This is an optimization exercise on Yosys and OpenROAD, whose aim is small area, a short achievable clock period and few clock cycles per item, not a production implementation.
RTL that was checked went through simulation tests only; none was proved equivalent to the original.
Not every run is shown, and edits may drop behaviour that the tests do not exercise.
For run 2, only the layout was checked, not whether the RTL still works.

File: design/flow/run.sh
#!/bin/bash
# synth_recipe.tcl (not shown) runs the flow's synth.tcl, then flattens the netlist and writes it again
# the make line also repeats each setting of config.mk as NAME=value (left out here)
make -C /OpenROAD-flow-scripts/flow DESIGN_CONFIG=/design/flow/config.mk WORK_HOME=/design/flow/orfs CLKGATE_MAP_FILE= SYNTH_SCRIPT=/design/flow/synth_recipe.tcl finish
File: design/flow/config.mk
export PLATFORM = sky130hd
export DESIGN_NAME = net_64_33_9_10_16_3
export DESIGN_NICKNAME = net_64_33_9_10_16_3
export VERILOG_FILES = /design/flow/design.v
export SDC_FILE = /design/flow/constraint.sdc
export NUM_CORES = 4
export LEC_CHECK = 0
export CAP_MARGIN = 20
export CORE_MARGIN = 2
export CORE_UTILIZATION = 40
export PLACE_DENSITY = 0.6
export SLEW_MARGIN = 20
File: design/flow/constraint.sdc
create_clock -name core_clock -period 9.0 [get_ports {clk}]
set_input_delay 1.8000 -clock core_clock [delete_from_list [all_inputs] [get_ports {clk}]]
set_output_delay 1.8000 -clock core_clock [all_outputs]
set_load 0.01 [all_outputs]
File: design/flow/design.v
module layer1_64_33_16_1_f_rom(clk, addr, z);
   input clk;
   input [5:0] addr;
   output logic signed [15:0] z;
   always_ff @(posedge clk) begin
      case(addr)
        0: z <= -16'd1;
        1: z <= 16'd5;
        2: z <= 16'd2;
        3: z <= -16'd4;
        4: z <= 16'd0;
        5: z <= 16'd4;
        6: z <= -16'd5;
        7: z <= 16'd0;
        8: z <= -16'd5;
        9: z <= -16'd5;
        10: z <= 16'd1;
        11: z <= -16'd8;
        12: z <= -16'd4;
        13: z <= 16'd7;
        14: z <= 16'd6;
        15: z <= 16'd0;
        16: z <= 16'd5;
        17: z <= -16'd3;
        18: z <= -16'd6;
        19: z <= -16'd2;
        20: z <= 16'd2;
        21: z <= 16'd1;
        22: z <= 16'd5;
        23: z <= 16'd2;
        24: z <= -16'd7;
        25: z <= 16'd3;
        26: z <= -16'd7;
        27: z <= -16'd2;
        28: z <= 16'd5;
        29: z <= 16'd2;
        30: z <= 16'd7;
        31: z <= -16'd3;
        32: z <= -16'd1;
      endcase
   end
endmodule
module layer1_64_33_16_1(clk, reset, x_data, x_valid, x_ready, y_data, y_valid, y_ready);
   parameter N = 64, M = 33, T = 16, P = 1;
   localparam LOGSIZE_N=$clog2(N);
   localparam LOGSIZE_M=$clog2(M); 
   input clk, reset, x_valid, y_ready;
   input signed [T-1:0] x_data;
   output x_ready, y_valid;
   output signed [T-1:0] y_data;
   topctrl_layer1_64_33_16_1 #(N, M, T, P) topc(.clk(clk),.reset(reset), .x_data(x_data), .x_valid(x_valid), .y_valid(y_valid), .x_ready(x_ready),.y_ready(y_ready), .y_data(y_data));
endmodule
module topctrl_layer1_64_33_16_1 (clk, reset, x_data, x_valid, y_valid, x_ready, y_ready, y_data);
   parameter N = 112, M = 49, T = 10, P = 1;
   localparam L = N-M+1;
   localparam LOGSIZE_N=$clog2(N);
   localparam LOGSIZE_M=$clog2(M); 
   localparam LOGSIZE_L=$clog2(L);    
   localparam LOGSIZE_P=(P > 1) ? $clog2(P) : 1;
   input clk, reset, x_valid, y_ready;
   output logic 		x_ready, y_valid;
   input signed [T-1:0] x_data;
   output signed [T-1:0]y_data;
   logic [LOGSIZE_N:0] 		load_x_counter;
   logic [LOGSIZE_P-1:0]        p_counter;
   logic done_x, done_load, done_conv, clear_counters, clear_p, inc_p;
   logic 		wr_en_x;
   logic [LOGSIZE_N-1:0] addr_x [P-1:0];
   logic [LOGSIZE_M-1:0] addr_f [P-1:0];
   logic [P-1:0]        clear_acc, en_acc;
   logic signed [T-1:0] y_data_p [P-1:0];
   logic [P-1:0] y_ready_p, y_valid_p, done_p;
   always_comb begin
      integer j;
      for (j = 0; j < P; j= j+1) begin
          y_ready_p[j] = 0;
      end 
      y_ready_p[p_counter] = y_ready;
   end 
   assign y_data = y_data_p[p_counter];
   assign y_valid = y_valid_p[p_counter];
   genvar i;
   generate 
       for (i = 0; i < P; i = i + 1) begin 
           datapath_i_layer1_64_33_16_1 #(N, M, T) d(.clk(clk),.reset(reset),.x_data(x_data),.y_data(y_data_p[i]),.addr_x(addr_x[i]),.addr_f(addr_f[i]),.wr_en_x(wr_en_x),.en_acc(en_acc[i]),.clear_acc(clear_acc[i]));
           ctrlpath_i #(i, N, M, T, P) c(.clk(clk), .reset(reset), .load_x_counter(load_x_counter), .y_valid(y_valid_p[i]), .y_ready(y_ready_p[i]), .addr_x(addr_x[i]), .addr_f(addr_f[i]), .clear_acc(clear_acc[i]), .en_acc(en_acc[i]), .done_p(done_p[i]), .done_load(done_load));
       end 
   endgenerate 
   always_ff @(posedge clk) begin
      if (clear_counters == 1)
        load_x_counter <= 0;
      else if (x_valid == 1 && x_ready == 1)
        load_x_counter <= load_x_counter+1;
   end
   always_ff @(posedge clk) begin
      if (clear_counters == 1 || clear_p)
        p_counter <= 0;
      else if (inc_p)
        p_counter <= p_counter + 1;
   end
   enum {INIT, LOAD, PROCESS, IDLE} state, next_state;
   assign clear_counters = reset || done_conv;
   assign inc_p = y_valid_p[p_counter] == 1 && y_ready_p[p_counter] == 1;
   assign clear_p = p_counter == P-1 && inc_p;
   assign done_x = (load_x_counter == N) || (load_x_counter == N-1 && x_valid == 1);
   assign done_load = done_x && state == LOAD;
   assign done_conv = (p_counter == P-1 && done_p[p_counter]);
   always_comb begin
      if (state == INIT)
	next_state = LOAD;
      else if (state == LOAD) begin
	 if (done_x == 1)
	   next_state = PROCESS;    
         else
	   next_state = LOAD;    
      end
      else if (state == PROCESS) begin
	 if (done_conv == 1)
	 	next_state = LOAD;
	 else
	   next_state = PROCESS;
      end
      else 
        next_state = IDLE;
   end
   always_ff @(posedge clk) begin
      if (reset == 1)
        state <= INIT;
      else
        state <= next_state;      
   end
   assign x_ready = (state == LOAD && load_x_counter < N);
   assign wr_en_x = (state == LOAD && load_x_counter < N);
endmodule
module datapath_i_layer1_64_33_16_1(clk, reset, x_data, y_data, addr_x, addr_f, wr_en_x, en_acc, clear_acc);
   parameter N = 112, M = 49, T = 10;
   localparam LOGSIZE_N=$clog2(N);
   localparam LOGSIZE_M=$clog2(M);   
   localparam signed [T-1:0] max = 2**(T-1)-1;
   localparam signed [T-1:0] min = -1*(2**(T-1));
   input clk, reset;
   input signed [T-1:0] x_data;
   output logic signed [T-1:0] y_data;
   input [LOGSIZE_N-1:0]      addr_x;
   input [LOGSIZE_M-1:0]      addr_f;
   input 		      wr_en_x, en_acc, clear_acc;
   logic signed [T-1:0] 	      x_out;
   logic signed [T-1:0] 	      f_out;
   logic signed [2*T-1:0] product;
   logic signed [T-1:0] product_reg;
   logic signed [T:0] sum;
   logic signed [T-1:0] accum;
   memory #(T, N) myMemInst_x(clk, x_data, x_out, addr_x, wr_en_x);
   layer1_64_33_16_1_f_rom myMemInst_f(clk, addr_f, f_out);
   assign product = x_out * f_out;
   always_ff @(posedge clk) begin
	  if (product > max) 
	     product_reg <= max;
	  else if (product < min)
	     product_reg <= min;
          else 
             product_reg <= product[T-1:0];
   end
      assign sum = accum + product_reg;
   always_ff @(posedge clk) begin
      if (reset == 1 || clear_acc == 1) 
   accum <= 0; 
      else if(en_acc == 1)
          if (sum > max) 
	     accum <= max;
	  else if (sum < min)
	     accum <= min;
          else 
             accum <= sum[T-1:0];
   end
   always_comb begin
       if (accum < 0)
            y_data = 0;
       else 
            y_data = accum;
   end
endmodule
module layer2_32_9_16_1_f_rom(clk, addr, z);
   input clk;
   input [3:0] addr;
   output logic signed [15:0] z;
   always_ff @(posedge clk) begin
      case(addr)
        0: z <= 16'd1;
        1: z <= 16'd1;
        2: z <= 16'd7;
        3: z <= -16'd2;
        4: z <= 16'd4;
        5: z <= -16'd1;
        6: z <= 16'd1;
        7: z <= 16'd7;
        8: z <= -16'd7;
      endcase
   end
endmodule
module layer2_32_9_16_1(clk, reset, x_data, x_valid, x_ready, y_data, y_valid, y_ready);
   parameter N = 32, M = 9, T = 16, P = 1;
   localparam LOGSIZE_N=$clog2(N);
   localparam LOGSIZE_M=$clog2(M); 
   input clk, reset, x_valid, y_ready;
   input signed [T-1:0] x_data;
   output x_ready, y_valid;
   output signed [T-1:0] y_data;
   topctrl_layer2_32_9_16_1 #(N, M, T, P) topc(.clk(clk),.reset(reset), .x_data(x_data), .x_valid(x_valid), .y_valid(y_valid), .x_ready(x_ready),.y_ready(y_ready), .y_data(y_data));
endmodule
module topctrl_layer2_32_9_16_1 (clk, reset, x_data, x_valid, y_valid, x_ready, y_ready, y_data);
   parameter N = 112, M = 49, T = 10, P = 1;
   localparam L = N-M+1;
   localparam LOGSIZE_N=$clog2(N);
   localparam LOGSIZE_M=$clog2(M); 
   localparam LOGSIZE_L=$clog2(L);    
   localparam LOGSIZE_P=(P > 1) ? $clog2(P) : 1;
   input clk, reset, x_valid, y_ready;
   output logic 		x_ready, y_valid;
   input signed [T-1:0] x_data;
   output signed [T-1:0]y_data;
   logic [LOGSIZE_N:0] 		load_x_counter;
   logic [LOGSIZE_P-1:0]        p_counter;
   logic done_x, done_load, done_conv, clear_counters, clear_p, inc_p;
   logic 		wr_en_x;
   logic [LOGSIZE_N-1:0] addr_x [P-1:0];
   logic [LOGSIZE_M-1:0] addr_f [P-1:0];
   logic [P-1:0]        clear_acc, en_acc;
   logic signed [T-1:0] y_data_p [P-1:0];
   logic [P-1:0] y_ready_p, y_valid_p, done_p;
   always_comb begin
      integer j;
      for (j = 0; j < P; j= j+1) begin
          y_ready_p[j] = 0;
      end 
      y_ready_p[p_counter] = y_ready;
   end 
   assign y_data = y_data_p[p_counter];
   assign y_valid = y_valid_p[p_counter];
   genvar i;
   generate 
       for (i = 0; i < P; i = i + 1) begin 
           datapath_i_layer2_32_9_16_1 #(N, M, T) d(.clk(clk),.reset(reset),.x_data(x_data),.y_data(y_data_p[i]),.addr_x(addr_x[i]),.addr_f(addr_f[i]),.wr_en_x(wr_en_x),.en_acc(en_acc[i]),.clear_acc(clear_acc[i]));
           ctrlpath_i #(i, N, M, T, P) c(.clk(clk), .reset(reset), .load_x_counter(load_x_counter), .y_valid(y_valid_p[i]), .y_ready(y_ready_p[i]), .addr_x(addr_x[i]), .addr_f(addr_f[i]), .clear_acc(clear_acc[i]), .en_acc(en_acc[i]), .done_p(done_p[i]), .done_load(done_load));
       end 
   endgenerate 
   always_ff @(posedge clk) begin
      if (clear_counters == 1)
        load_x_counter <= 0;
      else if (x_valid == 1 && x_ready == 1)
        load_x_counter <= load_x_counter+1;
   end
   always_ff @(posedge clk) begin
      if (clear_counters == 1 || clear_p)
        p_counter <= 0;
      else if (inc_p)
        p_counter <= p_counter + 1;
   end
   enum {INIT, LOAD, PROCESS, IDLE} state, next_state;
   assign clear_counters = reset || done_conv;
   assign inc_p = y_valid_p[p_counter] == 1 && y_ready_p[p_counter] == 1;
   assign clear_p = p_counter == P-1 && inc_p;
   assign done_x = (load_x_counter == N) || (load_x_counter == N-1 && x_valid == 1);
   assign done_load = done_x && state == LOAD;
   assign done_conv = (p_counter == P-1 && done_p[p_counter]);
   always_comb begin
      if (state == INIT)
	next_state = LOAD;
      else if (state == LOAD) begin
	 if (done_x == 1)
	   next_state = PROCESS;    
         else
	   next_state = LOAD;    
      end
      else if (state == PROCESS) begin
	 if (done_conv == 1)
	 	next_state = LOAD;
	 else
	   next_state = PROCESS;
      end
      else 
        next_state = IDLE;
   end
   always_ff @(posedge clk) begin
      if (reset == 1)
        state <= INIT;
      else
        state <= next_state;      
   end
   assign x_ready = (state == LOAD && load_x_counter < N);
   assign wr_en_x = (state == LOAD && load_x_counter < N);
endmodule
module datapath_i_layer2_32_9_16_1(clk, reset, x_data, y_data, addr_x, addr_f, wr_en_x, en_acc, clear_acc);
   parameter N = 112, M = 49, T = 10;
   localparam LOGSIZE_N=$clog2(N);
   localparam LOGSIZE_M=$clog2(M);   
   localparam signed [T-1:0] max = 2**(T-1)-1;
   localparam signed [T-1:0] min = -1*(2**(T-1));
   input clk, reset;
   input signed [T-1:0] x_data;
   output logic signed [T-1:0] y_data;
   input [LOGSIZE_N-1:0]      addr_x;
   input [LOGSIZE_M-1:0]      addr_f;
   input 		      wr_en_x, en_acc, clear_acc;
   logic signed [T-1:0] 	      x_out;
   logic signed [T-1:0] 	      f_out;
   logic signed [2*T-1:0] product;
   logic signed [T-1:0] product_reg;
   logic signed [T:0] sum;
   logic signed [T-1:0] accum;
   memory #(T, N) myMemInst_x(clk, x_data, x_out, addr_x, wr_en_x);
   layer2_32_9_16_1_f_rom myMemInst_f(clk, addr_f, f_out);
   assign product = x_out * f_out;
   always_ff @(posedge clk) begin
	  if (product > max) 
	     product_reg <= max;
	  else if (product < min)
	     product_reg <= min;
          else 
             product_reg <= product[T-1:0];
   end
      assign sum = accum + product_reg;
   always_ff @(posedge clk) begin
      if (reset == 1 || clear_acc == 1) 
   accum <= 0; 
      else if(en_acc == 1)
          if (sum > max) 
	     accum <= max;
	  else if (sum < min)
	     accum <= min;
          else 
             accum <= sum[T-1:0];
   end
   always_comb begin
       if (accum < 0)
            y_data = 0;
       else 
            y_data = accum;
   end
endmodule
module layer3_24_10_16_1_f_rom(clk, addr, z);
   input clk;
   input [3:0] addr;
   output logic signed [15:0] z;
   always_ff @(posedge clk) begin
      case(addr)
        0: z <= 16'd1;
        1: z <= -16'd5;
        2: z <= -16'd8;
        3: z <= -16'd1;
        4: z <= 16'd3;
        5: z <= 16'd5;
        6: z <= 16'd4;
        7: z <= 16'd5;
        8: z <= -16'd5;
        9: z <= -16'd2;
      endcase
   end
endmodule
module layer3_24_10_16_1(clk, reset, x_data, x_valid, x_ready, y_data, y_valid, y_ready);
   parameter N = 24, M = 10, T = 16, P = 1;
   localparam LOGSIZE_N=$clog2(N);
   localparam LOGSIZE_M=$clog2(M); 
   input clk, reset, x_valid, y_ready;
   input signed [T-1:0] x_data;
   output x_ready, y_valid;
   output signed [T-1:0] y_data;
   topctrl_layer3_24_10_16_1 #(N, M, T, P) topc(.clk(clk),.reset(reset), .x_data(x_data), .x_valid(x_valid), .y_valid(y_valid), .x_ready(x_ready),.y_ready(y_ready), .y_data(y_data));
endmodule
module topctrl_layer3_24_10_16_1 (clk, reset, x_data, x_valid, y_valid, x_ready, y_ready, y_data);
   parameter N = 112, M = 49, T = 10, P = 1;
   localparam L = N-M+1;
   localparam LOGSIZE_N=$clog2(N);
   localparam LOGSIZE_M=$clog2(M); 
   localparam LOGSIZE_L=$clog2(L);    
   localparam LOGSIZE_P=(P > 1) ? $clog2(P) : 1;
   input clk, reset, x_valid, y_ready;
   output logic 		x_ready, y_valid;
   input signed [T-1:0] x_data;
   output signed [T-1:0]y_data;
   logic [LOGSIZE_N:0] 		load_x_counter;
   logic [LOGSIZE_P-1:0]        p_counter;
   logic done_x, done_load, done_conv, clear_counters, clear_p, inc_p;
   logic 		wr_en_x;
   logic [LOGSIZE_N-1:0] addr_x [P-1:0];
   logic [LOGSIZE_M-1:0] addr_f [P-1:0];
   logic [P-1:0]        clear_acc, en_acc;
   logic signed [T-1:0] y_data_p [P-1:0];
   logic [P-1:0] y_ready_p, y_valid_p, done_p;
   always_comb begin
      integer j;
      for (j = 0; j < P; j= j+1) begin
          y_ready_p[j] = 0;
      end 
      y_ready_p[p_counter] = y_ready;
   end 
   assign y_data = y_data_p[p_counter];
   assign y_valid = y_valid_p[p_counter];
   genvar i;
   generate 
       for (i = 0; i < P; i = i + 1) begin 
           datapath_i_layer3_24_10_16_1 #(N, M, T) d(.clk(clk),.reset(reset),.x_data(x_data),.y_data(y_data_p[i]),.addr_x(addr_x[i]),.addr_f(addr_f[i]),.wr_en_x(wr_en_x),.en_acc(en_acc[i]),.clear_acc(clear_acc[i]));
           ctrlpath_i #(i, N, M, T, P) c(.clk(clk), .reset(reset), .load_x_counter(load_x_counter), .y_valid(y_valid_p[i]), .y_ready(y_ready_p[i]), .addr_x(addr_x[i]), .addr_f(addr_f[i]), .clear_acc(clear_acc[i]), .en_acc(en_acc[i]), .done_p(done_p[i]), .done_load(done_load));
       end 
   endgenerate 
   always_ff @(posedge clk) begin
      if (clear_counters == 1)
        load_x_counter <= 0;
      else if (x_valid == 1 && x_ready == 1)
        load_x_counter <= load_x_counter+1;
   end
   always_ff @(posedge clk) begin
      if (clear_counters == 1 || clear_p)
        p_counter <= 0;
      else if (inc_p)
        p_counter <= p_counter + 1;
   end
   enum {INIT, LOAD, PROCESS, IDLE} state, next_state;
   assign clear_counters = reset || done_conv;
   assign inc_p = y_valid_p[p_counter] == 1 && y_ready_p[p_counter] == 1;
   assign clear_p = p_counter == P-1 && inc_p;
   assign done_x = (load_x_counter == N) || (load_x_counter == N-1 && x_valid == 1);
   assign done_load = done_x && state == LOAD;
   assign done_conv = (p_counter == P-1 && done_p[p_counter]);
   always_comb begin
      if (state == INIT)
	next_state = LOAD;
      else if (state == LOAD) begin
	 if (done_x == 1)
	   next_state = PROCESS;    
         else
	   next_state = LOAD;    
      end
      else if (state == PROCESS) begin
	 if (done_conv == 1)
	 	next_state = LOAD;
	 else
	   next_state = PROCESS;
      end
      else 
        next_state = IDLE;
   end
   always_ff @(posedge clk) begin
      if (reset == 1)
        state <= INIT;
      else
        state <= next_state;      
   end
   assign x_ready = (state == LOAD && load_x_counter < N);
   assign wr_en_x = (state == LOAD && load_x_counter < N);
endmodule
module datapath_i_layer3_24_10_16_1(clk, reset, x_data, y_data, addr_x, addr_f, wr_en_x, en_acc, clear_acc);
   parameter N = 112, M = 49, T = 10;
   localparam LOGSIZE_N=$clog2(N);
   localparam LOGSIZE_M=$clog2(M);   
   localparam signed [T-1:0] max = 2**(T-1)-1;
   localparam signed [T-1:0] min = -1*(2**(T-1));
   input clk, reset;
   input signed [T-1:0] x_data;
   output logic signed [T-1:0] y_data;
   input [LOGSIZE_N-1:0]      addr_x;
   input [LOGSIZE_M-1:0]      addr_f;
   input 		      wr_en_x, en_acc, clear_acc;
   logic signed [T-1:0] 	      x_out;
   logic signed [T-1:0] 	      f_out;
   logic signed [2*T-1:0] product;
   logic signed [T-1:0] product_reg;
   logic signed [T:0] sum;
   logic signed [T-1:0] accum;
   memory #(T, N) myMemInst_x(clk, x_data, x_out, addr_x, wr_en_x);
   layer3_24_10_16_1_f_rom myMemInst_f(clk, addr_f, f_out);
   assign product = x_out * f_out;
   always_ff @(posedge clk) begin
	  if (product > max) 
	     product_reg <= max;
	  else if (product < min)
	     product_reg <= min;
          else 
             product_reg <= product[T-1:0];
   end
      assign sum = accum + product_reg;
   always_ff @(posedge clk) begin
      if (reset == 1 || clear_acc == 1) 
   accum <= 0; 
      else if(en_acc == 1)
          if (sum > max) 
	     accum <= max;
	  else if (sum < min)
	     accum <= min;
          else 
             accum <= sum[T-1:0];
   end
   always_comb begin
       if (accum < 0)
            y_data = 0;
       else 
            y_data = accum;
   end
endmodule
module net_64_33_9_10_16_3(clk, reset, x_data, x_valid, x_ready, y_data, y_valid, y_ready);
   parameter N = 64, M1 = 33, M2 = 9, M3 = 10, T = 16, P1 = 1, P2 = 1, P3 = 1;
   localparam L1 = N-M1+1, L2 = L1-M2+1;
   input clk, reset, x_valid, y_ready;
   input signed [T-1:0] x_data;
   output x_ready, y_valid;
   output signed [T-1:0] y_data;
   logic signed [T-1:0] y_data1;
   logic y_valid1;
   logic x_ready2;
   logic signed [T-1:0] y_data2;
   logic y_valid2;
   logic x_ready3;
   layer1_64_33_16_1 #(N, M1, T, P1) layer1(.clk(clk),.reset(reset), .x_data(x_data), .x_valid(x_valid), .x_ready(x_ready), .y_data(y_data1), .y_valid(y_valid1), .y_ready(x_ready2));
   layer2_32_9_16_1 #(L1, M2, T, P2) layer2(.clk(clk),.reset(reset), .x_data(y_data1), .x_valid(y_valid1), .x_ready(x_ready2), .y_data(y_data2), .y_valid(y_valid2), .y_ready(x_ready3));
   layer3_24_10_16_1 #(L2, M3, T, P3) layer3(.clk(clk),.reset(reset), .x_data(y_data2), .x_valid(y_valid2), .x_ready(x_ready3), .y_data(y_data), .y_valid(y_valid), .y_ready(y_ready));
endmodule
module memory(clk, data_in, data_out, addr, wr_en);
   parameter                   WIDTH=16, SIZE=64;
   localparam                  LOGSIZE=$clog2(SIZE);
   input [WIDTH-1:0]           data_in;
   output logic [WIDTH-1:0]    data_out;
   input [LOGSIZE-1:0] 	       addr;
   input                       clk, wr_en;
   logic [SIZE-1:0][WIDTH-1:0] mem;
   always_ff @(posedge clk) begin
      data_out <= mem[addr];
      if (wr_en)
        mem[addr] <= data_in;
   end
endmodule
module ctrlpath_i(clk, reset, load_x_counter, y_valid, y_ready, addr_x, addr_f, clear_acc, en_acc, done_p, done_load);
   parameter index = 0, N = 112, M = 49, T = 10, P = 1;
   localparam L = N-M+1;
   localparam LOGSIZE_N=$clog2(N);
   localparam LOGSIZE_M=$clog2(M); 
   localparam LOGSIZE_L=$clog2(L);    
   input clk, reset, y_ready, done_load;
   input [LOGSIZE_N:0] 		load_x_counter;
   output y_valid, done_p;
   output logic [LOGSIZE_N-1:0] addr_x;
   output logic [LOGSIZE_M-1:0] addr_f;
   output logic 		clear_acc, en_acc;
   logic 			inc_inner, clear_counters, clear_inner, inc_outer, done_inner, done_outer;
   logic [LOGSIZE_M:0] 		inner_counter; 
   logic [LOGSIZE_L - 1:0] 	outer_counter;
   enum 			{INIT, LOAD, CLEAR_ACC, FIRST_PIPE, INC_INNER, WAIT_READY, IDLE} state, next_state;
   always_comb begin
      if (state == INIT)
	next_state = LOAD;
      else if (state == LOAD) begin
	 if (done_load == 1)
	   next_state = CLEAR_ACC;    
         else
	   next_state = LOAD;    
      end
      else if (state == CLEAR_ACC) 
        next_state = FIRST_PIPE;
      else if (state == FIRST_PIPE)
        next_state = INC_INNER;
      else if (state == INC_INNER) begin
	 if (done_inner == 1)
	   next_state = WAIT_READY;
         else
           next_state = INC_INNER;
      end
      else if (state == WAIT_READY) begin
	 if (y_ready == 1)
           if (done_outer == 1)
             next_state = LOAD;
           else 
	     next_state = CLEAR_ACC;
	 else
	   next_state = WAIT_READY;
      end
      else 
        next_state = IDLE;
   end
   always_ff @(posedge clk) begin
      if (reset == 1)
        state <= INIT;
      else
        state <= next_state;      
   end
   always_comb begin
      if ( state == CLEAR_ACC || state == INC_INNER || state == FIRST_PIPE) begin
         addr_x = inner_counter + outer_counter;  
         addr_f = inner_counter;
      end
      else if (state == LOAD) begin
         addr_x = load_x_counter;
         addr_f = 0;
      end 
      else begin
         addr_x = 0;
         addr_f = 0;
      end 
   end 
   always_ff @(posedge clk) begin
      if (clear_counters == 1 || clear_inner == 1) 
        inner_counter <= 0;
      else if (inc_inner == 1) 
	inner_counter <= inner_counter + 1;
   end	
   always_ff @(posedge clk) begin
      if (clear_counters == 1)
        outer_counter <= index;
      else if (inc_outer == 1)
        outer_counter <= outer_counter + P;
   end	
   assign clear_counters = (reset == 1 || (next_state == LOAD && state == WAIT_READY));
   assign done_p = clear_counters;
   assign done_inner = (inner_counter == M + 1);
   assign done_outer = (outer_counter >= L - P);
   assign inc_inner = (state == INC_INNER || state == CLEAR_ACC || state == FIRST_PIPE) && done_inner == 0;
   assign y_valid = (state == WAIT_READY);
   assign inc_outer = (state == WAIT_READY && y_ready == 1) && done_outer == 0;
   assign clear_acc = (state == CLEAR_ACC);
   assign clear_inner = (next_state == CLEAR_ACC);
   assign en_acc = (state == INC_INNER);
endmodule
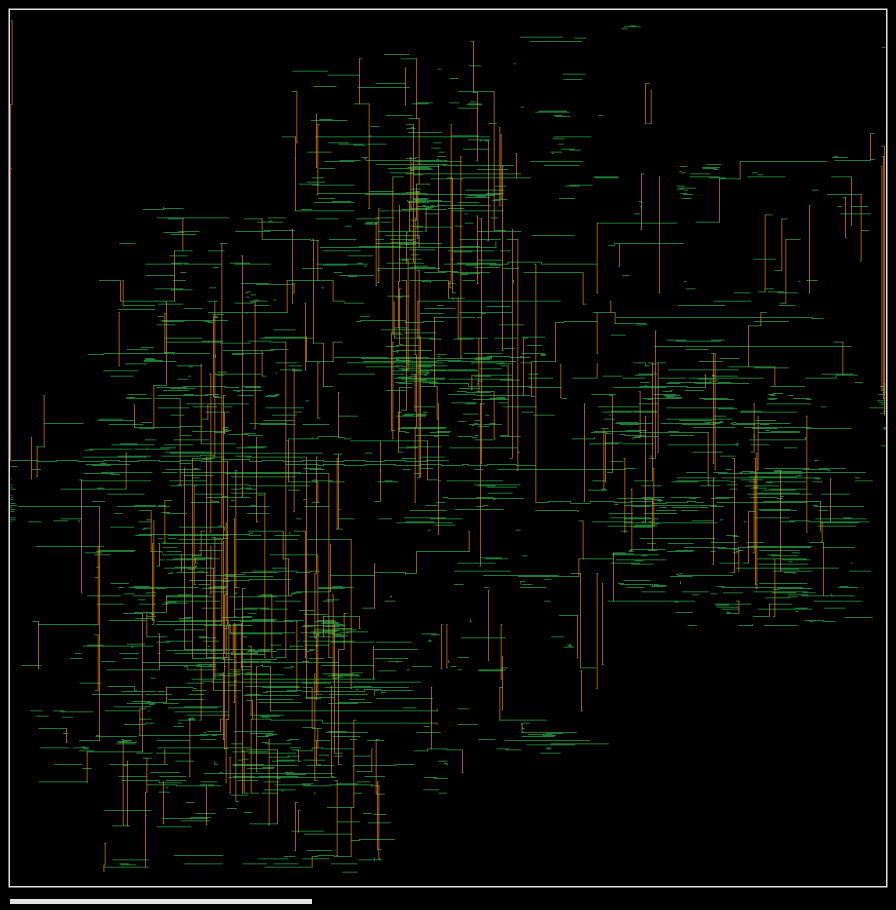
Run 1: signal wires by layer
Bar = 200 µm. Two of the layers only.
| color | layer | wire length |
|---|---|---|
| orange | M4 | 14800 µm |
| green | M3 | 26.0 mm |

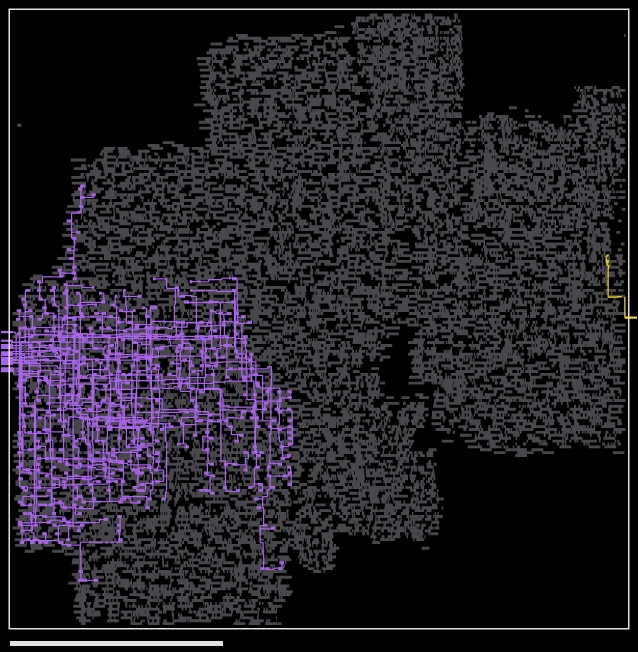
Run 1: I/O nets highlighted
Bar = 200 µm.
| color | port | direction | edge | end cells | buffers | wire |
|---|---|---|---|---|---|---|
| yellow | y_valid | output | east | 1 | 1 | 79.9 µm |
| purple | x_data | input | west | 544 | 32 | 13000 µm |

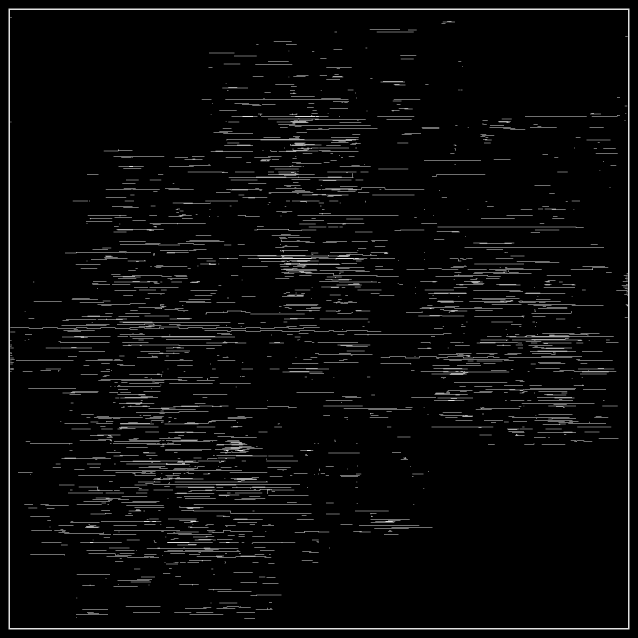
Run 1: met3 routing
share of all routed wire: 6.6%
main direction: horizontal
longest straight run: 138 µm
wire length on this layer: 26.0 mm

## run 1: through the flow
stage	setup slack [ns]	util (%)
2_1_floorplan	-7.86	-
3_3_place_gp	0.822	41.3
3_5_place_dp	0.744	41.3
4_1_cts	0.735	43.7
5_1_grt	0.268	43.8
6_report	0.975	43.8
## run 1: layout make-up
cell class                      instances  area, µm²  share of cell area [%]
Sequential cell                      2144      62300                    43.1
Antenna cell                            4       10.0                 0.00692
Multi-Input combinational cell       8999      63500                    43.9
Timing Repair Buffer                  222       1980                    1.37
Clock inverter                        143       1270                   0.877
Inverter                              920       3490                    2.42
Clock buffer                          306       6640                    4.59
Tap cell                             4366       5460                    3.78
## run 1: timing repair
action	in CTS	in global routing
hold buffers	0	0
setup endpoints to repair	0	10
buffers inserted	0	1
endpoints found under the hold margin	0	0
## run 1: layer usage
metal  vias to the layer above  GRT usage (%)  wire, µm
li1                      45011              -         -
met1                     49270           31.2    167000
met2                      3602           36.4    183000
met3                       660           2.65     26000
met4                         4           8.13     14800
met5                         -              0        27
==> run notes, run 1 <==
via count of the first global-routing pass=roughly 95k; Inst Count DP=16.6k; largest family of logic cells by synthesized area=simple AND/OR/NAND/NOR gates; total of cells resized after clock tree synthesis=0; clock latency on the worst-skew pair=a little under 1 ns; Startpoint Class=register; sequential cell area fraction in the yosys report=between 40% and 50%; synthesized-area fraction occupied by and/or/nand/nor cells=15.3%; critical path arrival=8.79 ns; initial cell density of the core=40.2%; FFs w/ async S/R, synth=0%; final non-filler cell total=between 15k and 20k; most used standard cells in the synthesized netlist=2988 x nand2_1, 1932 x edfxtp_1, 909 x inv_1, 839 x o21ai_0, 774 x clkbuf_1; worst-path cell chain=clkinv_1, nor2_1, inv_1, fa_1, inv_1, fa_1, fa_1, fa_1, fa_1, inv_1, fa_1, inv_1, ha_1, a21oi_1, o21bai_1, a21oi_1, nor2b_1, a221oi_1, o311ai_0, nor4_1, or4b_1, o41ai_2, inv_2, o21ai_0; Worst Hold End=layer3.topc.load_x_counter[5]$_SDFFE_PP0P_; cell count after synthesis=13.0k; count of flip-flops with a built-in enable after synthesis=1932; via count=98.5k; clock tree from TritonCTS=built; final critical delay including setup and external delays=~8.0 ns; Placed Instance Area=137000 µm²; most frequent standard cell in the layout excluding fill and tap cells=nand2_1; total of endpoints with negative setup slack in the final report=0; final routed wire length divided by cell count=~23 µm; worst hold margin=0.462 ns; buffer cell driving the clock tree root=clkbuf_16; post-route antenna net violation count=0; Final Max Slew Viols=0; total clock sinks=2144; source of the critical timing path=layer3.topc.genblk1[0].d.myMemInst_f.z[14]$_DFFE_PP_; Warnings, synthesis=24; combined area of all synthesized cells=133000 µm²; Clock Tree Buf Depth=4; largest net degree at the start of global routing=178; most instantiated flip-flop cell in the synthesis netlist=edfxtp_1; Total Neg Setup Slack=0 ns; Hold Crit Start=layer3.topc.load_x_counter[5]$_SDFFE_PP0P_; number of buffers and inverters on the critical path=6; slew of the pin with the lowest slew margin=1.26 ns; number of cells on the critical path=24; Crit Path Category=reg -> reg; synth unique cells=100; core footprint=330000 µm²; total routed wirelength=a little under 400000 µm; area enclosed by the die boundary=336000 µm²; total track usage=22.5%; required time reported for the critical path endpoint=9.77 ns; routed vias/inst=5.76; Residual DRC=0; Clock Skew=roughly 0.13 ns; drt pass-1 iters=6; type of the tightest min-delay check=reg -> reg; area fraction of the dominant cell type after synthesis=43.7%; area leader, netlist=edfxtp_1; starting DRC count in detailed routing=10.1k; number of CTS-inserted buffers=roughly 240; Top delay family on crit path=adder cells; relative max-transition margin=between 10% and 20%; critical path endpoint category=register; max frequency=125 MHz; worst setup slack for register-to-register paths=0.97 ns; cell occurring most often along the worst timing path=fa_1; biggest cell delay along the critical path=0.61 ns; leading cell types by total area after synthesis=edfxtp_1 44%, fa_1 8.9%, nand2_1 8.5%; biggest registers after layout=layer1.topc.genblk1.d.myMemInst_x.mem (1024), layer2.topc.genblk1.d.myMemInst_x.mem (512), layer3.topc.genblk1.d.myMemInst_x.mem (384); number of fillers in the final layout=31.4k; R2R Path End=layer3.topc.genblk1[0].d.product_reg[5]$_SDFF_PN1_; number of cell instances on the worst register-to-register path=24; flip-flop and latch count after synthesis=2144; share of the synthesized netlist area taken by xor and xnor gates=1.43%; share of the synthesized area in compound gates (AO/OA/AOI/OAI)=13.2%; Row Count=211; global route total overflow=0; flip-flop count of the largest register after layout=1024; worst setup path end=layer3.topc.genblk1[0].d.product_reg[5]$_SDFF_PN1_; HPWL after detailed placement=248000 µm; clk slew on worst S/H paths=0.06 ns; total number of H-tree levels=4; result of the run=finished clean; post-synthesis average cell area=10.2 µm²; global placement routability congestion=~0.89; setup repair after global routing missed its margin=false; adder-cell area share of the yosys netlist=approximately 12%; Top reg by flops=layer1.topc.genblk1.d.myMemInst_x.mem; I/O pin count=38; count of input and output buffers=36; max capacitance violation total=0; layout overhead on the synthesized area=8.93%; Total Nets Final=13.5k; leading cell type by number of instances after synthesis=nand2_1; number of antenna violations at the first check in global routing=6; slowest stage cell on the critical path=o41ai_2; DIE HEIGHT=580 µm; critical path fanouts, max=12; ratio of cells with drive above 1 in the final layout=9.93%; design area=roughly 140000 µm²; reg2reg start=layer3.topc.genblk1[0].d.myMemInst_f.z[14]$_DFFE_PP_; most frequent cells in the layout=2984 x nand2_1, 1932 x edfxtp_1, 904 x inv_1; multiplexer share of the synthesized area=5.32%; Die X=580 µm; final cycle utilization of the critical path=89.2%; final hold violation count=0; wire length of the first global-routing pass=598000 µm; Min-Delay Path Depth=1
Testbench counts for the RTL of run 1, summed over its fixed seeds: cycles 92,272, vectors 64.
Run 1, clock tree after CTS:
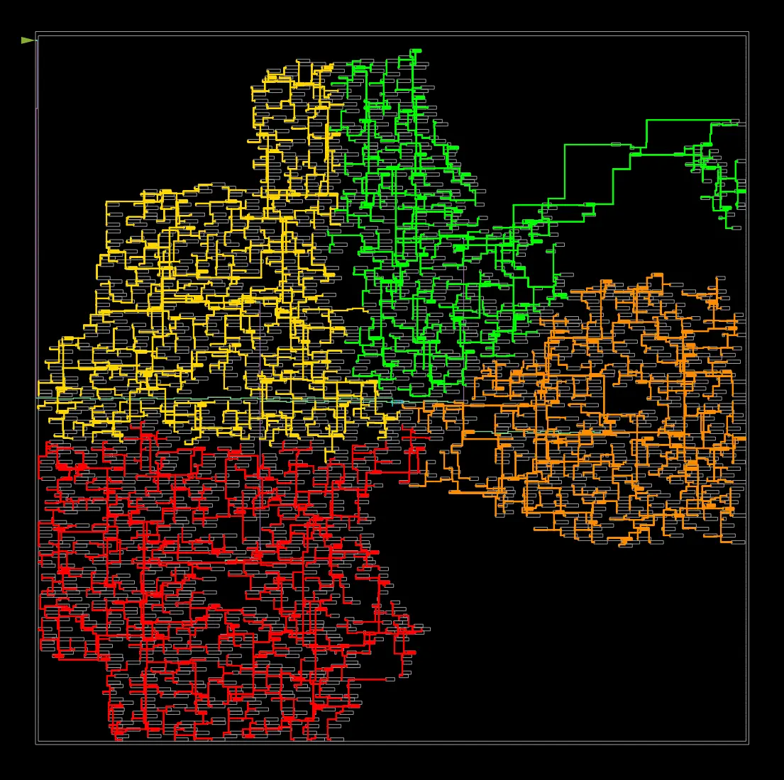

## Run 2: files that changed since run 1, shown whole
==> design/flow/design.v <==
module net_64_33_9_10_16_3(clk, reset, x_data, x_valid, x_ready, y_data, y_valid, y_ready);
   input clk, reset, x_valid, y_ready;
   input signed [15:0] x_data;
   output x_ready, y_valid;
   output signed [15:0] y_data;
   function automatic integer f1(input integer k);
      case (k)
        0: f1 = -1;  1: f1 = 5;   2: f1 = 2;   3: f1 = -4;  4: f1 = 0;
        5: f1 = 4;   6: f1 = -5;  7: f1 = 0;   8: f1 = -5;  9: f1 = -5;
        10: f1 = 1;  11: f1 = -8; 12: f1 = -4; 13: f1 = 7;  14: f1 = 6;
        15: f1 = 0;  16: f1 = 5;  17: f1 = -3; 18: f1 = -6; 19: f1 = -2;
        20: f1 = 2;  21: f1 = 1;  22: f1 = 5;  23: f1 = 2;  24: f1 = -7;
        25: f1 = 3;  26: f1 = -7; 27: f1 = -2; 28: f1 = 5;  29: f1 = 2;
        30: f1 = 7;  31: f1 = -3; 32: f1 = -1;
        default: f1 = 0;
      endcase
   endfunction
   function automatic integer f2(input integer k);
      case (k)
        0: f2 = 1;  1: f2 = 1;  2: f2 = 7;  3: f2 = -2; 4: f2 = 4;
        5: f2 = -1; 6: f2 = 1;  7: f2 = 7;  8: f2 = -7;
        default: f2 = 0;
      endcase
   endfunction
   function automatic integer f3(input integer k);
      case (k)
        0: f3 = 1;  1: f3 = -5; 2: f3 = -8; 3: f3 = -1; 4: f3 = 3;
        5: f3 = 5;  6: f3 = 4;  7: f3 = 5;  8: f3 = -5; 9: f3 = -2;
        default: f3 = 0;
      endcase
   endfunction
   logic yv;
   logic signed [15:0] yr;
   wire adv = !(yv && !y_ready);
   assign x_ready = adv;
   assign y_valid = yv;
   assign y_data = yr;
   wire accept = x_valid && adv && !reset;
   logic [5:0] cnt;
   always_ff @(posedge clk) begin
      if (reset) cnt <= 6'd0;
      else if (accept) cnt <= cnt + 6'd1;
   end
   logic signed [15:0] xr;
   logic xv, x32, x40, x49;
   always_ff @(posedge clk) begin
      if (reset) begin
         xv <= 1'b0;
      end else if (adv) begin
         xv <= accept;
      end
   end
   always_ff @(posedge clk) begin
      if (adv) begin
         xr <= x_data;
         x32 <= cnt >= 6'd32;
         x40 <= cnt >= 6'd40;
         x49 <= cnt >= 6'd49;
      end
   end
   logic signed [15:0] a1 [0:31];
   logic [14:0] y1r;
   logic y1v, y1_40, y1_49;
   wire en1 = xv && adv;
   wire signed [15:0] t1_0;
   mulsat #(.F(f1(0))) m1_0(.x(xr), .p(t1_0));
   always_ff @(posedge clk) if (en1) a1[0] <= t1_0;
   genvar k;
   generate
      for (k = 1; k < 32; k = k + 1) begin : g1
         wire signed [15:0] s;
         macsat #(.F(f1(k))) u(.acc(a1[k-1]), .x(xr), .s(s));
         always_ff @(posedge clk) if (en1) a1[k] <= s;
      end
   endgenerate
   wire signed [15:0] s1o;
   macsat #(.F(f1(32))) m1o(.acc(a1[31]), .x(xr), .s(s1o));
   always_ff @(posedge clk) begin
      if (reset) y1v <= 1'b0;
      else if (adv) y1v <= xv && x32;
   end
   always_ff @(posedge clk) begin
      if (adv) begin
         y1r <= s1o[15] ? 15'd0 : s1o[14:0];
         y1_40 <= x40;
         y1_49 <= x49;
      end
   end
   wire signed [15:0] x2 = {1'b0, y1r};
   logic signed [15:0] a2 [0:7];
   logic [14:0] y2r;
   logic y2v, y2_49;
   wire en2 = y1v && adv;
   wire signed [15:0] t2_0;
   mulsat #(.F(f2(0))) m2_0(.x(x2), .p(t2_0));
   always_ff @(posedge clk) if (en2) a2[0] <= t2_0;
   generate
      for (k = 1; k < 8; k = k + 1) begin : g2
         wire signed [15:0] s;
         macsat #(.F(f2(k))) u(.acc(a2[k-1]), .x(x2), .s(s));
         always_ff @(posedge clk) if (en2) a2[k] <= s;
      end
   endgenerate
   wire signed [15:0] s2o;
   macsat #(.F(f2(8))) m2o(.acc(a2[7]), .x(x2), .s(s2o));
   always_ff @(posedge clk) begin
      if (reset) y2v <= 1'b0;
      else if (adv) y2v <= y1v && y1_40;
   end
   always_ff @(posedge clk) begin
      if (adv) begin
         y2r <= s2o[15] ? 15'd0 : s2o[14:0];
         y2_49 <= y1_49;
      end
   end
   wire signed [15:0] x3 = {1'b0, y2r};
   logic signed [15:0] a3 [0:8];
   wire en3 = y2v && adv;
   wire signed [15:0] t3_0;
   mulsat #(.F(f3(0))) m3_0(.x(x3), .p(t3_0));
   always_ff @(posedge clk) if (en3) a3[0] <= t3_0;
   generate
      for (k = 1; k < 9; k = k + 1) begin : g3
         wire signed [15:0] s;
         macsat #(.F(f3(k))) u(.acc(a3[k-1]), .x(x3), .s(s));
         always_ff @(posedge clk) if (en3) a3[k] <= s;
      end
   endgenerate
   wire signed [15:0] s3o;
   macsat #(.F(f3(9))) m3o(.acc(a3[8]), .x(x3), .s(s3o));
   always_ff @(posedge clk) begin
      if (reset) yv <= 1'b0;
      else if (adv) yv <= y2v && y2_49;
   end
   always_ff @(posedge clk) begin
      if (adv) yr <= s3o[15] ? 16'sd0 : s3o;
   end
endmodule
module mulsat #(parameter integer F = 1) (x, p);
   input signed [15:0] x;
   output signed [15:0] p;
   wire signed [20:0] m = x * F;
   assign p = (m > 21'sd32767) ? 16'sh7fff : (m < -21'sd32768) ? 16'sh8000 : m[15:0];
endmodule
module macsat #(parameter integer F = 1) (acc, x, s);
   input signed [15:0] acc;
   input signed [15:0] x;
   output signed [15:0] s;
   wire signed [15:0] p;
   mulsat #(.F(F)) m(.x(x), .p(p));
   wire signed [16:0] sum = acc + p;
   assign s = (sum > 17'sd32767) ? 16'sh7fff : (sum < -17'sd32768) ? 16'sh8000 : sum[15:0];
endmodule
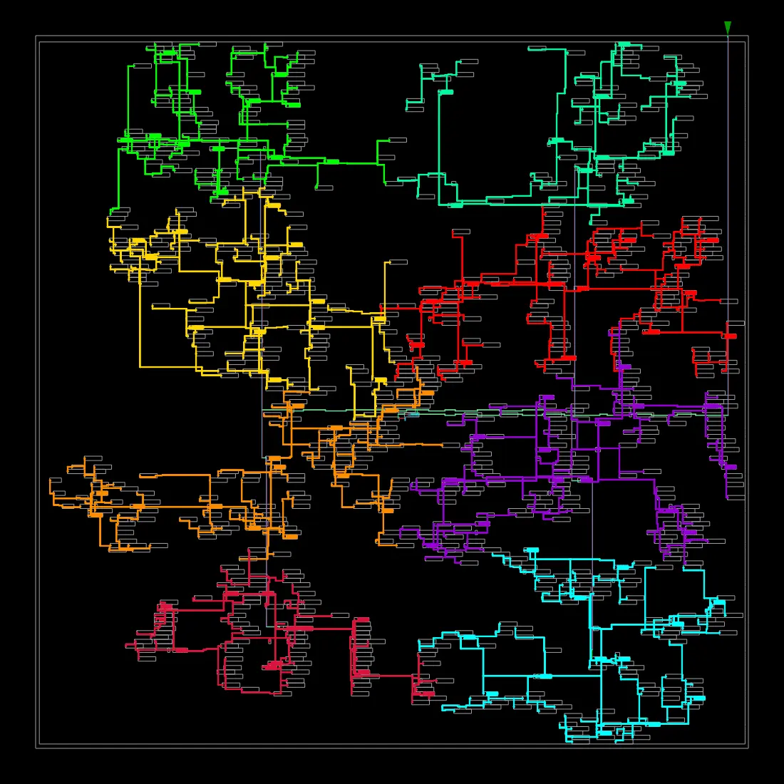
Run 2: clock tree after CTS
number of CTS-inserted buffers: 106
total number of H-tree levels: 3
buffer cell driving the clock tree root: clkbuf_16
total clock sinks: 859

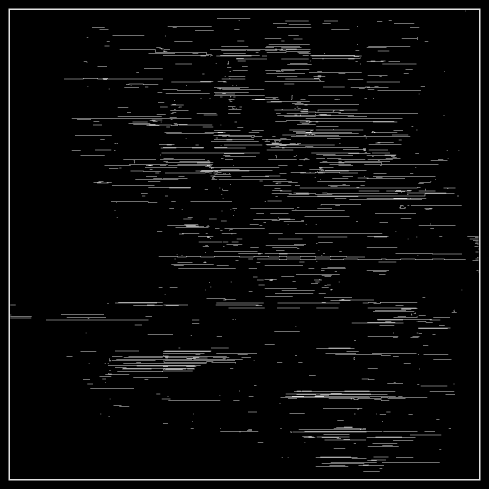
Run 2: met3 routing
wire length on this layer: 15900 µm
share of all routed wire: 6.7%
main direction: horizontal

==> run 2 against run 1 <==
Still clean on timing, DRC and antenna. Cell area shrank 41%. Area after synthesis is 42% lower. Critical path depth up 5. Synthesized cell count shrank 37%. Hold slack worse by 0.050 ns. Fmax down 3.6%. Global-route usage is 0.80 points higher. Die area fell by 41%. First-iteration DRC count fell by 47%.
==> run notes, run 2 <==
biggest registers after layout=a1 (512), a3 (143), a2 (127); largest cell class by area=multi-input gates; leading cell type by number of instances after synthesis=ha_1; biggest cell delay along the critical path=0.54 ns (-0.07 ns); worst hold margin=0.411 ns (-0.0502 ns); count of flip-flops with a built-in enable after synthesis=849 (-56%); sequential cell area fraction in the yosys report=33.1% (-14 points); Non-clock inverters=559 (-39%); worst setup slack for register-to-register paths=0.67 ns (-0.30 ns); Crit Path Category=reg -> reg; Min-Delay Path Depth=0 (-1); fraction of area in clock buffers and inverters=4.07% (-1.4 points); source of the critical timing path=xr[0]$_DFFE_PN_; global placement routability congestion=1.02 (+14%); most frequent cells in the layout=1130 x ha_1, 849 x edfxtp_1, 828 x a21oi_1; number of flip-flops and latches=859 (-60%); total of endpoints with negative setup slack in the final report=0 (unchanged); register cell area after layout=25700 µm² (-59%); number of cells on the critical path=29 (+21%); result of the run=finished clean; critical path endpoint category=register; required time reported for the critical path endpoint=9.44 ns (-0.33 ns); DIE HEIGHT=445 µm (-23%); final critical delay including setup and external delays=8.33 ns (+0.304 ns); leading cell types by total area after synthesis=edfxtp_1 33%, ha_1 18%, a21oi_1 5.4%; clock latency on the worst-skew pair=0.76 ns (-0.21 ns); highest routed layer=met4; starting DRC count in detailed routing=5327 (-47%); Startpoint Class=register; share of the final layout cell area in multi-input gates=58.0% (+14 points); Hold Crit Start=a1[14][10]$_SDFFCE_PN1P_; Die X=445 µm (-23%); routed length on met3=15900 µm (-39%); Top delay family on crit path=compound AO/OA/AOI/OAI gates; clk slew on worst S/H paths=0.06 ns (about the same); initial cell density of the core=40.3% (+0.084 points); drt pass-1 iters=8 (+2); number of cell instances on the worst register-to-register path=29 (+21%); final routed wire length divided by cell count=21.7 µm (-5.2%); critical path arrival=8.77 ns (-0.02 ns); R2R Path End=a1[8][5]$_SDFFCE_PN1P_; Total Nets Final=9521 (-29%); largest net degree at the start of global routing=175 (-1.7%); core footprint=193000 µm² (-42%); FFs w/ async S/R, synth=0% (unchanged); routed vias/inst=5.76 (-0.10%); via count of the first global-routing pass=60.1k (-37%); Final Max Slew Viols=0 (unchanged); Worst Hold End=a1[15][10]$_SDFFCE_PN1P_; Row Count=161 (-24%); type of the tightest min-delay check=reg -> reg; cell count after synthesis=8248 (-37%); Clock Tree Buf Depth=3 (-1); relative max-transition margin=14.4% (-0.88 points); wire length of the first global-routing pass=357000 µm (-40%); total of cells resized after clock tree synthesis=0 (unchanged); routing usage on met3=3.30% (+0.65 points); combined area of all synthesized cells=77600 µm² (-42%); # Post-CTS Setup Buffers=0 (unchanged); slowest stage cell on the critical path=edfxtp_1; Tapcells=2526 (-42%); flip-flop count of the largest register after layout=512 (-50%); total routed wirelength=236000 µm (-40%); layout overhead on the synthesized area=8.96% (about the same); flip-flop and latch count after synthesis=859 (-60%); area fraction of the dominant cell type after synthesis=32.8% (-11 points); Warnings, synthesis=7 (-71%); met1 wire length=109000 µm (-35%); area enclosed by the die boundary=198000 µm² (-41%); worst setup path end=a1[8][5]$_SDFFCE_PN1P_; max capacitance violation total=0 (unchanged); most frequent standard cell in the layout excluding fill and tap cells=ha_1; reg2reg start=xr[0]$_DFFE_PN_; met1 Usage GRT=33.2% (+1.9 points); ratio of cells with drive above 1 in the final layout=4.59% (-5.3 points); area leader, netlist=edfxtp_1; most used standard cells in the synthesized netlist=1130 x ha_1, 849 x edfxtp_1, 831 x a21oi_1, 775 x o21ai_0, 557 x inv_1; met2 Usage GRT=35.9% (-0.41 points); hold-fix buffer count after cts=0 (unchanged); cell occurring most often along the worst timing path=inv_1; HPWL after detailed placement=187000 µm (-25%); max frequency=120 MHz (-3.6%); sequential cell area share=30.4% (-13 points); final cycle utilization of the critical path=92.5% (+3.4 points); global route total overflow=0 (unchanged); Clock Skew=0.0512 ns (-0.0832 ns); wire length on met2=102000 µm (-44%); setup repair after global routing missed its margin=false; clkbuf count=124 (-59%); via count=62.6k (-36%); Top reg by flops=a1; Residual DRC=0 (unchanged); post-synthesis average cell area=9.41 µm² (-7.7%); slew of the pin with the lowest slew margin=1.27 ns (+0.0126 ns); final hold violation count=0 (unchanged); clock tree from TritonCTS=built; number of antenna violations at the first check in global routing=14 (+8); routing layer with the top usage in global route=met2; synth unique cells=87 (-13%); non-clk buf share=1.33% (-0.035 points); comb_multi_in=6601 (-27%); n_diodes=4 (unchanged); Non-Clock Buffer Count=133 (-40%); most instantiated flip-flop cell in the synthesis netlist=edfxtp_1; Total Neg Setup Slack=0 ns (unchanged); critical path fanouts, max=16 (+4); total track usage=23.3% (+0.80 points); number of buffers and inverters on the critical path=5 (-1); post-route antenna net violation count=0 (unchanged); multi-input logic area=49100 µm² (-23%); number of fillers in the final layout=18.4k (-42%)
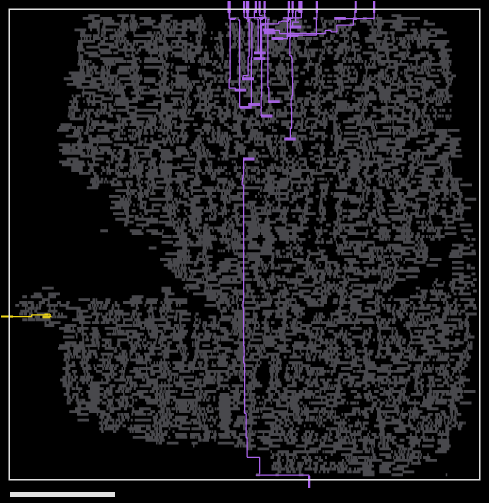
Run 2: I/O nets highlighted
Bar = 100 µm.
count of input and output buffers: 36
I/O pin count: 38

run 2: changes by cell type after synthesis, sizes merged, moves of 358 or more:
cell and change:
edfxtp -1083, inv -358, a311oi -379, a22o -537
nand3 -437, mux2 -612, nand2 -2500, ha +795
clkbuf -560, a21oi +556, fa -477
run 2: cells by family (layout without fill, tap and decap cells):
logic type | Yosys count | in the layout | synth area share [%]
AOI/OAI and AO/OA | 2715 | 2715 | 21.5
and+or+nand+nor | 1851 | 1851 | 11.4
adders and majority gates | 1301 | 1301 | 21.8
DFF | 859 | 859 | 33.1
buffers and inverters | 794 | 885 | 3.87
xor gates and xnor gates | 707 | 707 | 7.98
muxes | 20 | 20 | 0.271
other | 1 | 11 | 0.00483
run 2: stage by stage:
step                      instances  worst slack, ns  utilization, %  instance area [µm²]
after global placement        10676            0.785            42.0                81000
final                         10875            0.671            43.9                84600
after CTS                     10870            0.523            43.8                84500
after global routing          10872          0.00515            43.9                84600
after detailed placement      10677            0.584            42.1                81100
after floorplan                8254             1.57               -                77700
Run 2, signal wires by layer:
Bar = 100 µm. Two of the layers only.
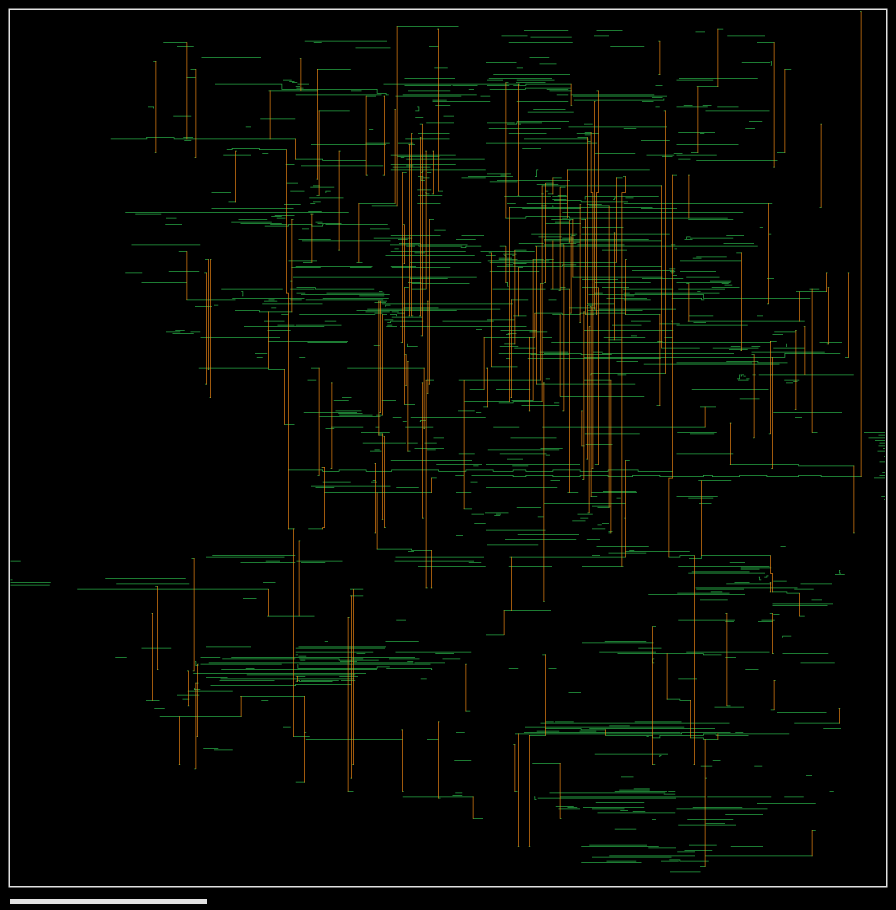

## Run 3: files that changed since run 2, shown whole
==> design/flow/design.v <==
module net_64_33_9_10_16_3(clk, reset, x_data, x_valid, x_ready, y_data, y_valid, y_ready);
   input clk, reset, x_valid, y_ready;
   input signed [15:0] x_data;
   output x_ready, y_valid;
   output signed [15:0] y_data;
   function automatic integer f1(input integer k);
      case (k)
        0: f1 = -1;  1: f1 = 5;   2: f1 = 2;   3: f1 = -4;  4: f1 = 0;
        5: f1 = 4;   6: f1 = -5;  7: f1 = 0;   8: f1 = -5;  9: f1 = -5;
        10: f1 = 1;  11: f1 = -8; 12: f1 = -4; 13: f1 = 7;  14: f1 = 6;
        15: f1 = 0;  16: f1 = 5;  17: f1 = -3; 18: f1 = -6; 19: f1 = -2;
        20: f1 = 2;  21: f1 = 1;  22: f1 = 5;  23: f1 = 2;  24: f1 = -7;
        25: f1 = 3;  26: f1 = -7; 27: f1 = -2; 28: f1 = 5;  29: f1 = 2;
        30: f1 = 7;  31: f1 = -3; 32: f1 = -1;
        default: f1 = 0;
      endcase
   endfunction
   function automatic integer f2(input integer k);
      case (k)
        0: f2 = 1;  1: f2 = 1;  2: f2 = 7;  3: f2 = -2; 4: f2 = 4;
        5: f2 = -1; 6: f2 = 1;  7: f2 = 7;  8: f2 = -7;
        default: f2 = 0;
      endcase
   endfunction
   function automatic integer f3(input integer k);
      case (k)
        0: f3 = 1;  1: f3 = -5; 2: f3 = -8; 3: f3 = -1; 4: f3 = 3;
        5: f3 = 5;  6: f3 = 4;  7: f3 = 5;  8: f3 = -5; 9: f3 = -2;
        default: f3 = 0;
      endcase
   endfunction
   function automatic integer iabs(input integer v);
      iabs = (v < 0) ? -v : v;
   endfunction
   logic [1:0] ocnt;                  
   logic signed [15:0] ob0, ob1;      
   wire adv = !ocnt[1];
   assign x_ready = adv;
   assign y_valid = ocnt[1] | ocnt[0];
   assign y_data = ob0;
   wire accept = x_valid && adv && !reset;
   logic [5:0] cnt;                   
   always_ff @(posedge clk) begin
      if (reset) cnt <= 6'd0;
      else if (accept) cnt <= cnt + 6'd1;
   end
   logic xv, pv1, y1v, pv2, y2v, pv3;
   logic x32, x40, x49, q32, q40, q49, y1_40, y1_49, r40, r49, y2_49, s49;
   always_ff @(posedge clk) begin
      if (reset) begin
         xv <= 1'b0; pv1 <= 1'b0; y1v <= 1'b0; pv2 <= 1'b0; y2v <= 1'b0; pv3 <= 1'b0;
      end else if (adv) begin
         xv <= accept;
         pv1 <= xv;
         y1v <= pv1 && q32;
         pv2 <= y1v;
         y2v <= pv2 && r40;
         pv3 <= y2v;
      end
   end
   always_ff @(posedge clk) begin
      if (adv) begin
         x32 <= cnt[5]; x40 <= cnt >= 6'd40; x49 <= cnt >= 6'd49;
         q32 <= x32; q40 <= x40; q49 <= x49;
         y1_40 <= q40; y1_49 <= q49;
         r40 <= y1_40; r49 <= y1_49;
         y2_49 <= r49;
         s49 <= y2_49;
      end
   end
   logic signed [15:0] xr;
   always_ff @(posedge clk) if (adv) xr <= x_data;
   logic signed [15:0] p1 [1:8];
   logic e1 [1:8];
   genvar m, k;
   generate
      for (m = 1; m <= 8; m = m + 1) begin : gp1
         wire signed [19:0] v = xr * m;
         wire hi = !v[19] && (|v[18:15]);
         wire lo = v[19] && !(&v[18:15]);
         always_ff @(posedge clk) if (adv) begin
            p1[m] <= hi ? 16'sh7fff : lo ? 16'sh8000 : v[15:0];
            e1[m] <= hi || lo || (v[19:15] == 5'b11111 && v[14:0] == 15'd0);
         end
      end
   endgenerate
   logic signed [15:0] a1 [0:31];
   logic [14:0] y1r;
   wire en1 = pv1 && adv;
   wire signed [15:0] s1 [0:32];
   generate
      for (k = 0; k <= 32; k = k + 1) begin : g1
         if (f1(k) == 0) begin : z
            assign s1[k] = a1[k-1];
         end else begin : nz
            tap_s #(.NEG(f1(k) < 0), .FIRST(k == 0)) u(
               .acc(k == 0 ? 16'sd0 : a1[k == 0 ? 0 : k-1]),
               .p(p1[iabs(f1(k))]), .e(e1[iabs(f1(k))]), .s(s1[k]));
         end
         if (k < 32) begin : r
            always_ff @(posedge clk) if (en1) a1[k] <= s1[k];
         end
      end
   endgenerate
   always_ff @(posedge clk) if (adv) y1r <= s1[32][15] ? 15'd0 : s1[32][14:0];
   logic [14:0] p2 [1:8];
   logic e2 [1:8];
   generate
      for (m = 1; m <= 8; m = m + 1) begin : gp2
         if (m == 1 || m == 2 || m == 4 || m == 7) begin : u
            wire [17:0] v = y1r * m;
            always_ff @(posedge clk) if (adv) begin
               p2[m] <= (|v[17:15]) ? 15'h7fff : v[14:0];
               e2[m] <= |v[17:15];
            end
         end
      end
   endgenerate
   logic signed [15:0] a2 [0:7];
   logic [14:0] y2r;
   wire en2 = pv2 && adv;
   wire signed [15:0] s2 [0:8];
   generate
      for (k = 0; k <= 8; k = k + 1) begin : g2
         tap_u #(.NEG(f2(k) < 0), .FIRST(k == 0)) u(
            .acc(k == 0 ? 16'sd0 : a2[k == 0 ? 0 : k-1]),
            .p(p2[iabs(f2(k))]), .e(e2[iabs(f2(k))]), .s(s2[k]));
         if (k < 8) begin : r
            always_ff @(posedge clk) if (en2) a2[k] <= s2[k];
         end
      end
   endgenerate
   always_ff @(posedge clk) if (adv) y2r <= s2[8][15] ? 15'd0 : s2[8][14:0];
   logic [14:0] p3 [1:8];
   logic e3 [1:8];
   generate
      for (m = 1; m <= 8; m = m + 1) begin : gp3
         if (m != 6 && m != 7) begin : u
            wire [17:0] v = y2r * m;
            always_ff @(posedge clk) if (adv) begin
               p3[m] <= (|v[17:15]) ? 15'h7fff : v[14:0];
               e3[m] <= |v[17:15];
            end
         end
      end
   endgenerate
   logic signed [15:0] a3 [0:8];
   wire en3 = pv3 && adv;
   wire signed [15:0] s3 [0:9];
   generate
      for (k = 0; k <= 9; k = k + 1) begin : g3
         tap_u #(.NEG(f3(k) < 0), .FIRST(k == 0)) u(
            .acc(k == 0 ? 16'sd0 : a3[k == 0 ? 0 : k-1]),
            .p(p3[iabs(f3(k))]), .e(e3[iabs(f3(k))]), .s(s3[k]));
         if (k < 9) begin : r
            always_ff @(posedge clk) if (en3) a3[k] <= s3[k];
         end
      end
   endgenerate
   wire signed [15:0] yo = s3[9][15] ? 16'sd0 : s3[9];
   wire push = adv && pv3 && s49;
   wire pop = (ocnt != 2'd0) && y_ready;
   always_ff @(posedge clk) begin
      if (reset) ocnt <= 2'd0;
      else ocnt <= ocnt + {1'b0, push} - {1'b0, pop};
   end
   always_ff @(posedge clk) begin
      if (ocnt == 2'd2) begin
         if (pop) ob0 <= ob1;
      end else if (push) begin
         if (ocnt == 2'd0 || pop) ob0 <= yo;
         else ob1 <= yo;
      end
   end
endmodule
module tap_s #(parameter NEG = 0, parameter FIRST = 0)
   (input signed [15:0] acc, input signed [15:0] p, input e, output signed [15:0] s);
   wire signed [15:0] w = NEG ? ~p : p;
   wire signed [1:0] ci = {1'b0, NEG ? !e : 1'b0};
   generate
      if (FIRST) begin : f
         wire signed [16:0] t = w + ci;
         assign s = t[15:0];       
      end else begin : a
         wire signed [16:0] t = acc + w + ci;
         assign s = (t[16] != t[15]) ? {t[16], {15{!t[16]}}} : t[15:0];
      end
   endgenerate
endmodule
module tap_u #(parameter NEG = 0, parameter FIRST = 0)
   (input signed [15:0] acc, input [14:0] p, input e, output signed [15:0] s);
   generate
      if (FIRST) begin : f
         if (NEG) begin : n
            assign s = ~{1'b0, p} + {15'd0, !e};
         end else begin : q
            assign s = {1'b0, p};
         end
      end else if (NEG) begin : n
         wire signed [16:0] np = {2'b11, ~p};
         wire signed [1:0] ce = {1'b0, !e};
         wire signed [16:0] t = acc + np + ce;
         assign s = (t[16] != t[15]) ? 16'sh8000 : t[15:0];
      end else begin : q
         wire signed [16:0] pp = {2'b00, p};
         wire signed [16:0] t = acc + pp;
         assign s = (t[16] != t[15]) ? 16'sh7fff : t[15:0];
      end
   endgenerate
endmodule
==> design/flow/config.mk <==
export PLATFORM = sky130hd
export DESIGN_NAME = net_64_33_9_10_16_3
export DESIGN_NICKNAME = net_64_33_9_10_16_3
export VERILOG_FILES = /design/flow/design.v
export SDC_FILE = /design/flow/constraint.sdc
export NUM_CORES = 4
export LEC_CHECK = 0
export CAP_MARGIN = 20
export CORE_MARGIN = 2
export CORE_UTILIZATION = 40
export PLACE_DENSITY = 0.6
export SETUP_SLACK_MARGIN = 5
export SLEW_MARGIN = 20
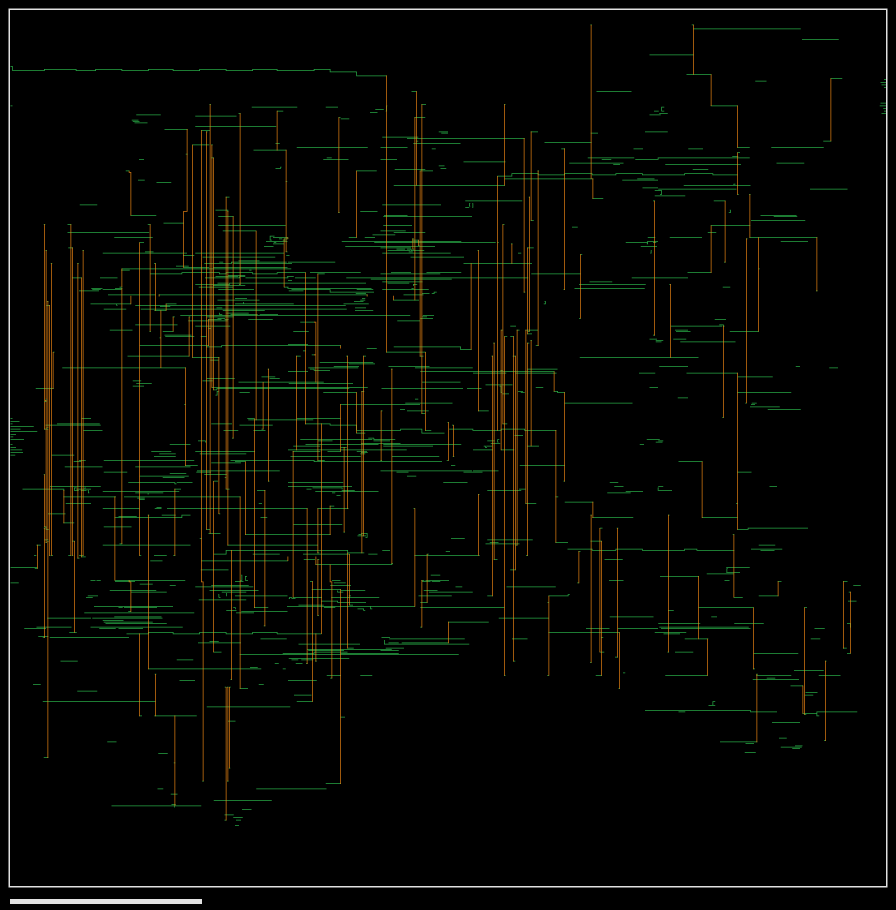
Run 3: signal wires by layer
Bar = 100 µm. Two of the layers only.
| color | layer | wire length |
|---|---|---|
| orange | M4 | 11100 µm |
| green | M3 | 11900 µm |

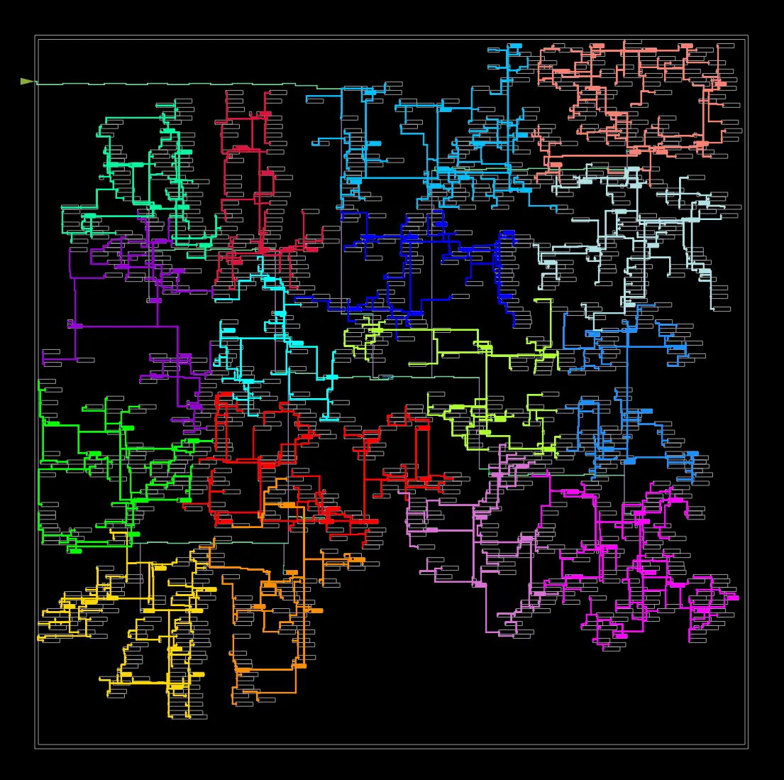
Run 3: clock tree after CTS
number of flip-flops and latches: 1163
total clock sinks: 1163
total number of H-tree levels: 4

==> run 3 against run 2 <==
Cell area is 8.4% higher. Non-clock buffer count is 57 higher. Register-to-register slack better by 4.4 ns. Flip-flop and latch count is 304 higher. Clock skew is 0.0086 ns lower. Critical endpoint is now a1[31][1]$_DFFE_PP_.
==> run notes, run 3 <==
I/O pin count=38 (unchanged); critical path arrival=4.47 ns (-4.30 ns); Top reg by flops=a1; max capacitance violation total=0 (unchanged); flip-flop and latch count after synthesis=1163 (+35%); core footprint=204000 µm² (+6.0%); Final Max Slew Viols=0 (unchanged); clock latency on the worst-skew pair=0.82 ns (+0.06 ns); initial cell density of the core=40.2% (-0.12 points); reg2reg start=p1[3][1]$_SDFFCE_PP1N_; sequential cell area fraction in the yosys report=42.4% (+9.3 points); final critical delay including setup and external delays=3.93 ns (-4.40 ns); Total Nets Final=8972 (-5.8%); largest net degree at the start of global routing=165 (-5.7%); wire length on met2=109000 µm (+7.0%); Clock Tree Buf Depth=3 (unchanged); routed vias/inst=5.69 (-1.2%); Warnings, synthesis=19 (+12); relative max-transition margin=26.2% (+12 points); post-synthesis average cell area=10.5 µm² (+12%); Placed Instance Area=85500 µm² (+5.5%); worst setup path end=a1[31][1]$_DFFE_PP_; starting DRC count in detailed routing=4967 (-6.8%); layout overhead on the synthesized area=11.7%; critical path fanouts, max=15 (-1); type of the tightest min-delay check=reg -> reg; global route total overflow=0 (unchanged); number of CTS-inserted buffers=140 (+32%); leading cell type by number of instances after synthesis=edfxtp_1; post-route antenna net violation count=0 (unchanged); most frequent standard cell in the layout excluding fill and tap cells=edfxtp_1; Hold Crit Start=a1[3][2]$_DFFE_PP_; global placement routability congestion=0.929 (-8.5%); leading cell types by total area after synthesis=edfxtp_1 42%, ha_1 13%, a21oi_1 3.5%; ratio of cells with drive above 1 in the final layout=8.34% (+3.8 points); required time reported for the critical path endpoint=9.55 ns (+0.11 ns); worst setup slack for register-to-register paths=5.07 ns (+4.40 ns); Residual DRC=0 (unchanged); count of flip-flops with a built-in enable after synthesis=1149 (+35%); Inst Count DP=10.4k (-2.3%); Crit Path Category=reg -> reg; clk slew on worst S/H paths=0.06 ns (about the same); adder-cell area share of the yosys netlist=16.0% (-5.8 points); via count=61.4k (-1.9%); setup repair after global routing missed its margin=true; synth unique cells=118 (+36%); Worst Hold End=a1[4][2]$_DFFE_PP_; area fraction of the dominant cell type after synthesis=42.0% (+9.2 points); Total Neg Setup Slack=0 ns (unchanged); met1 Usage GRT=28.1% (-5.1 points); most instantiated flip-flop cell in the synthesis netlist=edfxtp_1; clock tree from TritonCTS=built; via count of the first global-routing pass=59.7k (-0.68%); cell count after synthesis=7810 (-5.3%); final hold violation count=0 (unchanged); count of input and output buffers=36 (unchanged); most used standard cells in the synthesized netlist=1149 x edfxtp_1, 864 x ha_1, 580 x a21oi_1, 569 x inv_1, 494 x nand2_1; final routed wire length divided by cell count=21.5 µm (-0.71%); area leader, netlist=edfxtp_1; critical path endpoint category=register; routing usage on met3=2.95% (-0.35 points); Clock Skew=0.0426 ns (-0.00861 ns); HPWL after detailed placement=175000 µm (-6.2%); result of the run=finished clean; area enclosed by the die boundary=209000 µm² (+5.7%); worst hold margin=0.416 ns (+0.00422 ns); R2R Path End=a1[31][1]$_DFFE_PP_; largest family of logic cells by synthesized area=compound AO/OA/AOI/OAI gates; total track usage=21.7% (-1.6 points); synthesized-area fraction occupied by and/or/nand/nor cells=12.6% (+1.2 points); FFs w/ async S/R, synth=0% (unchanged); design area=91700 µm² (+8.4%); highest routed layer=met5; share of the synthesized area in compound gates (AO/OA/AOI/OAI)=19.3% (-2.2 points); final cycle utilization of the critical path=43.6% (-49 points); Die X=457 µm (+2.8%); drt pass-1 iters=6 (-2); number of antenna violations at the first check in global routing=9 (-5); Startpoint Class=register; total routed wirelength=232000 µm (-1.5%); wire length of the first global-routing pass=352000 µm (-1.3%); Min-Delay Path Depth=0 (unchanged); number of cell instances on the worst register-to-register path=10 (-66%); biggest registers after layout=a1 (512), a3 (143), a2 (127); DIE HEIGHT=457 µm (+2.8%); routed length on met3=11900 µm (-25%); flip-flop count of the largest register after layout=512 (unchanged); buffer cell driving the clock tree root=clkbuf_16; share of the synthesized netlist area taken by xor and xnor gates=5.58% (-2.4 points); hold-fix buffer count after cts=0 (unchanged); multiplexer share of the synthesized area=0.590% (+0.32 points); slew of the pin with the lowest slew margin=1.10 ns (-0.177 ns); met2 Usage GRT=36.0% (+0.051 points); routing layer with the top usage in global route=met2; most frequent cells in the layout=1149 x edfxtp_1, 857 x ha_1, 575 x a21oi_1; PnR worst setup slack=5.07 ns (+4.40 ns); total of endpoints with negative setup slack in the final report=0 (unchanged); worst slack at placement=4.28 ns (+3.70 ns); Row Count=166 (+3.1%); source of the critical timing path=p1[3][1]$_SDFFCE_PP1N_; met1 wire length=100000 µm (-8.1%); Final Util=44.9% (+0.97 points); final non-filler cell total=10.8k (-0.76%); combined area of all synthesized cells=82100 µm² (+5.7%); max frequency=255 MHz (+110%)
Testbench counts for the RTL of run 3, summed over its fixed seeds: cycles 4,152, vectors 64.
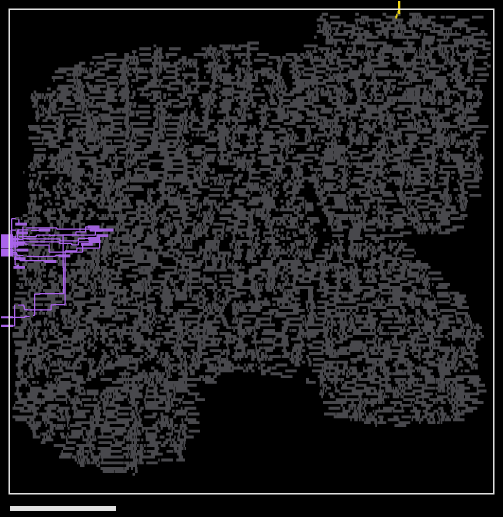
Run 3: I/O nets highlighted
Bar = 100 µm.

[run 3: kinds of logic (layout without fill, tap and decap cells)]
logic type | after synthesis | count (layout)
AOI/OAI and AO/OA | 2334 | 2334
xor gates and xnor gates | 521 | 521
adders and majority gates | 1002 | 1002
buffers and inverters | 724 | 1014
DFF | 1163 | 1163
muxes | 46 | 46
other | 1 | 3
and+or+nand+nor | 2019 | 2021
[run 3: cell type report]
| cell class | count | area [µm²] |
|---|---|---|
| timing repair buffer | 190 | 1670 |
| antenna | 1 | 2.50 |
| inverter | 572 | 2160 |
| clock buffer | 158 | 3590 |
| sequential | 1163 | 34800 |
| tap | 2688 | 3360 |
| fill | 19153 | 113000 |
| clock inverter | 94 | 882 |
| multi-input combinational | 5926 | 45200 |
[run 3: timing repair]
action	CTS	global route
pin swaps	4	27
setup endpoints to repair	300	405
buffers inserted	42	63
gates cloned	1	2
resized for setup	58	90
[run 3: critical path, stage by stage (launching register included)]
cell and delay, ns:
edfxtp_1 0.67, inv_1 0.32, ha_1 0.35, nor2b_1 0.14
o31a_1 0.28, o311ai_1 0.40, a21oi_1 0.17, a21o_1 0.23
a21oi_1 0.32, o311ai_4 0.28, a31oi_1 0.52
Run 3, met3 routing:
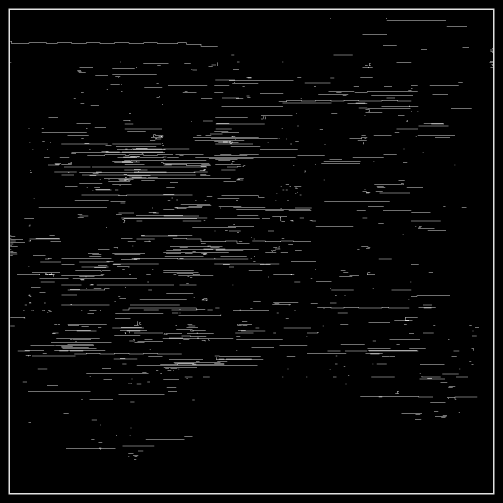

## Run 4: what changed since run 3
--- a/design/flow/design.v
+++ b/design/flow/design.v
@@ -33,10 +33,10 @@
       iabs = (v < 0) ? -v : v;
    endfunction
-   logic [1:0] ocnt;                  
-   logic signed [15:0] ob0, ob1;      
-   wire adv = !ocnt[1];
-   assign x_ready = adv;
-   assign y_valid = ocnt[1] | ocnt[0];
-   assign y_data = ob0;
+   logic ne, fu, xrdy, yv;
+   logic [14:0] ob0, ob1;             
+   wire adv = !fu;
+   assign x_ready = xrdy;
+   assign y_valid = yv;
+   assign y_data = {1'b0, ob0};
    wire accept = x_valid && adv && !reset;
    logic [5:0] cnt;                   
@@ -76,5 +76,16 @@
    generate
       for (m = 1; m <= 8; m = m + 1) begin : gp1
-         wire signed [19:0] v = xr * m;
+         wire signed [19:0] xe = xr;
+         wire signed [19:0] v;
+         if (m == 3 || m == 6) begin : a3
+            wire signed [19:0] t3 = xe + (xe <<< 1);
+            assign v = t3 <<< (m / 3 - 1);
+         end else if (m == 5) begin : a5
+            assign v = xe + (xe <<< 2);
+         end else if (m == 7) begin : a7
+            assign v = (xe <<< 3) - xe;
+         end else begin : sh
+            assign v = xe <<< $clog2(m);
+         end
          wire hi = !v[19] && (|v[18:15]);
          wire lo = v[19] && !(&v[18:15]);
@@ -109,5 +120,15 @@
       for (m = 1; m <= 8; m = m + 1) begin : gp2
          if (m == 1 || m == 2 || m == 4 || m == 7) begin : u
-            wire [17:0] v = y1r * m;
+            wire [17:0] ye = y1r;
+            wire [17:0] v;
+            if (m == 3) begin : a3
+               assign v = ye + (ye << 1);
+            end else if (m == 5) begin : a5
+               assign v = ye + (ye << 2);
+            end else if (m == 7) begin : a7
+               assign v = (ye << 3) - ye;
+            end else begin : sh
+               assign v = ye << $clog2(m);
+            end
             always_ff @(posedge clk) if (adv) begin
                p2[m] <= (|v[17:15]) ? 15'h7fff : v[14:0];
@@ -137,5 +158,15 @@
       for (m = 1; m <= 8; m = m + 1) begin : gp3
          if (m != 6 && m != 7) begin : u
-            wire [17:0] v = y2r * m;
+            wire [17:0] ye = y2r;
+            wire [17:0] v;
+            if (m == 3) begin : a3
+               assign v = ye + (ye << 1);
+            end else if (m == 5) begin : a5
+               assign v = ye + (ye << 2);
+            end else if (m == 7) begin : a7
+               assign v = (ye << 3) - ye;
+            end else begin : sh
+               assign v = ye << $clog2(m);
+            end
             always_ff @(posedge clk) if (adv) begin
                p3[m] <= (|v[17:15]) ? 15'h7fff : v[14:0];
@@ -158,16 +189,21 @@
       end
    endgenerate
-   wire signed [15:0] yo = s3[9][15] ? 16'sd0 : s3[9];
+   wire [14:0] yo = s3[9][15] ? 15'd0 : s3[9][14:0];
    wire push = adv && pv3 && s49;
-   wire pop = (ocnt != 2'd0) && y_ready;
-   always_ff @(posedge clk) begin
-      if (reset) ocnt <= 2'd0;
-      else ocnt <= ocnt + {1'b0, push} - {1'b0, pop};
-   end
-   always_ff @(posedge clk) begin
-      if (ocnt == 2'd2) begin
+   wire pop = ne && y_ready;
+   wire ne_n = fu || push || (ne && !pop);
+   wire fu_n = fu ? !pop : (ne && push && !pop);
+   always_ff @(posedge clk) begin
+      if (reset) begin
+         ne <= 1'b0; fu <= 1'b0; xrdy <= 1'b1; yv <= 1'b0;
+      end else begin
+         ne <= ne_n; fu <= fu_n; xrdy <= !fu_n; yv <= ne_n;
+      end
+   end
+   always_ff @(posedge clk) begin
+      if (fu) begin
          if (pop) ob0 <= ob1;
       end else if (push) begin
-         if (ocnt == 2'd0 || pop) ob0 <= yo;
+         if (!ne || pop) ob0 <= yo;
          else ob1 <= yo;
       end
@@ -183,5 +219,8 @@
          assign s = t[15:0];       
       end else begin : a
-         wire signed [16:0] t = acc + w + ci;
+         wire signed [17:0] aa = {acc[15], acc, 1'b1};
+         wire signed [17:0] ww = {w[15], w, ci[0]};
+         wire signed [17:0] tt = aa + ww;
+         wire signed [16:0] t = tt[17:1];
          assign s = (t[16] != t[15]) ? {t[16], {15{!t[16]}}} : t[15:0];
       end
@@ -198,7 +237,8 @@
          end
       end else if (NEG) begin : n
-         wire signed [16:0] np = {2'b11, ~p};
-         wire signed [1:0] ce = {1'b0, !e};
-         wire signed [16:0] t = acc + np + ce;
+         wire signed [17:0] aa = {acc[15], acc, 1'b1};
+         wire signed [17:0] np = {2'b11, ~p, !e};
+         wire signed [17:0] tt = aa + np;
+         wire signed [16:0] t = tt[17:1];
          assign s = (t[16] != t[15]) ? 16'sh8000 : t[15:0];
       end else begin : q
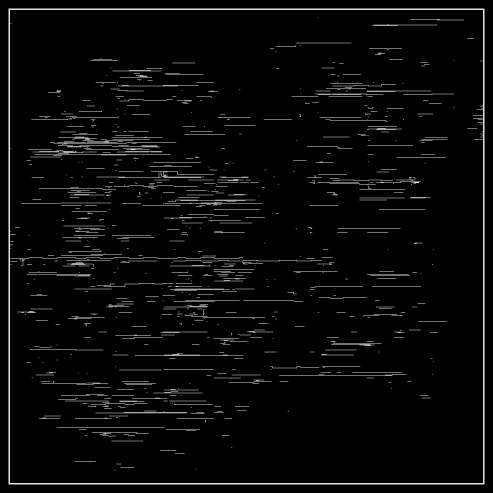
Run 4: met3 routing
via count: 58.4k
total routed wirelength: 230000 µm

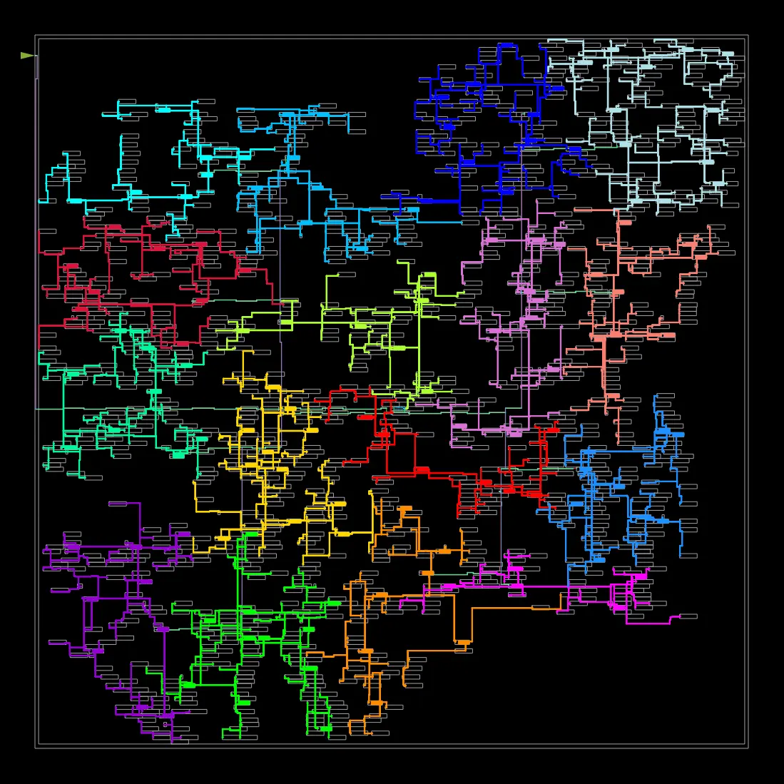
Run 4: clock tree after CTS
number of flip-flops and latches: 1164
total clock sinks: 1164

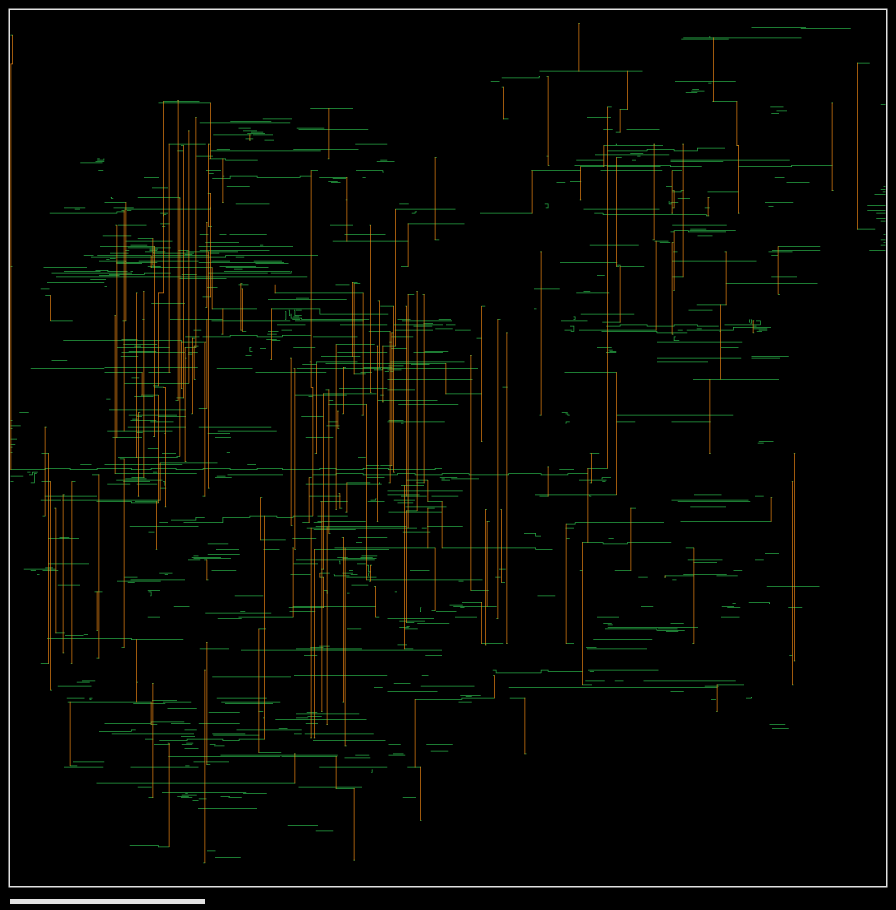
Run 4: signal wires by layer
Bar = 100 µm. Two of the layers only.
| color | layer | wire length |
|---|---|---|
| green | M3 | 12000 µm |
| orange | M4 | 9540 µm |

==> run 4 against run 3 <==
Setup slack better by 0.046 ns. Fmax up 1.2%. Flip-flop and latch count increased by 1. Critical path depth fell by 1. First-iteration DRC count about the same. Final cell count shrank 3.5%. Global-route usage is 0.92 points higher. Synthesized cell count is 3.5% lower. Core utilization decreased by 0.29 points. Critical endpoint is now a1[16][11]$_DFFE_PP_. Die area is 3.7% lower.
==> run notes, run 4 <==
met1 wire length=101000 µm (+0.33%); Total Nets Final=8556 (-4.6%); most used standard cells in the synthesized netlist=1149 x edfxtp_1, 829 x ha_1, 681 x a21oi_1, 557 x inv_1, 498 x nor2_1; count of input and output buffers=36 (unchanged); total of endpoints with negative setup slack in the final report=0 (unchanged); routed vias/inst=5.60 (-1.5%); register cell area after layout=34800 µm² (about the same); post-route antenna net violation count=0 (unchanged); leading cell type by number of instances after synthesis=edfxtp_1; met2 Usage GRT=37.5% (+1.5 points); global placement routability congestion=0.939 (+1.1%); drt pass-1 iters=7 (+1); max frequency=258 MHz (+1.2%); PnR worst setup slack=5.12 ns (+0.0459 ns); number of antenna violations at the first check in global routing=9 (unchanged); relative max-transition margin=22.6% (-3.6 points); flip-flop count of the largest register after layout=512 (unchanged); sequential cell area fraction in the yosys report=44.0% (+1.7 points); clock tree from TritonCTS=built; wire length of the first global-routing pass=345000 µm (-1.9%); type of the tightest min-delay check=reg -> reg; largest family of logic cells by synthesized area=compound AO/OA/AOI/OAI gates; Warnings, synthesis=19 (unchanged); synth unique cells=104 (-12%); starting DRC count in detailed routing=4965 (-0.040%); final routed wire length divided by cell count=22.1 µm (+2.7%); FFs w/ async S/R, synth=0% (unchanged); Final Util=44.6% (-0.29 points); Placed Instance Area=82400 µm² (-3.6%); Final Max Slew Viols=0 (unchanged); core footprint=197000 µm² (-3.7%); wire length on met2=108000 µm (-0.72%); slowest stage cell on the critical path=edfxtp_1; final critical delay including setup and external delays=3.88 ns (-0.0459 ns); final non-filler cell total=10.4k (-3.5%); post-synthesis average cell area=10.5 µm² (-0.23%); global route total overflow=0 (unchanged); Clock Tree Buf Depth=3 (unchanged); total of cells resized after clock tree synthesis=8 (-86%); # Post-CTS Setup Buffers=11 (-74%); Crit Path Category=reg -> reg; routing usage on met3=3.03% (+0.081 points); design area=87700 µm² (-4.3%); Inst Count DP=10.1k (-3.0%); Row Count=163 (-1.8%); area fraction of the dominant cell type after synthesis=43.7% (+1.6 points); most frequent cells in the layout=1149 x edfxtp_1, 829 x ha_1, 678 x a21oi_1; via count of the first global-routing pass=56.8k (-4.8%); multi-input logic area=41700 µm² (-7.7%); ratio of cells with drive above 1 in the final layout=6.46% (-1.9 points); I/O pin count=38 (unchanged); routing layer with the top usage in global route=met2; most frequent standard cell in the layout excluding fill and tap cells=edfxtp_1; worst hold margin=0.402 ns (-0.0132 ns); total number of H-tree levels=4 (unchanged); number of fillers in the final layout=18.4k (-3.8%); area leader, netlist=edfxtp_1; largest net degree at the start of global routing=169 (+2.4%); buffer cell driving the clock tree root=clkbuf_16; Die X=448 µm (-1.9%); HPWL after detailed placement=174000 µm (-0.73%); routed length on met3=12000 µm (+0.46%); number of buffers and inverters on the critical path=0 (-1); max capacitance violation total=0 (unchanged); setup repair after global routing missed its margin=true; final cycle utilization of the critical path=43.1% (-0.51 points); layout overhead on the synthesized area=11.0%; clock latency on the worst-skew pair=0.82 ns (about the same); number of CTS-inserted buffers=142 (+1.4%); cell occurring most often along the worst timing path=a21oi_1; Top reg by flops=a1; Clock Skew=0.0515 ns (+0.00892 ns); flip-flop and latch count after synthesis=1164 (+0.086%); clk slew on worst S/H paths=0.06 ns (about the same); final hold violation count=0 (unchanged); DIE HEIGHT=448 µm (-1.9%); worst slack at placement=4.76 ns (+0.483 ns); most instantiated flip-flop cell in the synthesis netlist=edfxtp_1; multiplexer share of the synthesized area=0.363% (-0.23 points); Total Neg Setup Slack=0 ns (unchanged); count of flip-flops with a built-in enable after synthesis=1149 (unchanged); area enclosed by the die boundary=201000 µm² (-3.7%); Top delay family on crit path=compound AO/OA/AOI/OAI gates; result of the run=finished clean; worst-path cell chain=ha_1, nor2b_1, a31oi_1, a21oi_1, a311o_1, a221oi_1, xnor2_1, nand2_1, a21oi_1; highest routed layer=met5; hold-fix buffer count after cts=0 (unchanged); critical path endpoint category=register; leading cell types by total area after synthesis=edfxtp_1 44%, ha_1 13%, a21oi_1 4.3%; combined area of all synthesized cells=79000 µm² (-3.7%); Residual DRC=0 (unchanged); biggest cell delay along the critical path=0.83 ns (+0.16 ns); met1 Usage GRT=29.8% (+1.7 points); share of the synthesized area in compound gates (AO/OA/AOI/OAI)=18.0% (-1.3 points); adder-cell area share of the yosys netlist=15.9% (-0.12 points); initial cell density of the core=40.2% (about the same); synthesized-area fraction occupied by and/or/nand/nor cells=11.5% (-1.2 points); total track usage=22.6% (+0.92 points); critical path arrival=4.52 ns (+0.05 ns); Startpoint Class=register; required time reported for the critical path endpoint=9.64 ns (+0.09 ns); critical path fanouts, max=11 (-4); share of the synthesized netlist area taken by xor and xnor gates=6.76% (+1.2 points); biggest registers after layout=a1 (512), a3 (143), a2 (127); slew of the pin with the lowest slew margin=1.16 ns (+0.0639 ns); cell count after synthesis=7537 (-3.5%)
Testbench counts for the RTL of run 4, summed over its fixed seeds: cycles 4,152, vectors 64.
## run 4: cell count changes after synthesis, moves of 43 or more
cell      before  now
a211o_1       56    7
a21o_1       205  290
a21oi_1      580  681
fa_1          95   47
maj3_1        43   94
nand2_1      494  451
nor2_1       377  498
o211ai_1     180   33
or2_2         91   41
xnor2_1      294  375
## run 4: worst paths after layout
| check | startpoint | end | slack (ns) | cells past startpoint |
|---|---|---|---|---|
| min | a1[3][4]$_DFFE_PP_ | a1[4][4]$_DFFE_PP_ | 0.40 | 0 |
| min reg2reg | a1[3][4]$_DFFE_PP_ | a1[4][4]$_DFFE_PP_ | 0.40 | 0 |
| max | p1[5][2]$_SDFFCE_PP1N_ | a1[16][11]$_DFFE_PP_ | 5.12 | 9 |
| max reg2reg | p1[5][2]$_SDFFCE_PP1N_ | a1[16][11]$_DFFE_PP_ | 5.12 | 9 |
## run 4: layout make-up
class | instances | share of cell area, %
repair buffers | 110 | 1.13
diodes | 4 | 0.0114
multi-input cells | 5681 | 47.6
clock inverters | 88 | 1.16
repair inverters | 1 | 0.00571
clock buffers | 169 | 4.24
inverters | 560 | 2.42
flip-flops and latches | 1164 | 39.7
well taps | 2640 | 3.77
Run 4, I/O nets highlighted:
Bar = 100 µm.
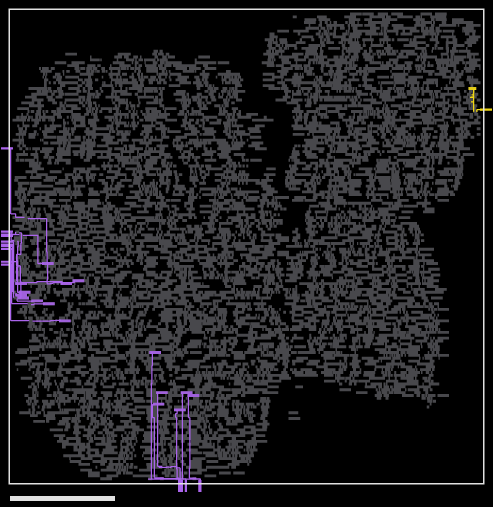

## Run 5: what changed since run 4
--- a/design/flow/design.v
+++ b/design/flow/design.v
@@ -212,16 +212,11 @@
 module tap_s #(parameter NEG = 0, parameter FIRST = 0)
    (input signed [15:0] acc, input signed [15:0] p, input e, output signed [15:0] s);
-   wire signed [15:0] w = NEG ? ~p : p;
-   wire signed [1:0] ci = {1'b0, NEG ? !e : 1'b0};
+   wire [15:0] b = NEG ? ~p : p;
+   wire ci = NEG ? !e : 1'b0;
    generate
       if (FIRST) begin : f
-         wire signed [16:0] t = w + ci;
-         assign s = t[15:0];       
+         assign s = b + {15'd0, ci};    
       end else begin : a
-         wire signed [17:0] aa = {acc[15], acc, 1'b1};
-         wire signed [17:0] ww = {w[15], w, ci[0]};
-         wire signed [17:0] tt = aa + ww;
-         wire signed [16:0] t = tt[17:1];
-         assign s = (t[16] != t[15]) ? {t[16], {15{!t[16]}}} : t[15:0];
+         satadd u(.a(acc), .b(b), .ci(ci), .s(s));
       end
    endgenerate
@@ -229,22 +224,35 @@
 module tap_u #(parameter NEG = 0, parameter FIRST = 0)
    (input signed [15:0] acc, input [14:0] p, input e, output signed [15:0] s);
+   wire [15:0] b = NEG ? {1'b1, ~p} : {1'b0, p};
+   wire ci = NEG ? !e : 1'b0;
    generate
       if (FIRST) begin : f
-         if (NEG) begin : n
-            assign s = ~{1'b0, p} + {15'd0, !e};
-         end else begin : q
-            assign s = {1'b0, p};
-         end
-      end else if (NEG) begin : n
-         wire signed [17:0] aa = {acc[15], acc, 1'b1};
-         wire signed [17:0] np = {2'b11, ~p, !e};
-         wire signed [17:0] tt = aa + np;
-         wire signed [16:0] t = tt[17:1];
-         assign s = (t[16] != t[15]) ? 16'sh8000 : t[15:0];
-      end else begin : q
-         wire signed [16:0] pp = {2'b00, p};
-         wire signed [16:0] t = acc + pp;
-         assign s = (t[16] != t[15]) ? 16'sh7fff : t[15:0];
-      end
-   endgenerate
-endmodule
+         assign s = b + {15'd0, ci};
+      end else begin : a
+         satadd u(.a(acc), .b(b), .ci(ci), .s(s));
+      end
+   endgenerate
+endmodule
+module satadd(input [15:0] a, input [15:0] b, input ci, output [15:0] s);
+   wire [15:0] g = a & b;
+   wire [15:0] q = a ^ b;
+   wire [16:0] c;
+   assign c[0] = ci;
+   genvar k;
+   generate
+      for (k = 0; k < 4; k = k + 1) begin : blk
+         wire [3:0] gg = g[4*k +: 4];
+         wire [3:0] pp = q[4*k +: 4];
+         wire cb = c[4*k];
+         assign c[4*k+1] = gg[0] | (pp[0] & cb);
+         assign c[4*k+2] = gg[1] | (pp[1] & gg[0]) | (pp[1] & pp[0] & cb);
+         assign c[4*k+3] = gg[2] | (pp[2] & gg[1]) | (pp[2] & pp[1] & gg[0])
+                           | (pp[2] & pp[1] & pp[0] & cb);
+         assign c[4*k+4] = gg[3] | (pp[3] & gg[2]) | (pp[3] & pp[2] & gg[1])
+                           | (pp[3] & pp[2] & pp[1] & gg[0]) | (&pp & cb);
+      end
+   endgenerate
+   wire [15:0] sum = q ^ c[15:0];
+   wire ovf = (a[15] == b[15]) && (sum[15] != a[15]);
+   assign s = ovf ? {a[15], {15{!a[15]}}} : sum;
+endmodule
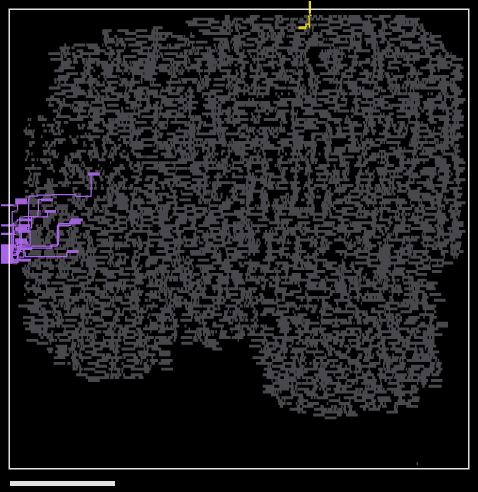
Run 5: I/O nets highlighted
Bar = 100 µm.

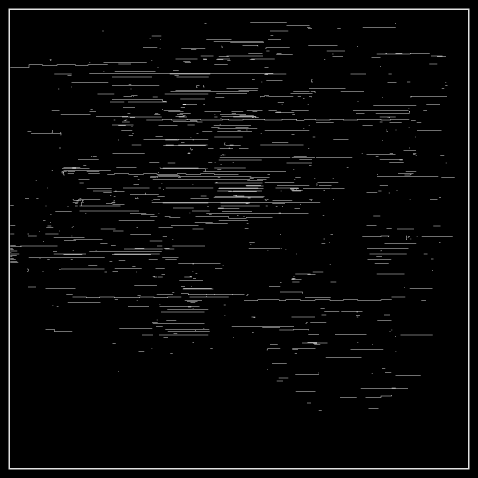
Run 5: met3 routing
main direction: horizontal
share of all routed wire: 4.8%
wire length on this layer: 9470 µm

==> run 5 against run 4 <==
Still clean on timing, DRC and antenna. Critical path depth is 1 higher. Clock skew fell by 0.018 ns. Hold slack about the same. Die area down 6.2%. First-iteration DRC count is 16% lower. Count of clock-buffer cells in the layout up 1. Fmax is 0.24% higher. Non-clock buffer count up 4. Critical path type unchanged. Critical endpoint is now a1[31][12]$_DFFE_PP_. Highest routed layer unchanged.
==> run notes, run 5 <==
result of the run=finished clean; final cycle utilization of the critical path=43.0% (-0.10 points); area fraction of the dominant cell type after synthesis=46.5% (+2.8 points); worst hold margin=0.403 ns (+0.000229 ns); clk slew on worst S/H paths=0.06 ns (about the same); Worst Hold End=a1[4][2]$_DFFE_PP_; relative max-transition margin=23.9% (+1.3 points); most frequent standard cell in the layout excluding fill and tap cells=edfxtp_1; leading cell types by total area after synthesis=edfxtp_1 46%, ha_1 14%, fa_1 4.9%; Die X=434 µm (-3.1%); Residual DRC=0 (unchanged); FFs w/ async S/R, synth=0% (unchanged); total of endpoints with negative setup slack in the final report=0 (unchanged); final non-filler cell total=9232 (-11%); source of the critical timing path=p1[3][0]$_SDFFCE_PP1N_; global placement routability congestion=0.913 (-2.7%); most used standard cells in the synthesized netlist=1147 x edfxtp_1, 805 x ha_1, 564 x inv_1, 486 x o21ai_0, 376 x a21oi_1; number of cells on the critical path=10 (+1); biggest cell delay along the critical path=0.82 ns (about the same); routed vias/inst=5.49 (-2.1%); worst-path cell chain=inv_1, ha_1, nor2b_1, o2111a_1, nor3_2, o21ai_1, a31oi_1, nor2b_1, fa_1, o21ai_0; flip-flop count of the largest register after layout=512 (unchanged); Final Util=44.8% (+0.19 points); worst setup slack for register-to-register paths=5.13 ns (about the same); number of antenna violations at the first check in global routing=10 (+1); count of flip-flops with a built-in enable after synthesis=1147 (-0.17%); PnR worst setup slack=5.13 ns (+0.00941 ns); area enclosed by the die boundary=189000 µm² (-6.2%); combined area of all synthesized cells=74100 µm² (-6.2%); critical path endpoint category=register; design area=82100 µm² (-6.4%); final critical delay including setup and external delays=3.87 ns (-0.00941 ns); number of CTS-inserted buffers=134 (-5.6%); ratio of cells with drive above 1 in the final layout=6.04% (-0.41 points); Startpoint Class=register; buffer cell driving the clock tree root=clkbuf_16; final hold violation count=0 (unchanged); initial cell density of the core=40.4% (+0.23 points); slew of the pin with the lowest slew margin=1.14 ns (-0.0191 ns); Min-Delay Path Depth=0 (unchanged); max capacitance violation total=0 (unchanged); R2R Path End=a1[31][12]$_DFFE_PP_; Row Count=157 (-3.7%); Total Nets Final=7670 (-10%); number of buffers and inverters on the critical path=1 (+1); via count of the first global-routing pass=50.1k (-12%); synth unique cells=100 (-3.8%); post-route antenna net violation count=0 (unchanged); count of input and output buffers=36 (unchanged); total number of H-tree levels=4 (unchanged); critical path fanouts, max=4 (-7); flip-flop and latch count after synthesis=1162 (-0.17%); sequential cell area fraction in the yosys report=46.9% (+2.8 points); Clock Skew=0.0338 ns (-0.0177 ns); core footprint=183000 µm² (-6.8%); setup repair after global routing missed its margin=true; wire length of the first global-routing pass=300000 µm (-13%); HPWL after detailed placement=149000 µm (-14%); Total Neg Setup Slack=0 ns (unchanged); I/O pin count=38 (unchanged); worst slack at placement=4.64 ns (-0.120 ns); max frequency=258 MHz (+0.24%); hold-fix buffer count after cts=0 (unchanged); Crit Path Category=reg -> reg; critical path arrival=4.29 ns (-0.23 ns); total of cells resized after clock tree synthesis=4 (-4); type of the tightest min-delay check=reg -> reg; Placed Instance Area=77400 µm² (-6.1%); worst setup path end=a1[31][12]$_DFFE_PP_
Testbench counts for the RTL of run 5, summed over its fixed seeds: cycles 4,152, vectors 64.
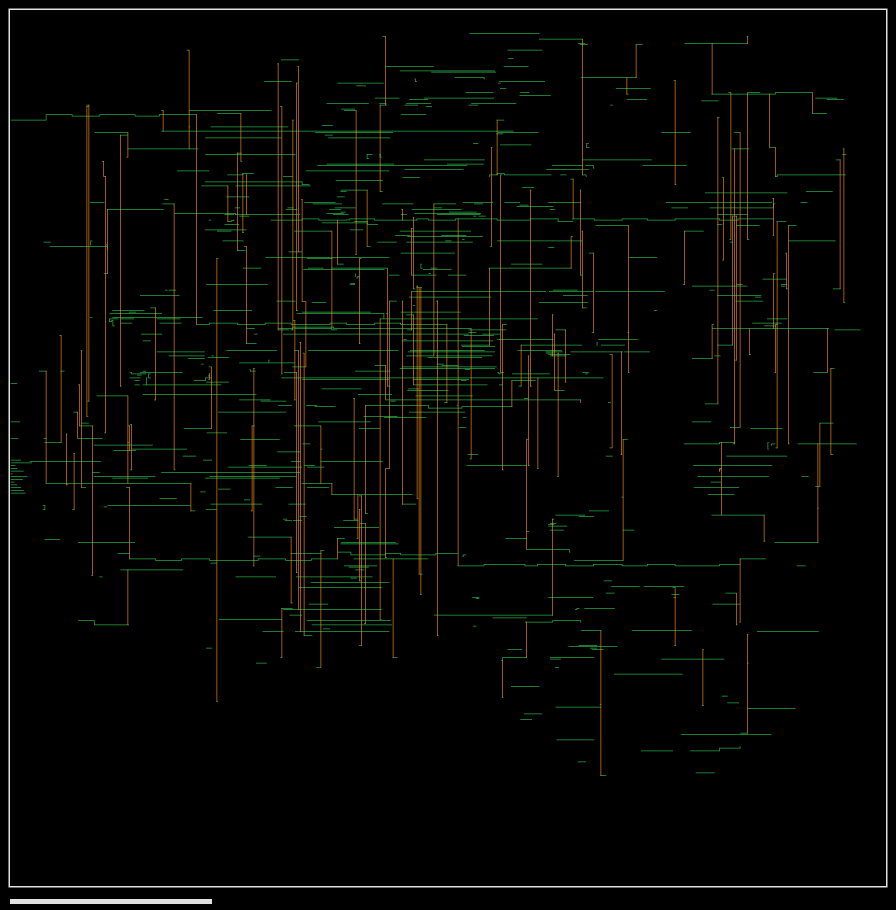
Run 5: signal wires by layer
Bar = 100 µm. Two of the layers only.
total routed wirelength: 198000 µm
total track usage: 20.9%
final routed wire length divided by cell count: 21.5 µm
via count: 50.7k

[run 5: changes by cell type in the layout (fill, tap and decap cells not counted), moves of 74 or more]
cell	before	now
fa_1	47	182
xnor2_1	374	276
maj3_1	94	20
nor2_1	494	359
nand2_1	448	352
a21oi_1	678	374
nand2b_1	206	124
[run 5: layout make-up]
| cell class | count | area [µm²] |
|---|---|---|
| Fill cell | 17006 | 101000 |
| Multi-Input combinational cell | 4682 | 36800 |
| Sequential cell | 1162 | 34700 |
| Clock buffer | 170 | 3620 |
| Tap cell | 2464 | 3080 |
| Inverter | 569 | 2140 |
| Timing Repair Buffer | 114 | 996 |
| Clock inverter | 70 | 778 |
| Antenna cell | 1 | 2.50 |
[run 5: per-layer routing]
layer  up-vias  share of wire [%]  track usage (%)
met2      1201                 47             34.8
met3       350                4.8             2.80
met5         -             0.0066                0
met1     24852                 44             27.6
li1      24249                  -                -
met4         2                4.3             8.66
[run 5: cells by family after synthesis]
logic type / synth area share, %
compound gates: 15.3
simple gates: 9.48
flops: 46.9
fa+ha+maj: 18.8
buf+inv: 3.64
xor+xnor: 5.79
mux: 0.0946
other cells: 0.00506
Run 5, clock tree after CTS:
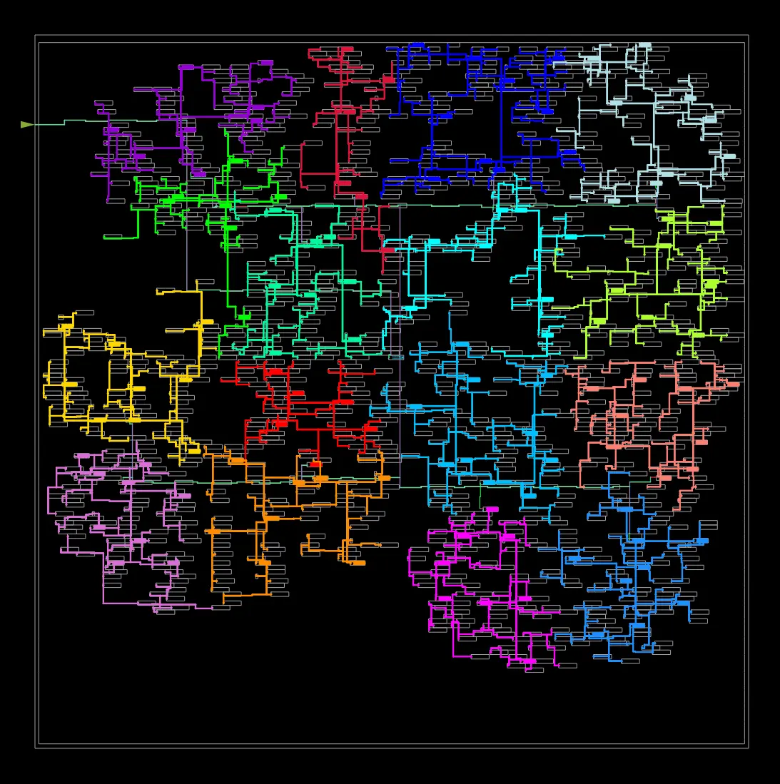

--- run 6: outline of the changes from run 5 ---
design/flow/design.v: 258 -> 247 lines; modules unchanged: 1
  net_64_33_9_10_16_3: edited, 211 -> 224 lines
  removed: tap_s, tap_u
--- a/design/flow/config.mk
+++ b/design/flow/config.mk
@@ -6,7 +6,10 @@
 export NUM_CORES = 4
 export LEC_CHECK = 0
+export ABC_AREA = 1
 export CAP_MARGIN = 20
 export CORE_MARGIN = 2
 export CORE_UTILIZATION = 40
+export CTS_CLUSTER_DIAMETER = 80
+export CTS_CLUSTER_SIZE = 30
 export PLACE_DENSITY = 0.6
 export SETUP_SLACK_MARGIN = 5
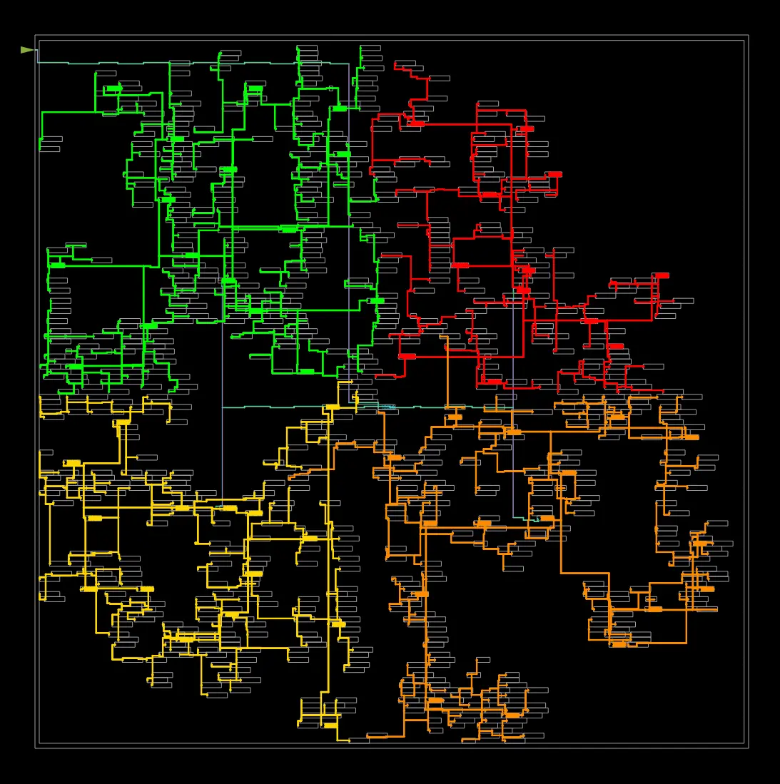
Run 6: clock tree after CTS
total clock sinks: 791
number of CTS-inserted buffers: 60
number of flip-flops and latches: 791
total number of H-tree levels: 2

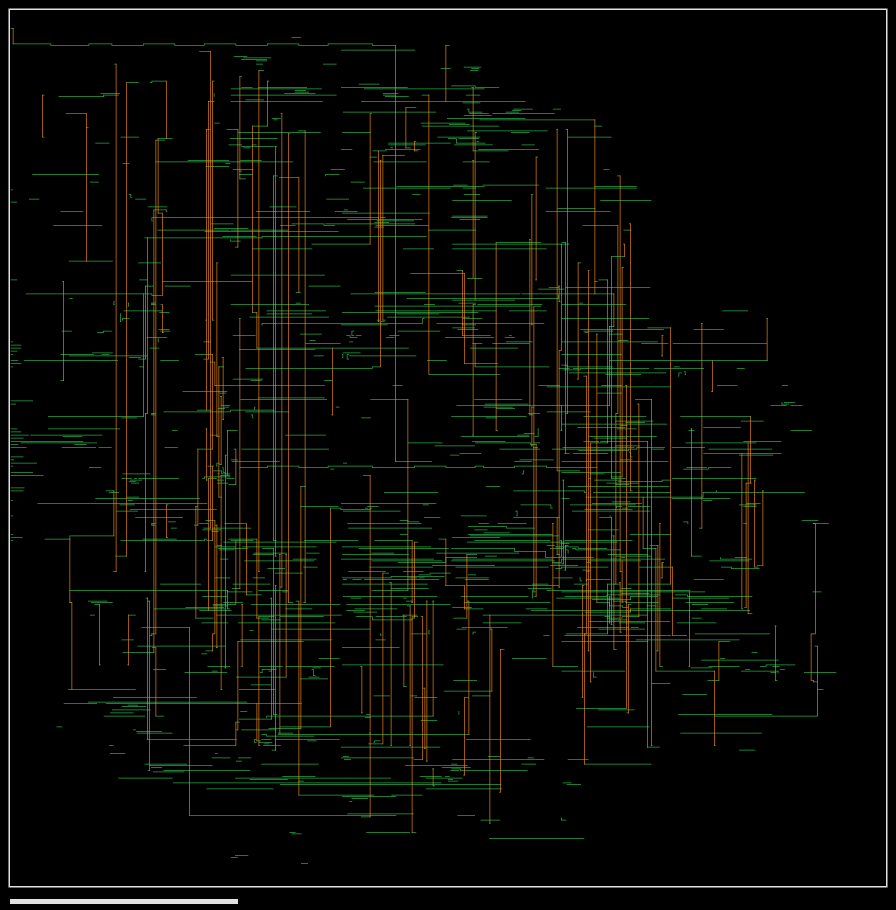
Run 6: signal wires by layer
Bar = 100 µm. Two of the layers only.
| color | layer | wire length |
|---|---|---|
| orange | M4 | 12000 µm |
| green | M3 | 14900 µm |

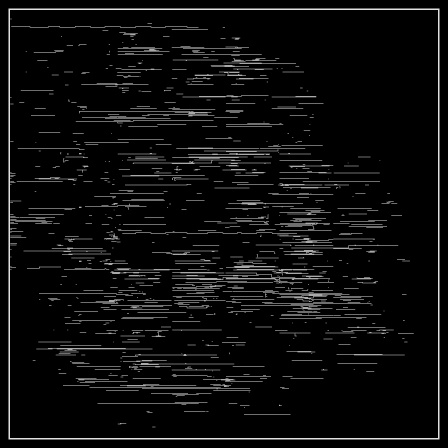
Run 6: met3 routing
share of all routed wire: 7.4%
longest straight run: 117 µm

==> run 6 against run 5 <==
Still clean on timing, DRC and antenna. Synthesized cell count is 1.6% lower. Die area down 22%. Hold slack improved by 0.027 ns. Core utilization up 0.25 points. Flip-flop and latch count down 371. First-iteration DRC count rose by 25%. Sequential share of layout area shrank 5.7 points. Via count decreased by 6.1%. Clock skew rose by 0.040 ns. Count of clock-buffer cells in the layout is 108 lower. Highest routed layer is now met4.
==> run notes, run 6 <==
relative max-transition margin=25.6% (+1.7 points); most used standard cells in the synthesized netlist=1306 x nand2_1, 847 x inv_1, 776 x edfxtp_1, 581 x ha_1, 536 x o21ai_0; combined area of all synthesized cells=57700 µm² (-22%); Total Nets Final=7304 (-4.8%); Final Util=45.0% (+0.25 points); share of the synthesized netlist area taken by xor and xnor gates=5.42% (-0.37 points); final routed wire length divided by cell count=23.4 µm (+9.1%); total track usage=26.0% (+5.1 points); flip-flop count of the largest register after layout=512 (unchanged); Crit Path Category=reg -> reg; FFs w/ async S/R, synth=0% (unchanged); design area=64500 µm² (-21%); critical path endpoint category=register; n_diodes=4 (+3); total of endpoints with negative setup slack in the final report=0 (unchanged); biggest cell delay along the critical path=0.40 ns (-0.42 ns); register cell area after layout=23600 µm² (-32%); worst setup slack for register-to-register paths=5.08 ns (-0.05 ns); number of antenna violations at the first check in global routing=7 (-3); max frequency=255 MHz (-1.4%); worst setup path end=R[14][5]$_DFFE_PP_; slew of the pin with the lowest slew margin=1.12 ns (-0.0258 ns); hold-fix buffer count after cts=0 (unchanged); count of input and output buffers=36 (unchanged); count of flip-flops with a built-in enable after synthesis=776 (-32%); met2 Usage GRT=41.3% (+6.5 points); R2R Path End=R[14][5]$_DFFE_PP_; area enclosed by the die boundary=147000 µm² (-22%); via count=47.6k (-6.1%); Tapcells=1903 (-23%); final non-filler cell total=8529 (-7.6%); Row Count=139 (-11%); flip-flop and latch count after synthesis=791 (-32%); multiplexer share of the synthesized area=0% (-0.095 points); routing layer with the top usage in global route=met2; wire length of the first global-routing pass=283000 µm (-5.8%); global placement routability congestion=0.978 (+7.1%); via count of the first global-routing pass=43.8k (-13%); I/O pin count=38 (unchanged); Clock Skew=0.0735 ns (+0.0396 ns); final critical delay including setup and external delays=3.92 ns (+0.0544 ns); Startpoint Class=register; leading cell types by total area after synthesis=edfxtp_1 40%, ha_1 13%, nand2_1 8.5%; final cycle utilization of the critical path=43.6% (+0.60 points); post-route antenna net violation count=0 (unchanged); critical path fanouts, max=11 (+7); most frequent standard cell in the layout excluding fill and tap cells=nand2_1; wire length on met2=89600 µm (-4.6%); met1 wire length=83400 µm (-3.4%); PnR worst setup slack=5.08 ns (-0.0544 ns); Non-clock inverters=867 (+52%); buffer cell driving the clock tree root=clkbuf_16; worst-path cell chain=buf_4, nand2_4, a21oi_4, buf_6, nand3_4, or2_4, o22ai_1, inv_1, ha_1, nand3_1, nand2_1, a21o_1, nand4_1, nand3_1, inv_1, o21ai_2, nand2_1, nand3b_1, buf_4, clkinvlp_4, o21ai_0; worst hold margin=0.430 ns (+0.0270 ns); comb_multi_in=4628 (-1.2%); multi-input logic area=30800 µm² (-16%); Placed Instance Area=60300 µm² (-22%); source of the critical timing path=j3[5]$_DFFE_PN_; Die X=384 µm (-12%); synth unique cells=69 (-31%); sequential cell area share=36.6% (-5.7 points); Non-Clock Buffer Count=223 (+96%); adder-cell area share of the yosys netlist=17.2% (-1.6 points); number of buffers and inverters on the critical path=6 (+5); synthesized-area fraction occupied by and/or/nand/nor cells=16.1% (+6.6 points); number of cells on the critical path=21 (+11); ratio of cells with drive above 1 in the final layout=8.03% (+2.0 points); number of fillers in the final layout=13.9k (-18%); share of the synthesized area in compound gates (AO/OA/AOI/OAI)=13.5% (-1.8 points); initial cell density of the core=40.3% (-0.13 points); highest routed layer=met4; routing usage on met3=2.70% (-0.098 points); core footprint=143000 µm² (-22%); final hold violation count=0 (unchanged); non-clk buf share=2.98% (+1.8 points); largest family of logic cells by synthesized area=adder cells; critical path arrival=4.46 ns (+0.17 ns); worst slack at placement=4.44 ns (-0.203 ns); HPWL after detailed placement=152000 µm (+2.0%); result of the run=finished clean; routed length on met3=14900 µm (+57%); clkbuf count=62 (-64%); routed vias/inst=5.58 (+1.7%); type of the tightest min-delay check=reg -> reg
Testbench counts for the RTL of run 6, summed over its fixed seeds: cycles 4,152, vectors 64.
==> run 6: changes by cell type in the layout (fill, tap and decap cells not counted), moves of 98 or more <==
cell      previous run  this run
nand2_1            352      1285
edfxtp_1          1147       776
inv_1              563       835
ha_1               805       578
nand3_1            136       352
a21o_1             237        59
a21oi_1            374       510
nor2_1             359       231
nand2b_1           124         0
o21a_1             111         3
xnor2_1            276       178
==> run 6: worst min path at each step <==
stage | from | cells past startpoint | to | slack (ns)
after floorplan | jx[0]$_DFFE_PN_ | 0 | j1[0]$_DFFE_PN_ | 0.40
after global placement | jx[1]$_DFFE_PN_ | 0 | j1[1]$_DFFE_PN_ | 0.40
after detailed placement | jy1[2]$_DFFE_PN_ | 0 | j2[2]$_DFFE_PN_ | 0.41
after CTS | jy1[0]$_DFFE_PN_ | 0 | j2[0]$_DFFE_PN_ | 0.43
after global routing | jx[4]$_DFFE_PN_ | 0 | j1[4]$_DFFE_PN_ | 0.44
final | jx[3]$_DFFE_PN_ | 0 | j1[3]$_DFFE_PN_ | 0.43
==> run 6: repair_timing <==
action	CTS	global route
pin swaps	3	50
gates resized for setup	42	155
endpoints found under the hold margin	0	0
setup buffers	9	113
setup endpoints to repair	307	482
gates cloned	2	13

-- what the ideal ports hide --
No port has a modelled driver above. Below, the same layouts with a new extraction and two added sets of constraints. Step 1 (the two cells are an assumption about what drives the block):
set clk [get_ports {clk}]
set_driving_cell -lib_cell sky130_fd_sc_hd__clkbuf_16 $clk
set_driving_cell -lib_cell sky130_fd_sc_hd__buf_2 [delete_from_list [all_inputs] $clk]
Step 2 also shifts input and output timing later by t, the mid clock arrival at the registers, as if the neighbouring blocks saw the same clock. a / b / c = ideal / step 1 / step 2; a / b = the first two.
run | t (ns) | setup WS [ns] | slew at the worst register clock pin (ns) | cell pins on the clock port's net
run 1 | 1.011 | 0.975 / 0.975 / 0.975 | 0.07 / 0.07 | 1
run 2 | 0.826 | 0.671 / 0.671 / 0.671 | 0.07 / 0.07 | 1
run 3 | 0.883 | 5.075 / 5.075 / 5.075 | 0.07 / 0.07 | 1
run 4 | 0.889 | 5.121 / 5.121 / 5.121 | 0.07 / 0.07 | 1
run 5 | 0.837 | 5.130 / 5.130 / 5.130 | 0.06 / 0.06 | 1
run 6 | 0.785 | 5.076 / 5.076 / 4.980 | 0.12 / 0.12 | 1
After both steps every run listed still meets setup and hold. For run 6, which loses most, drivers alone change the setup slack by 0.000 ns; drivers and shift together by -0.096 ns.
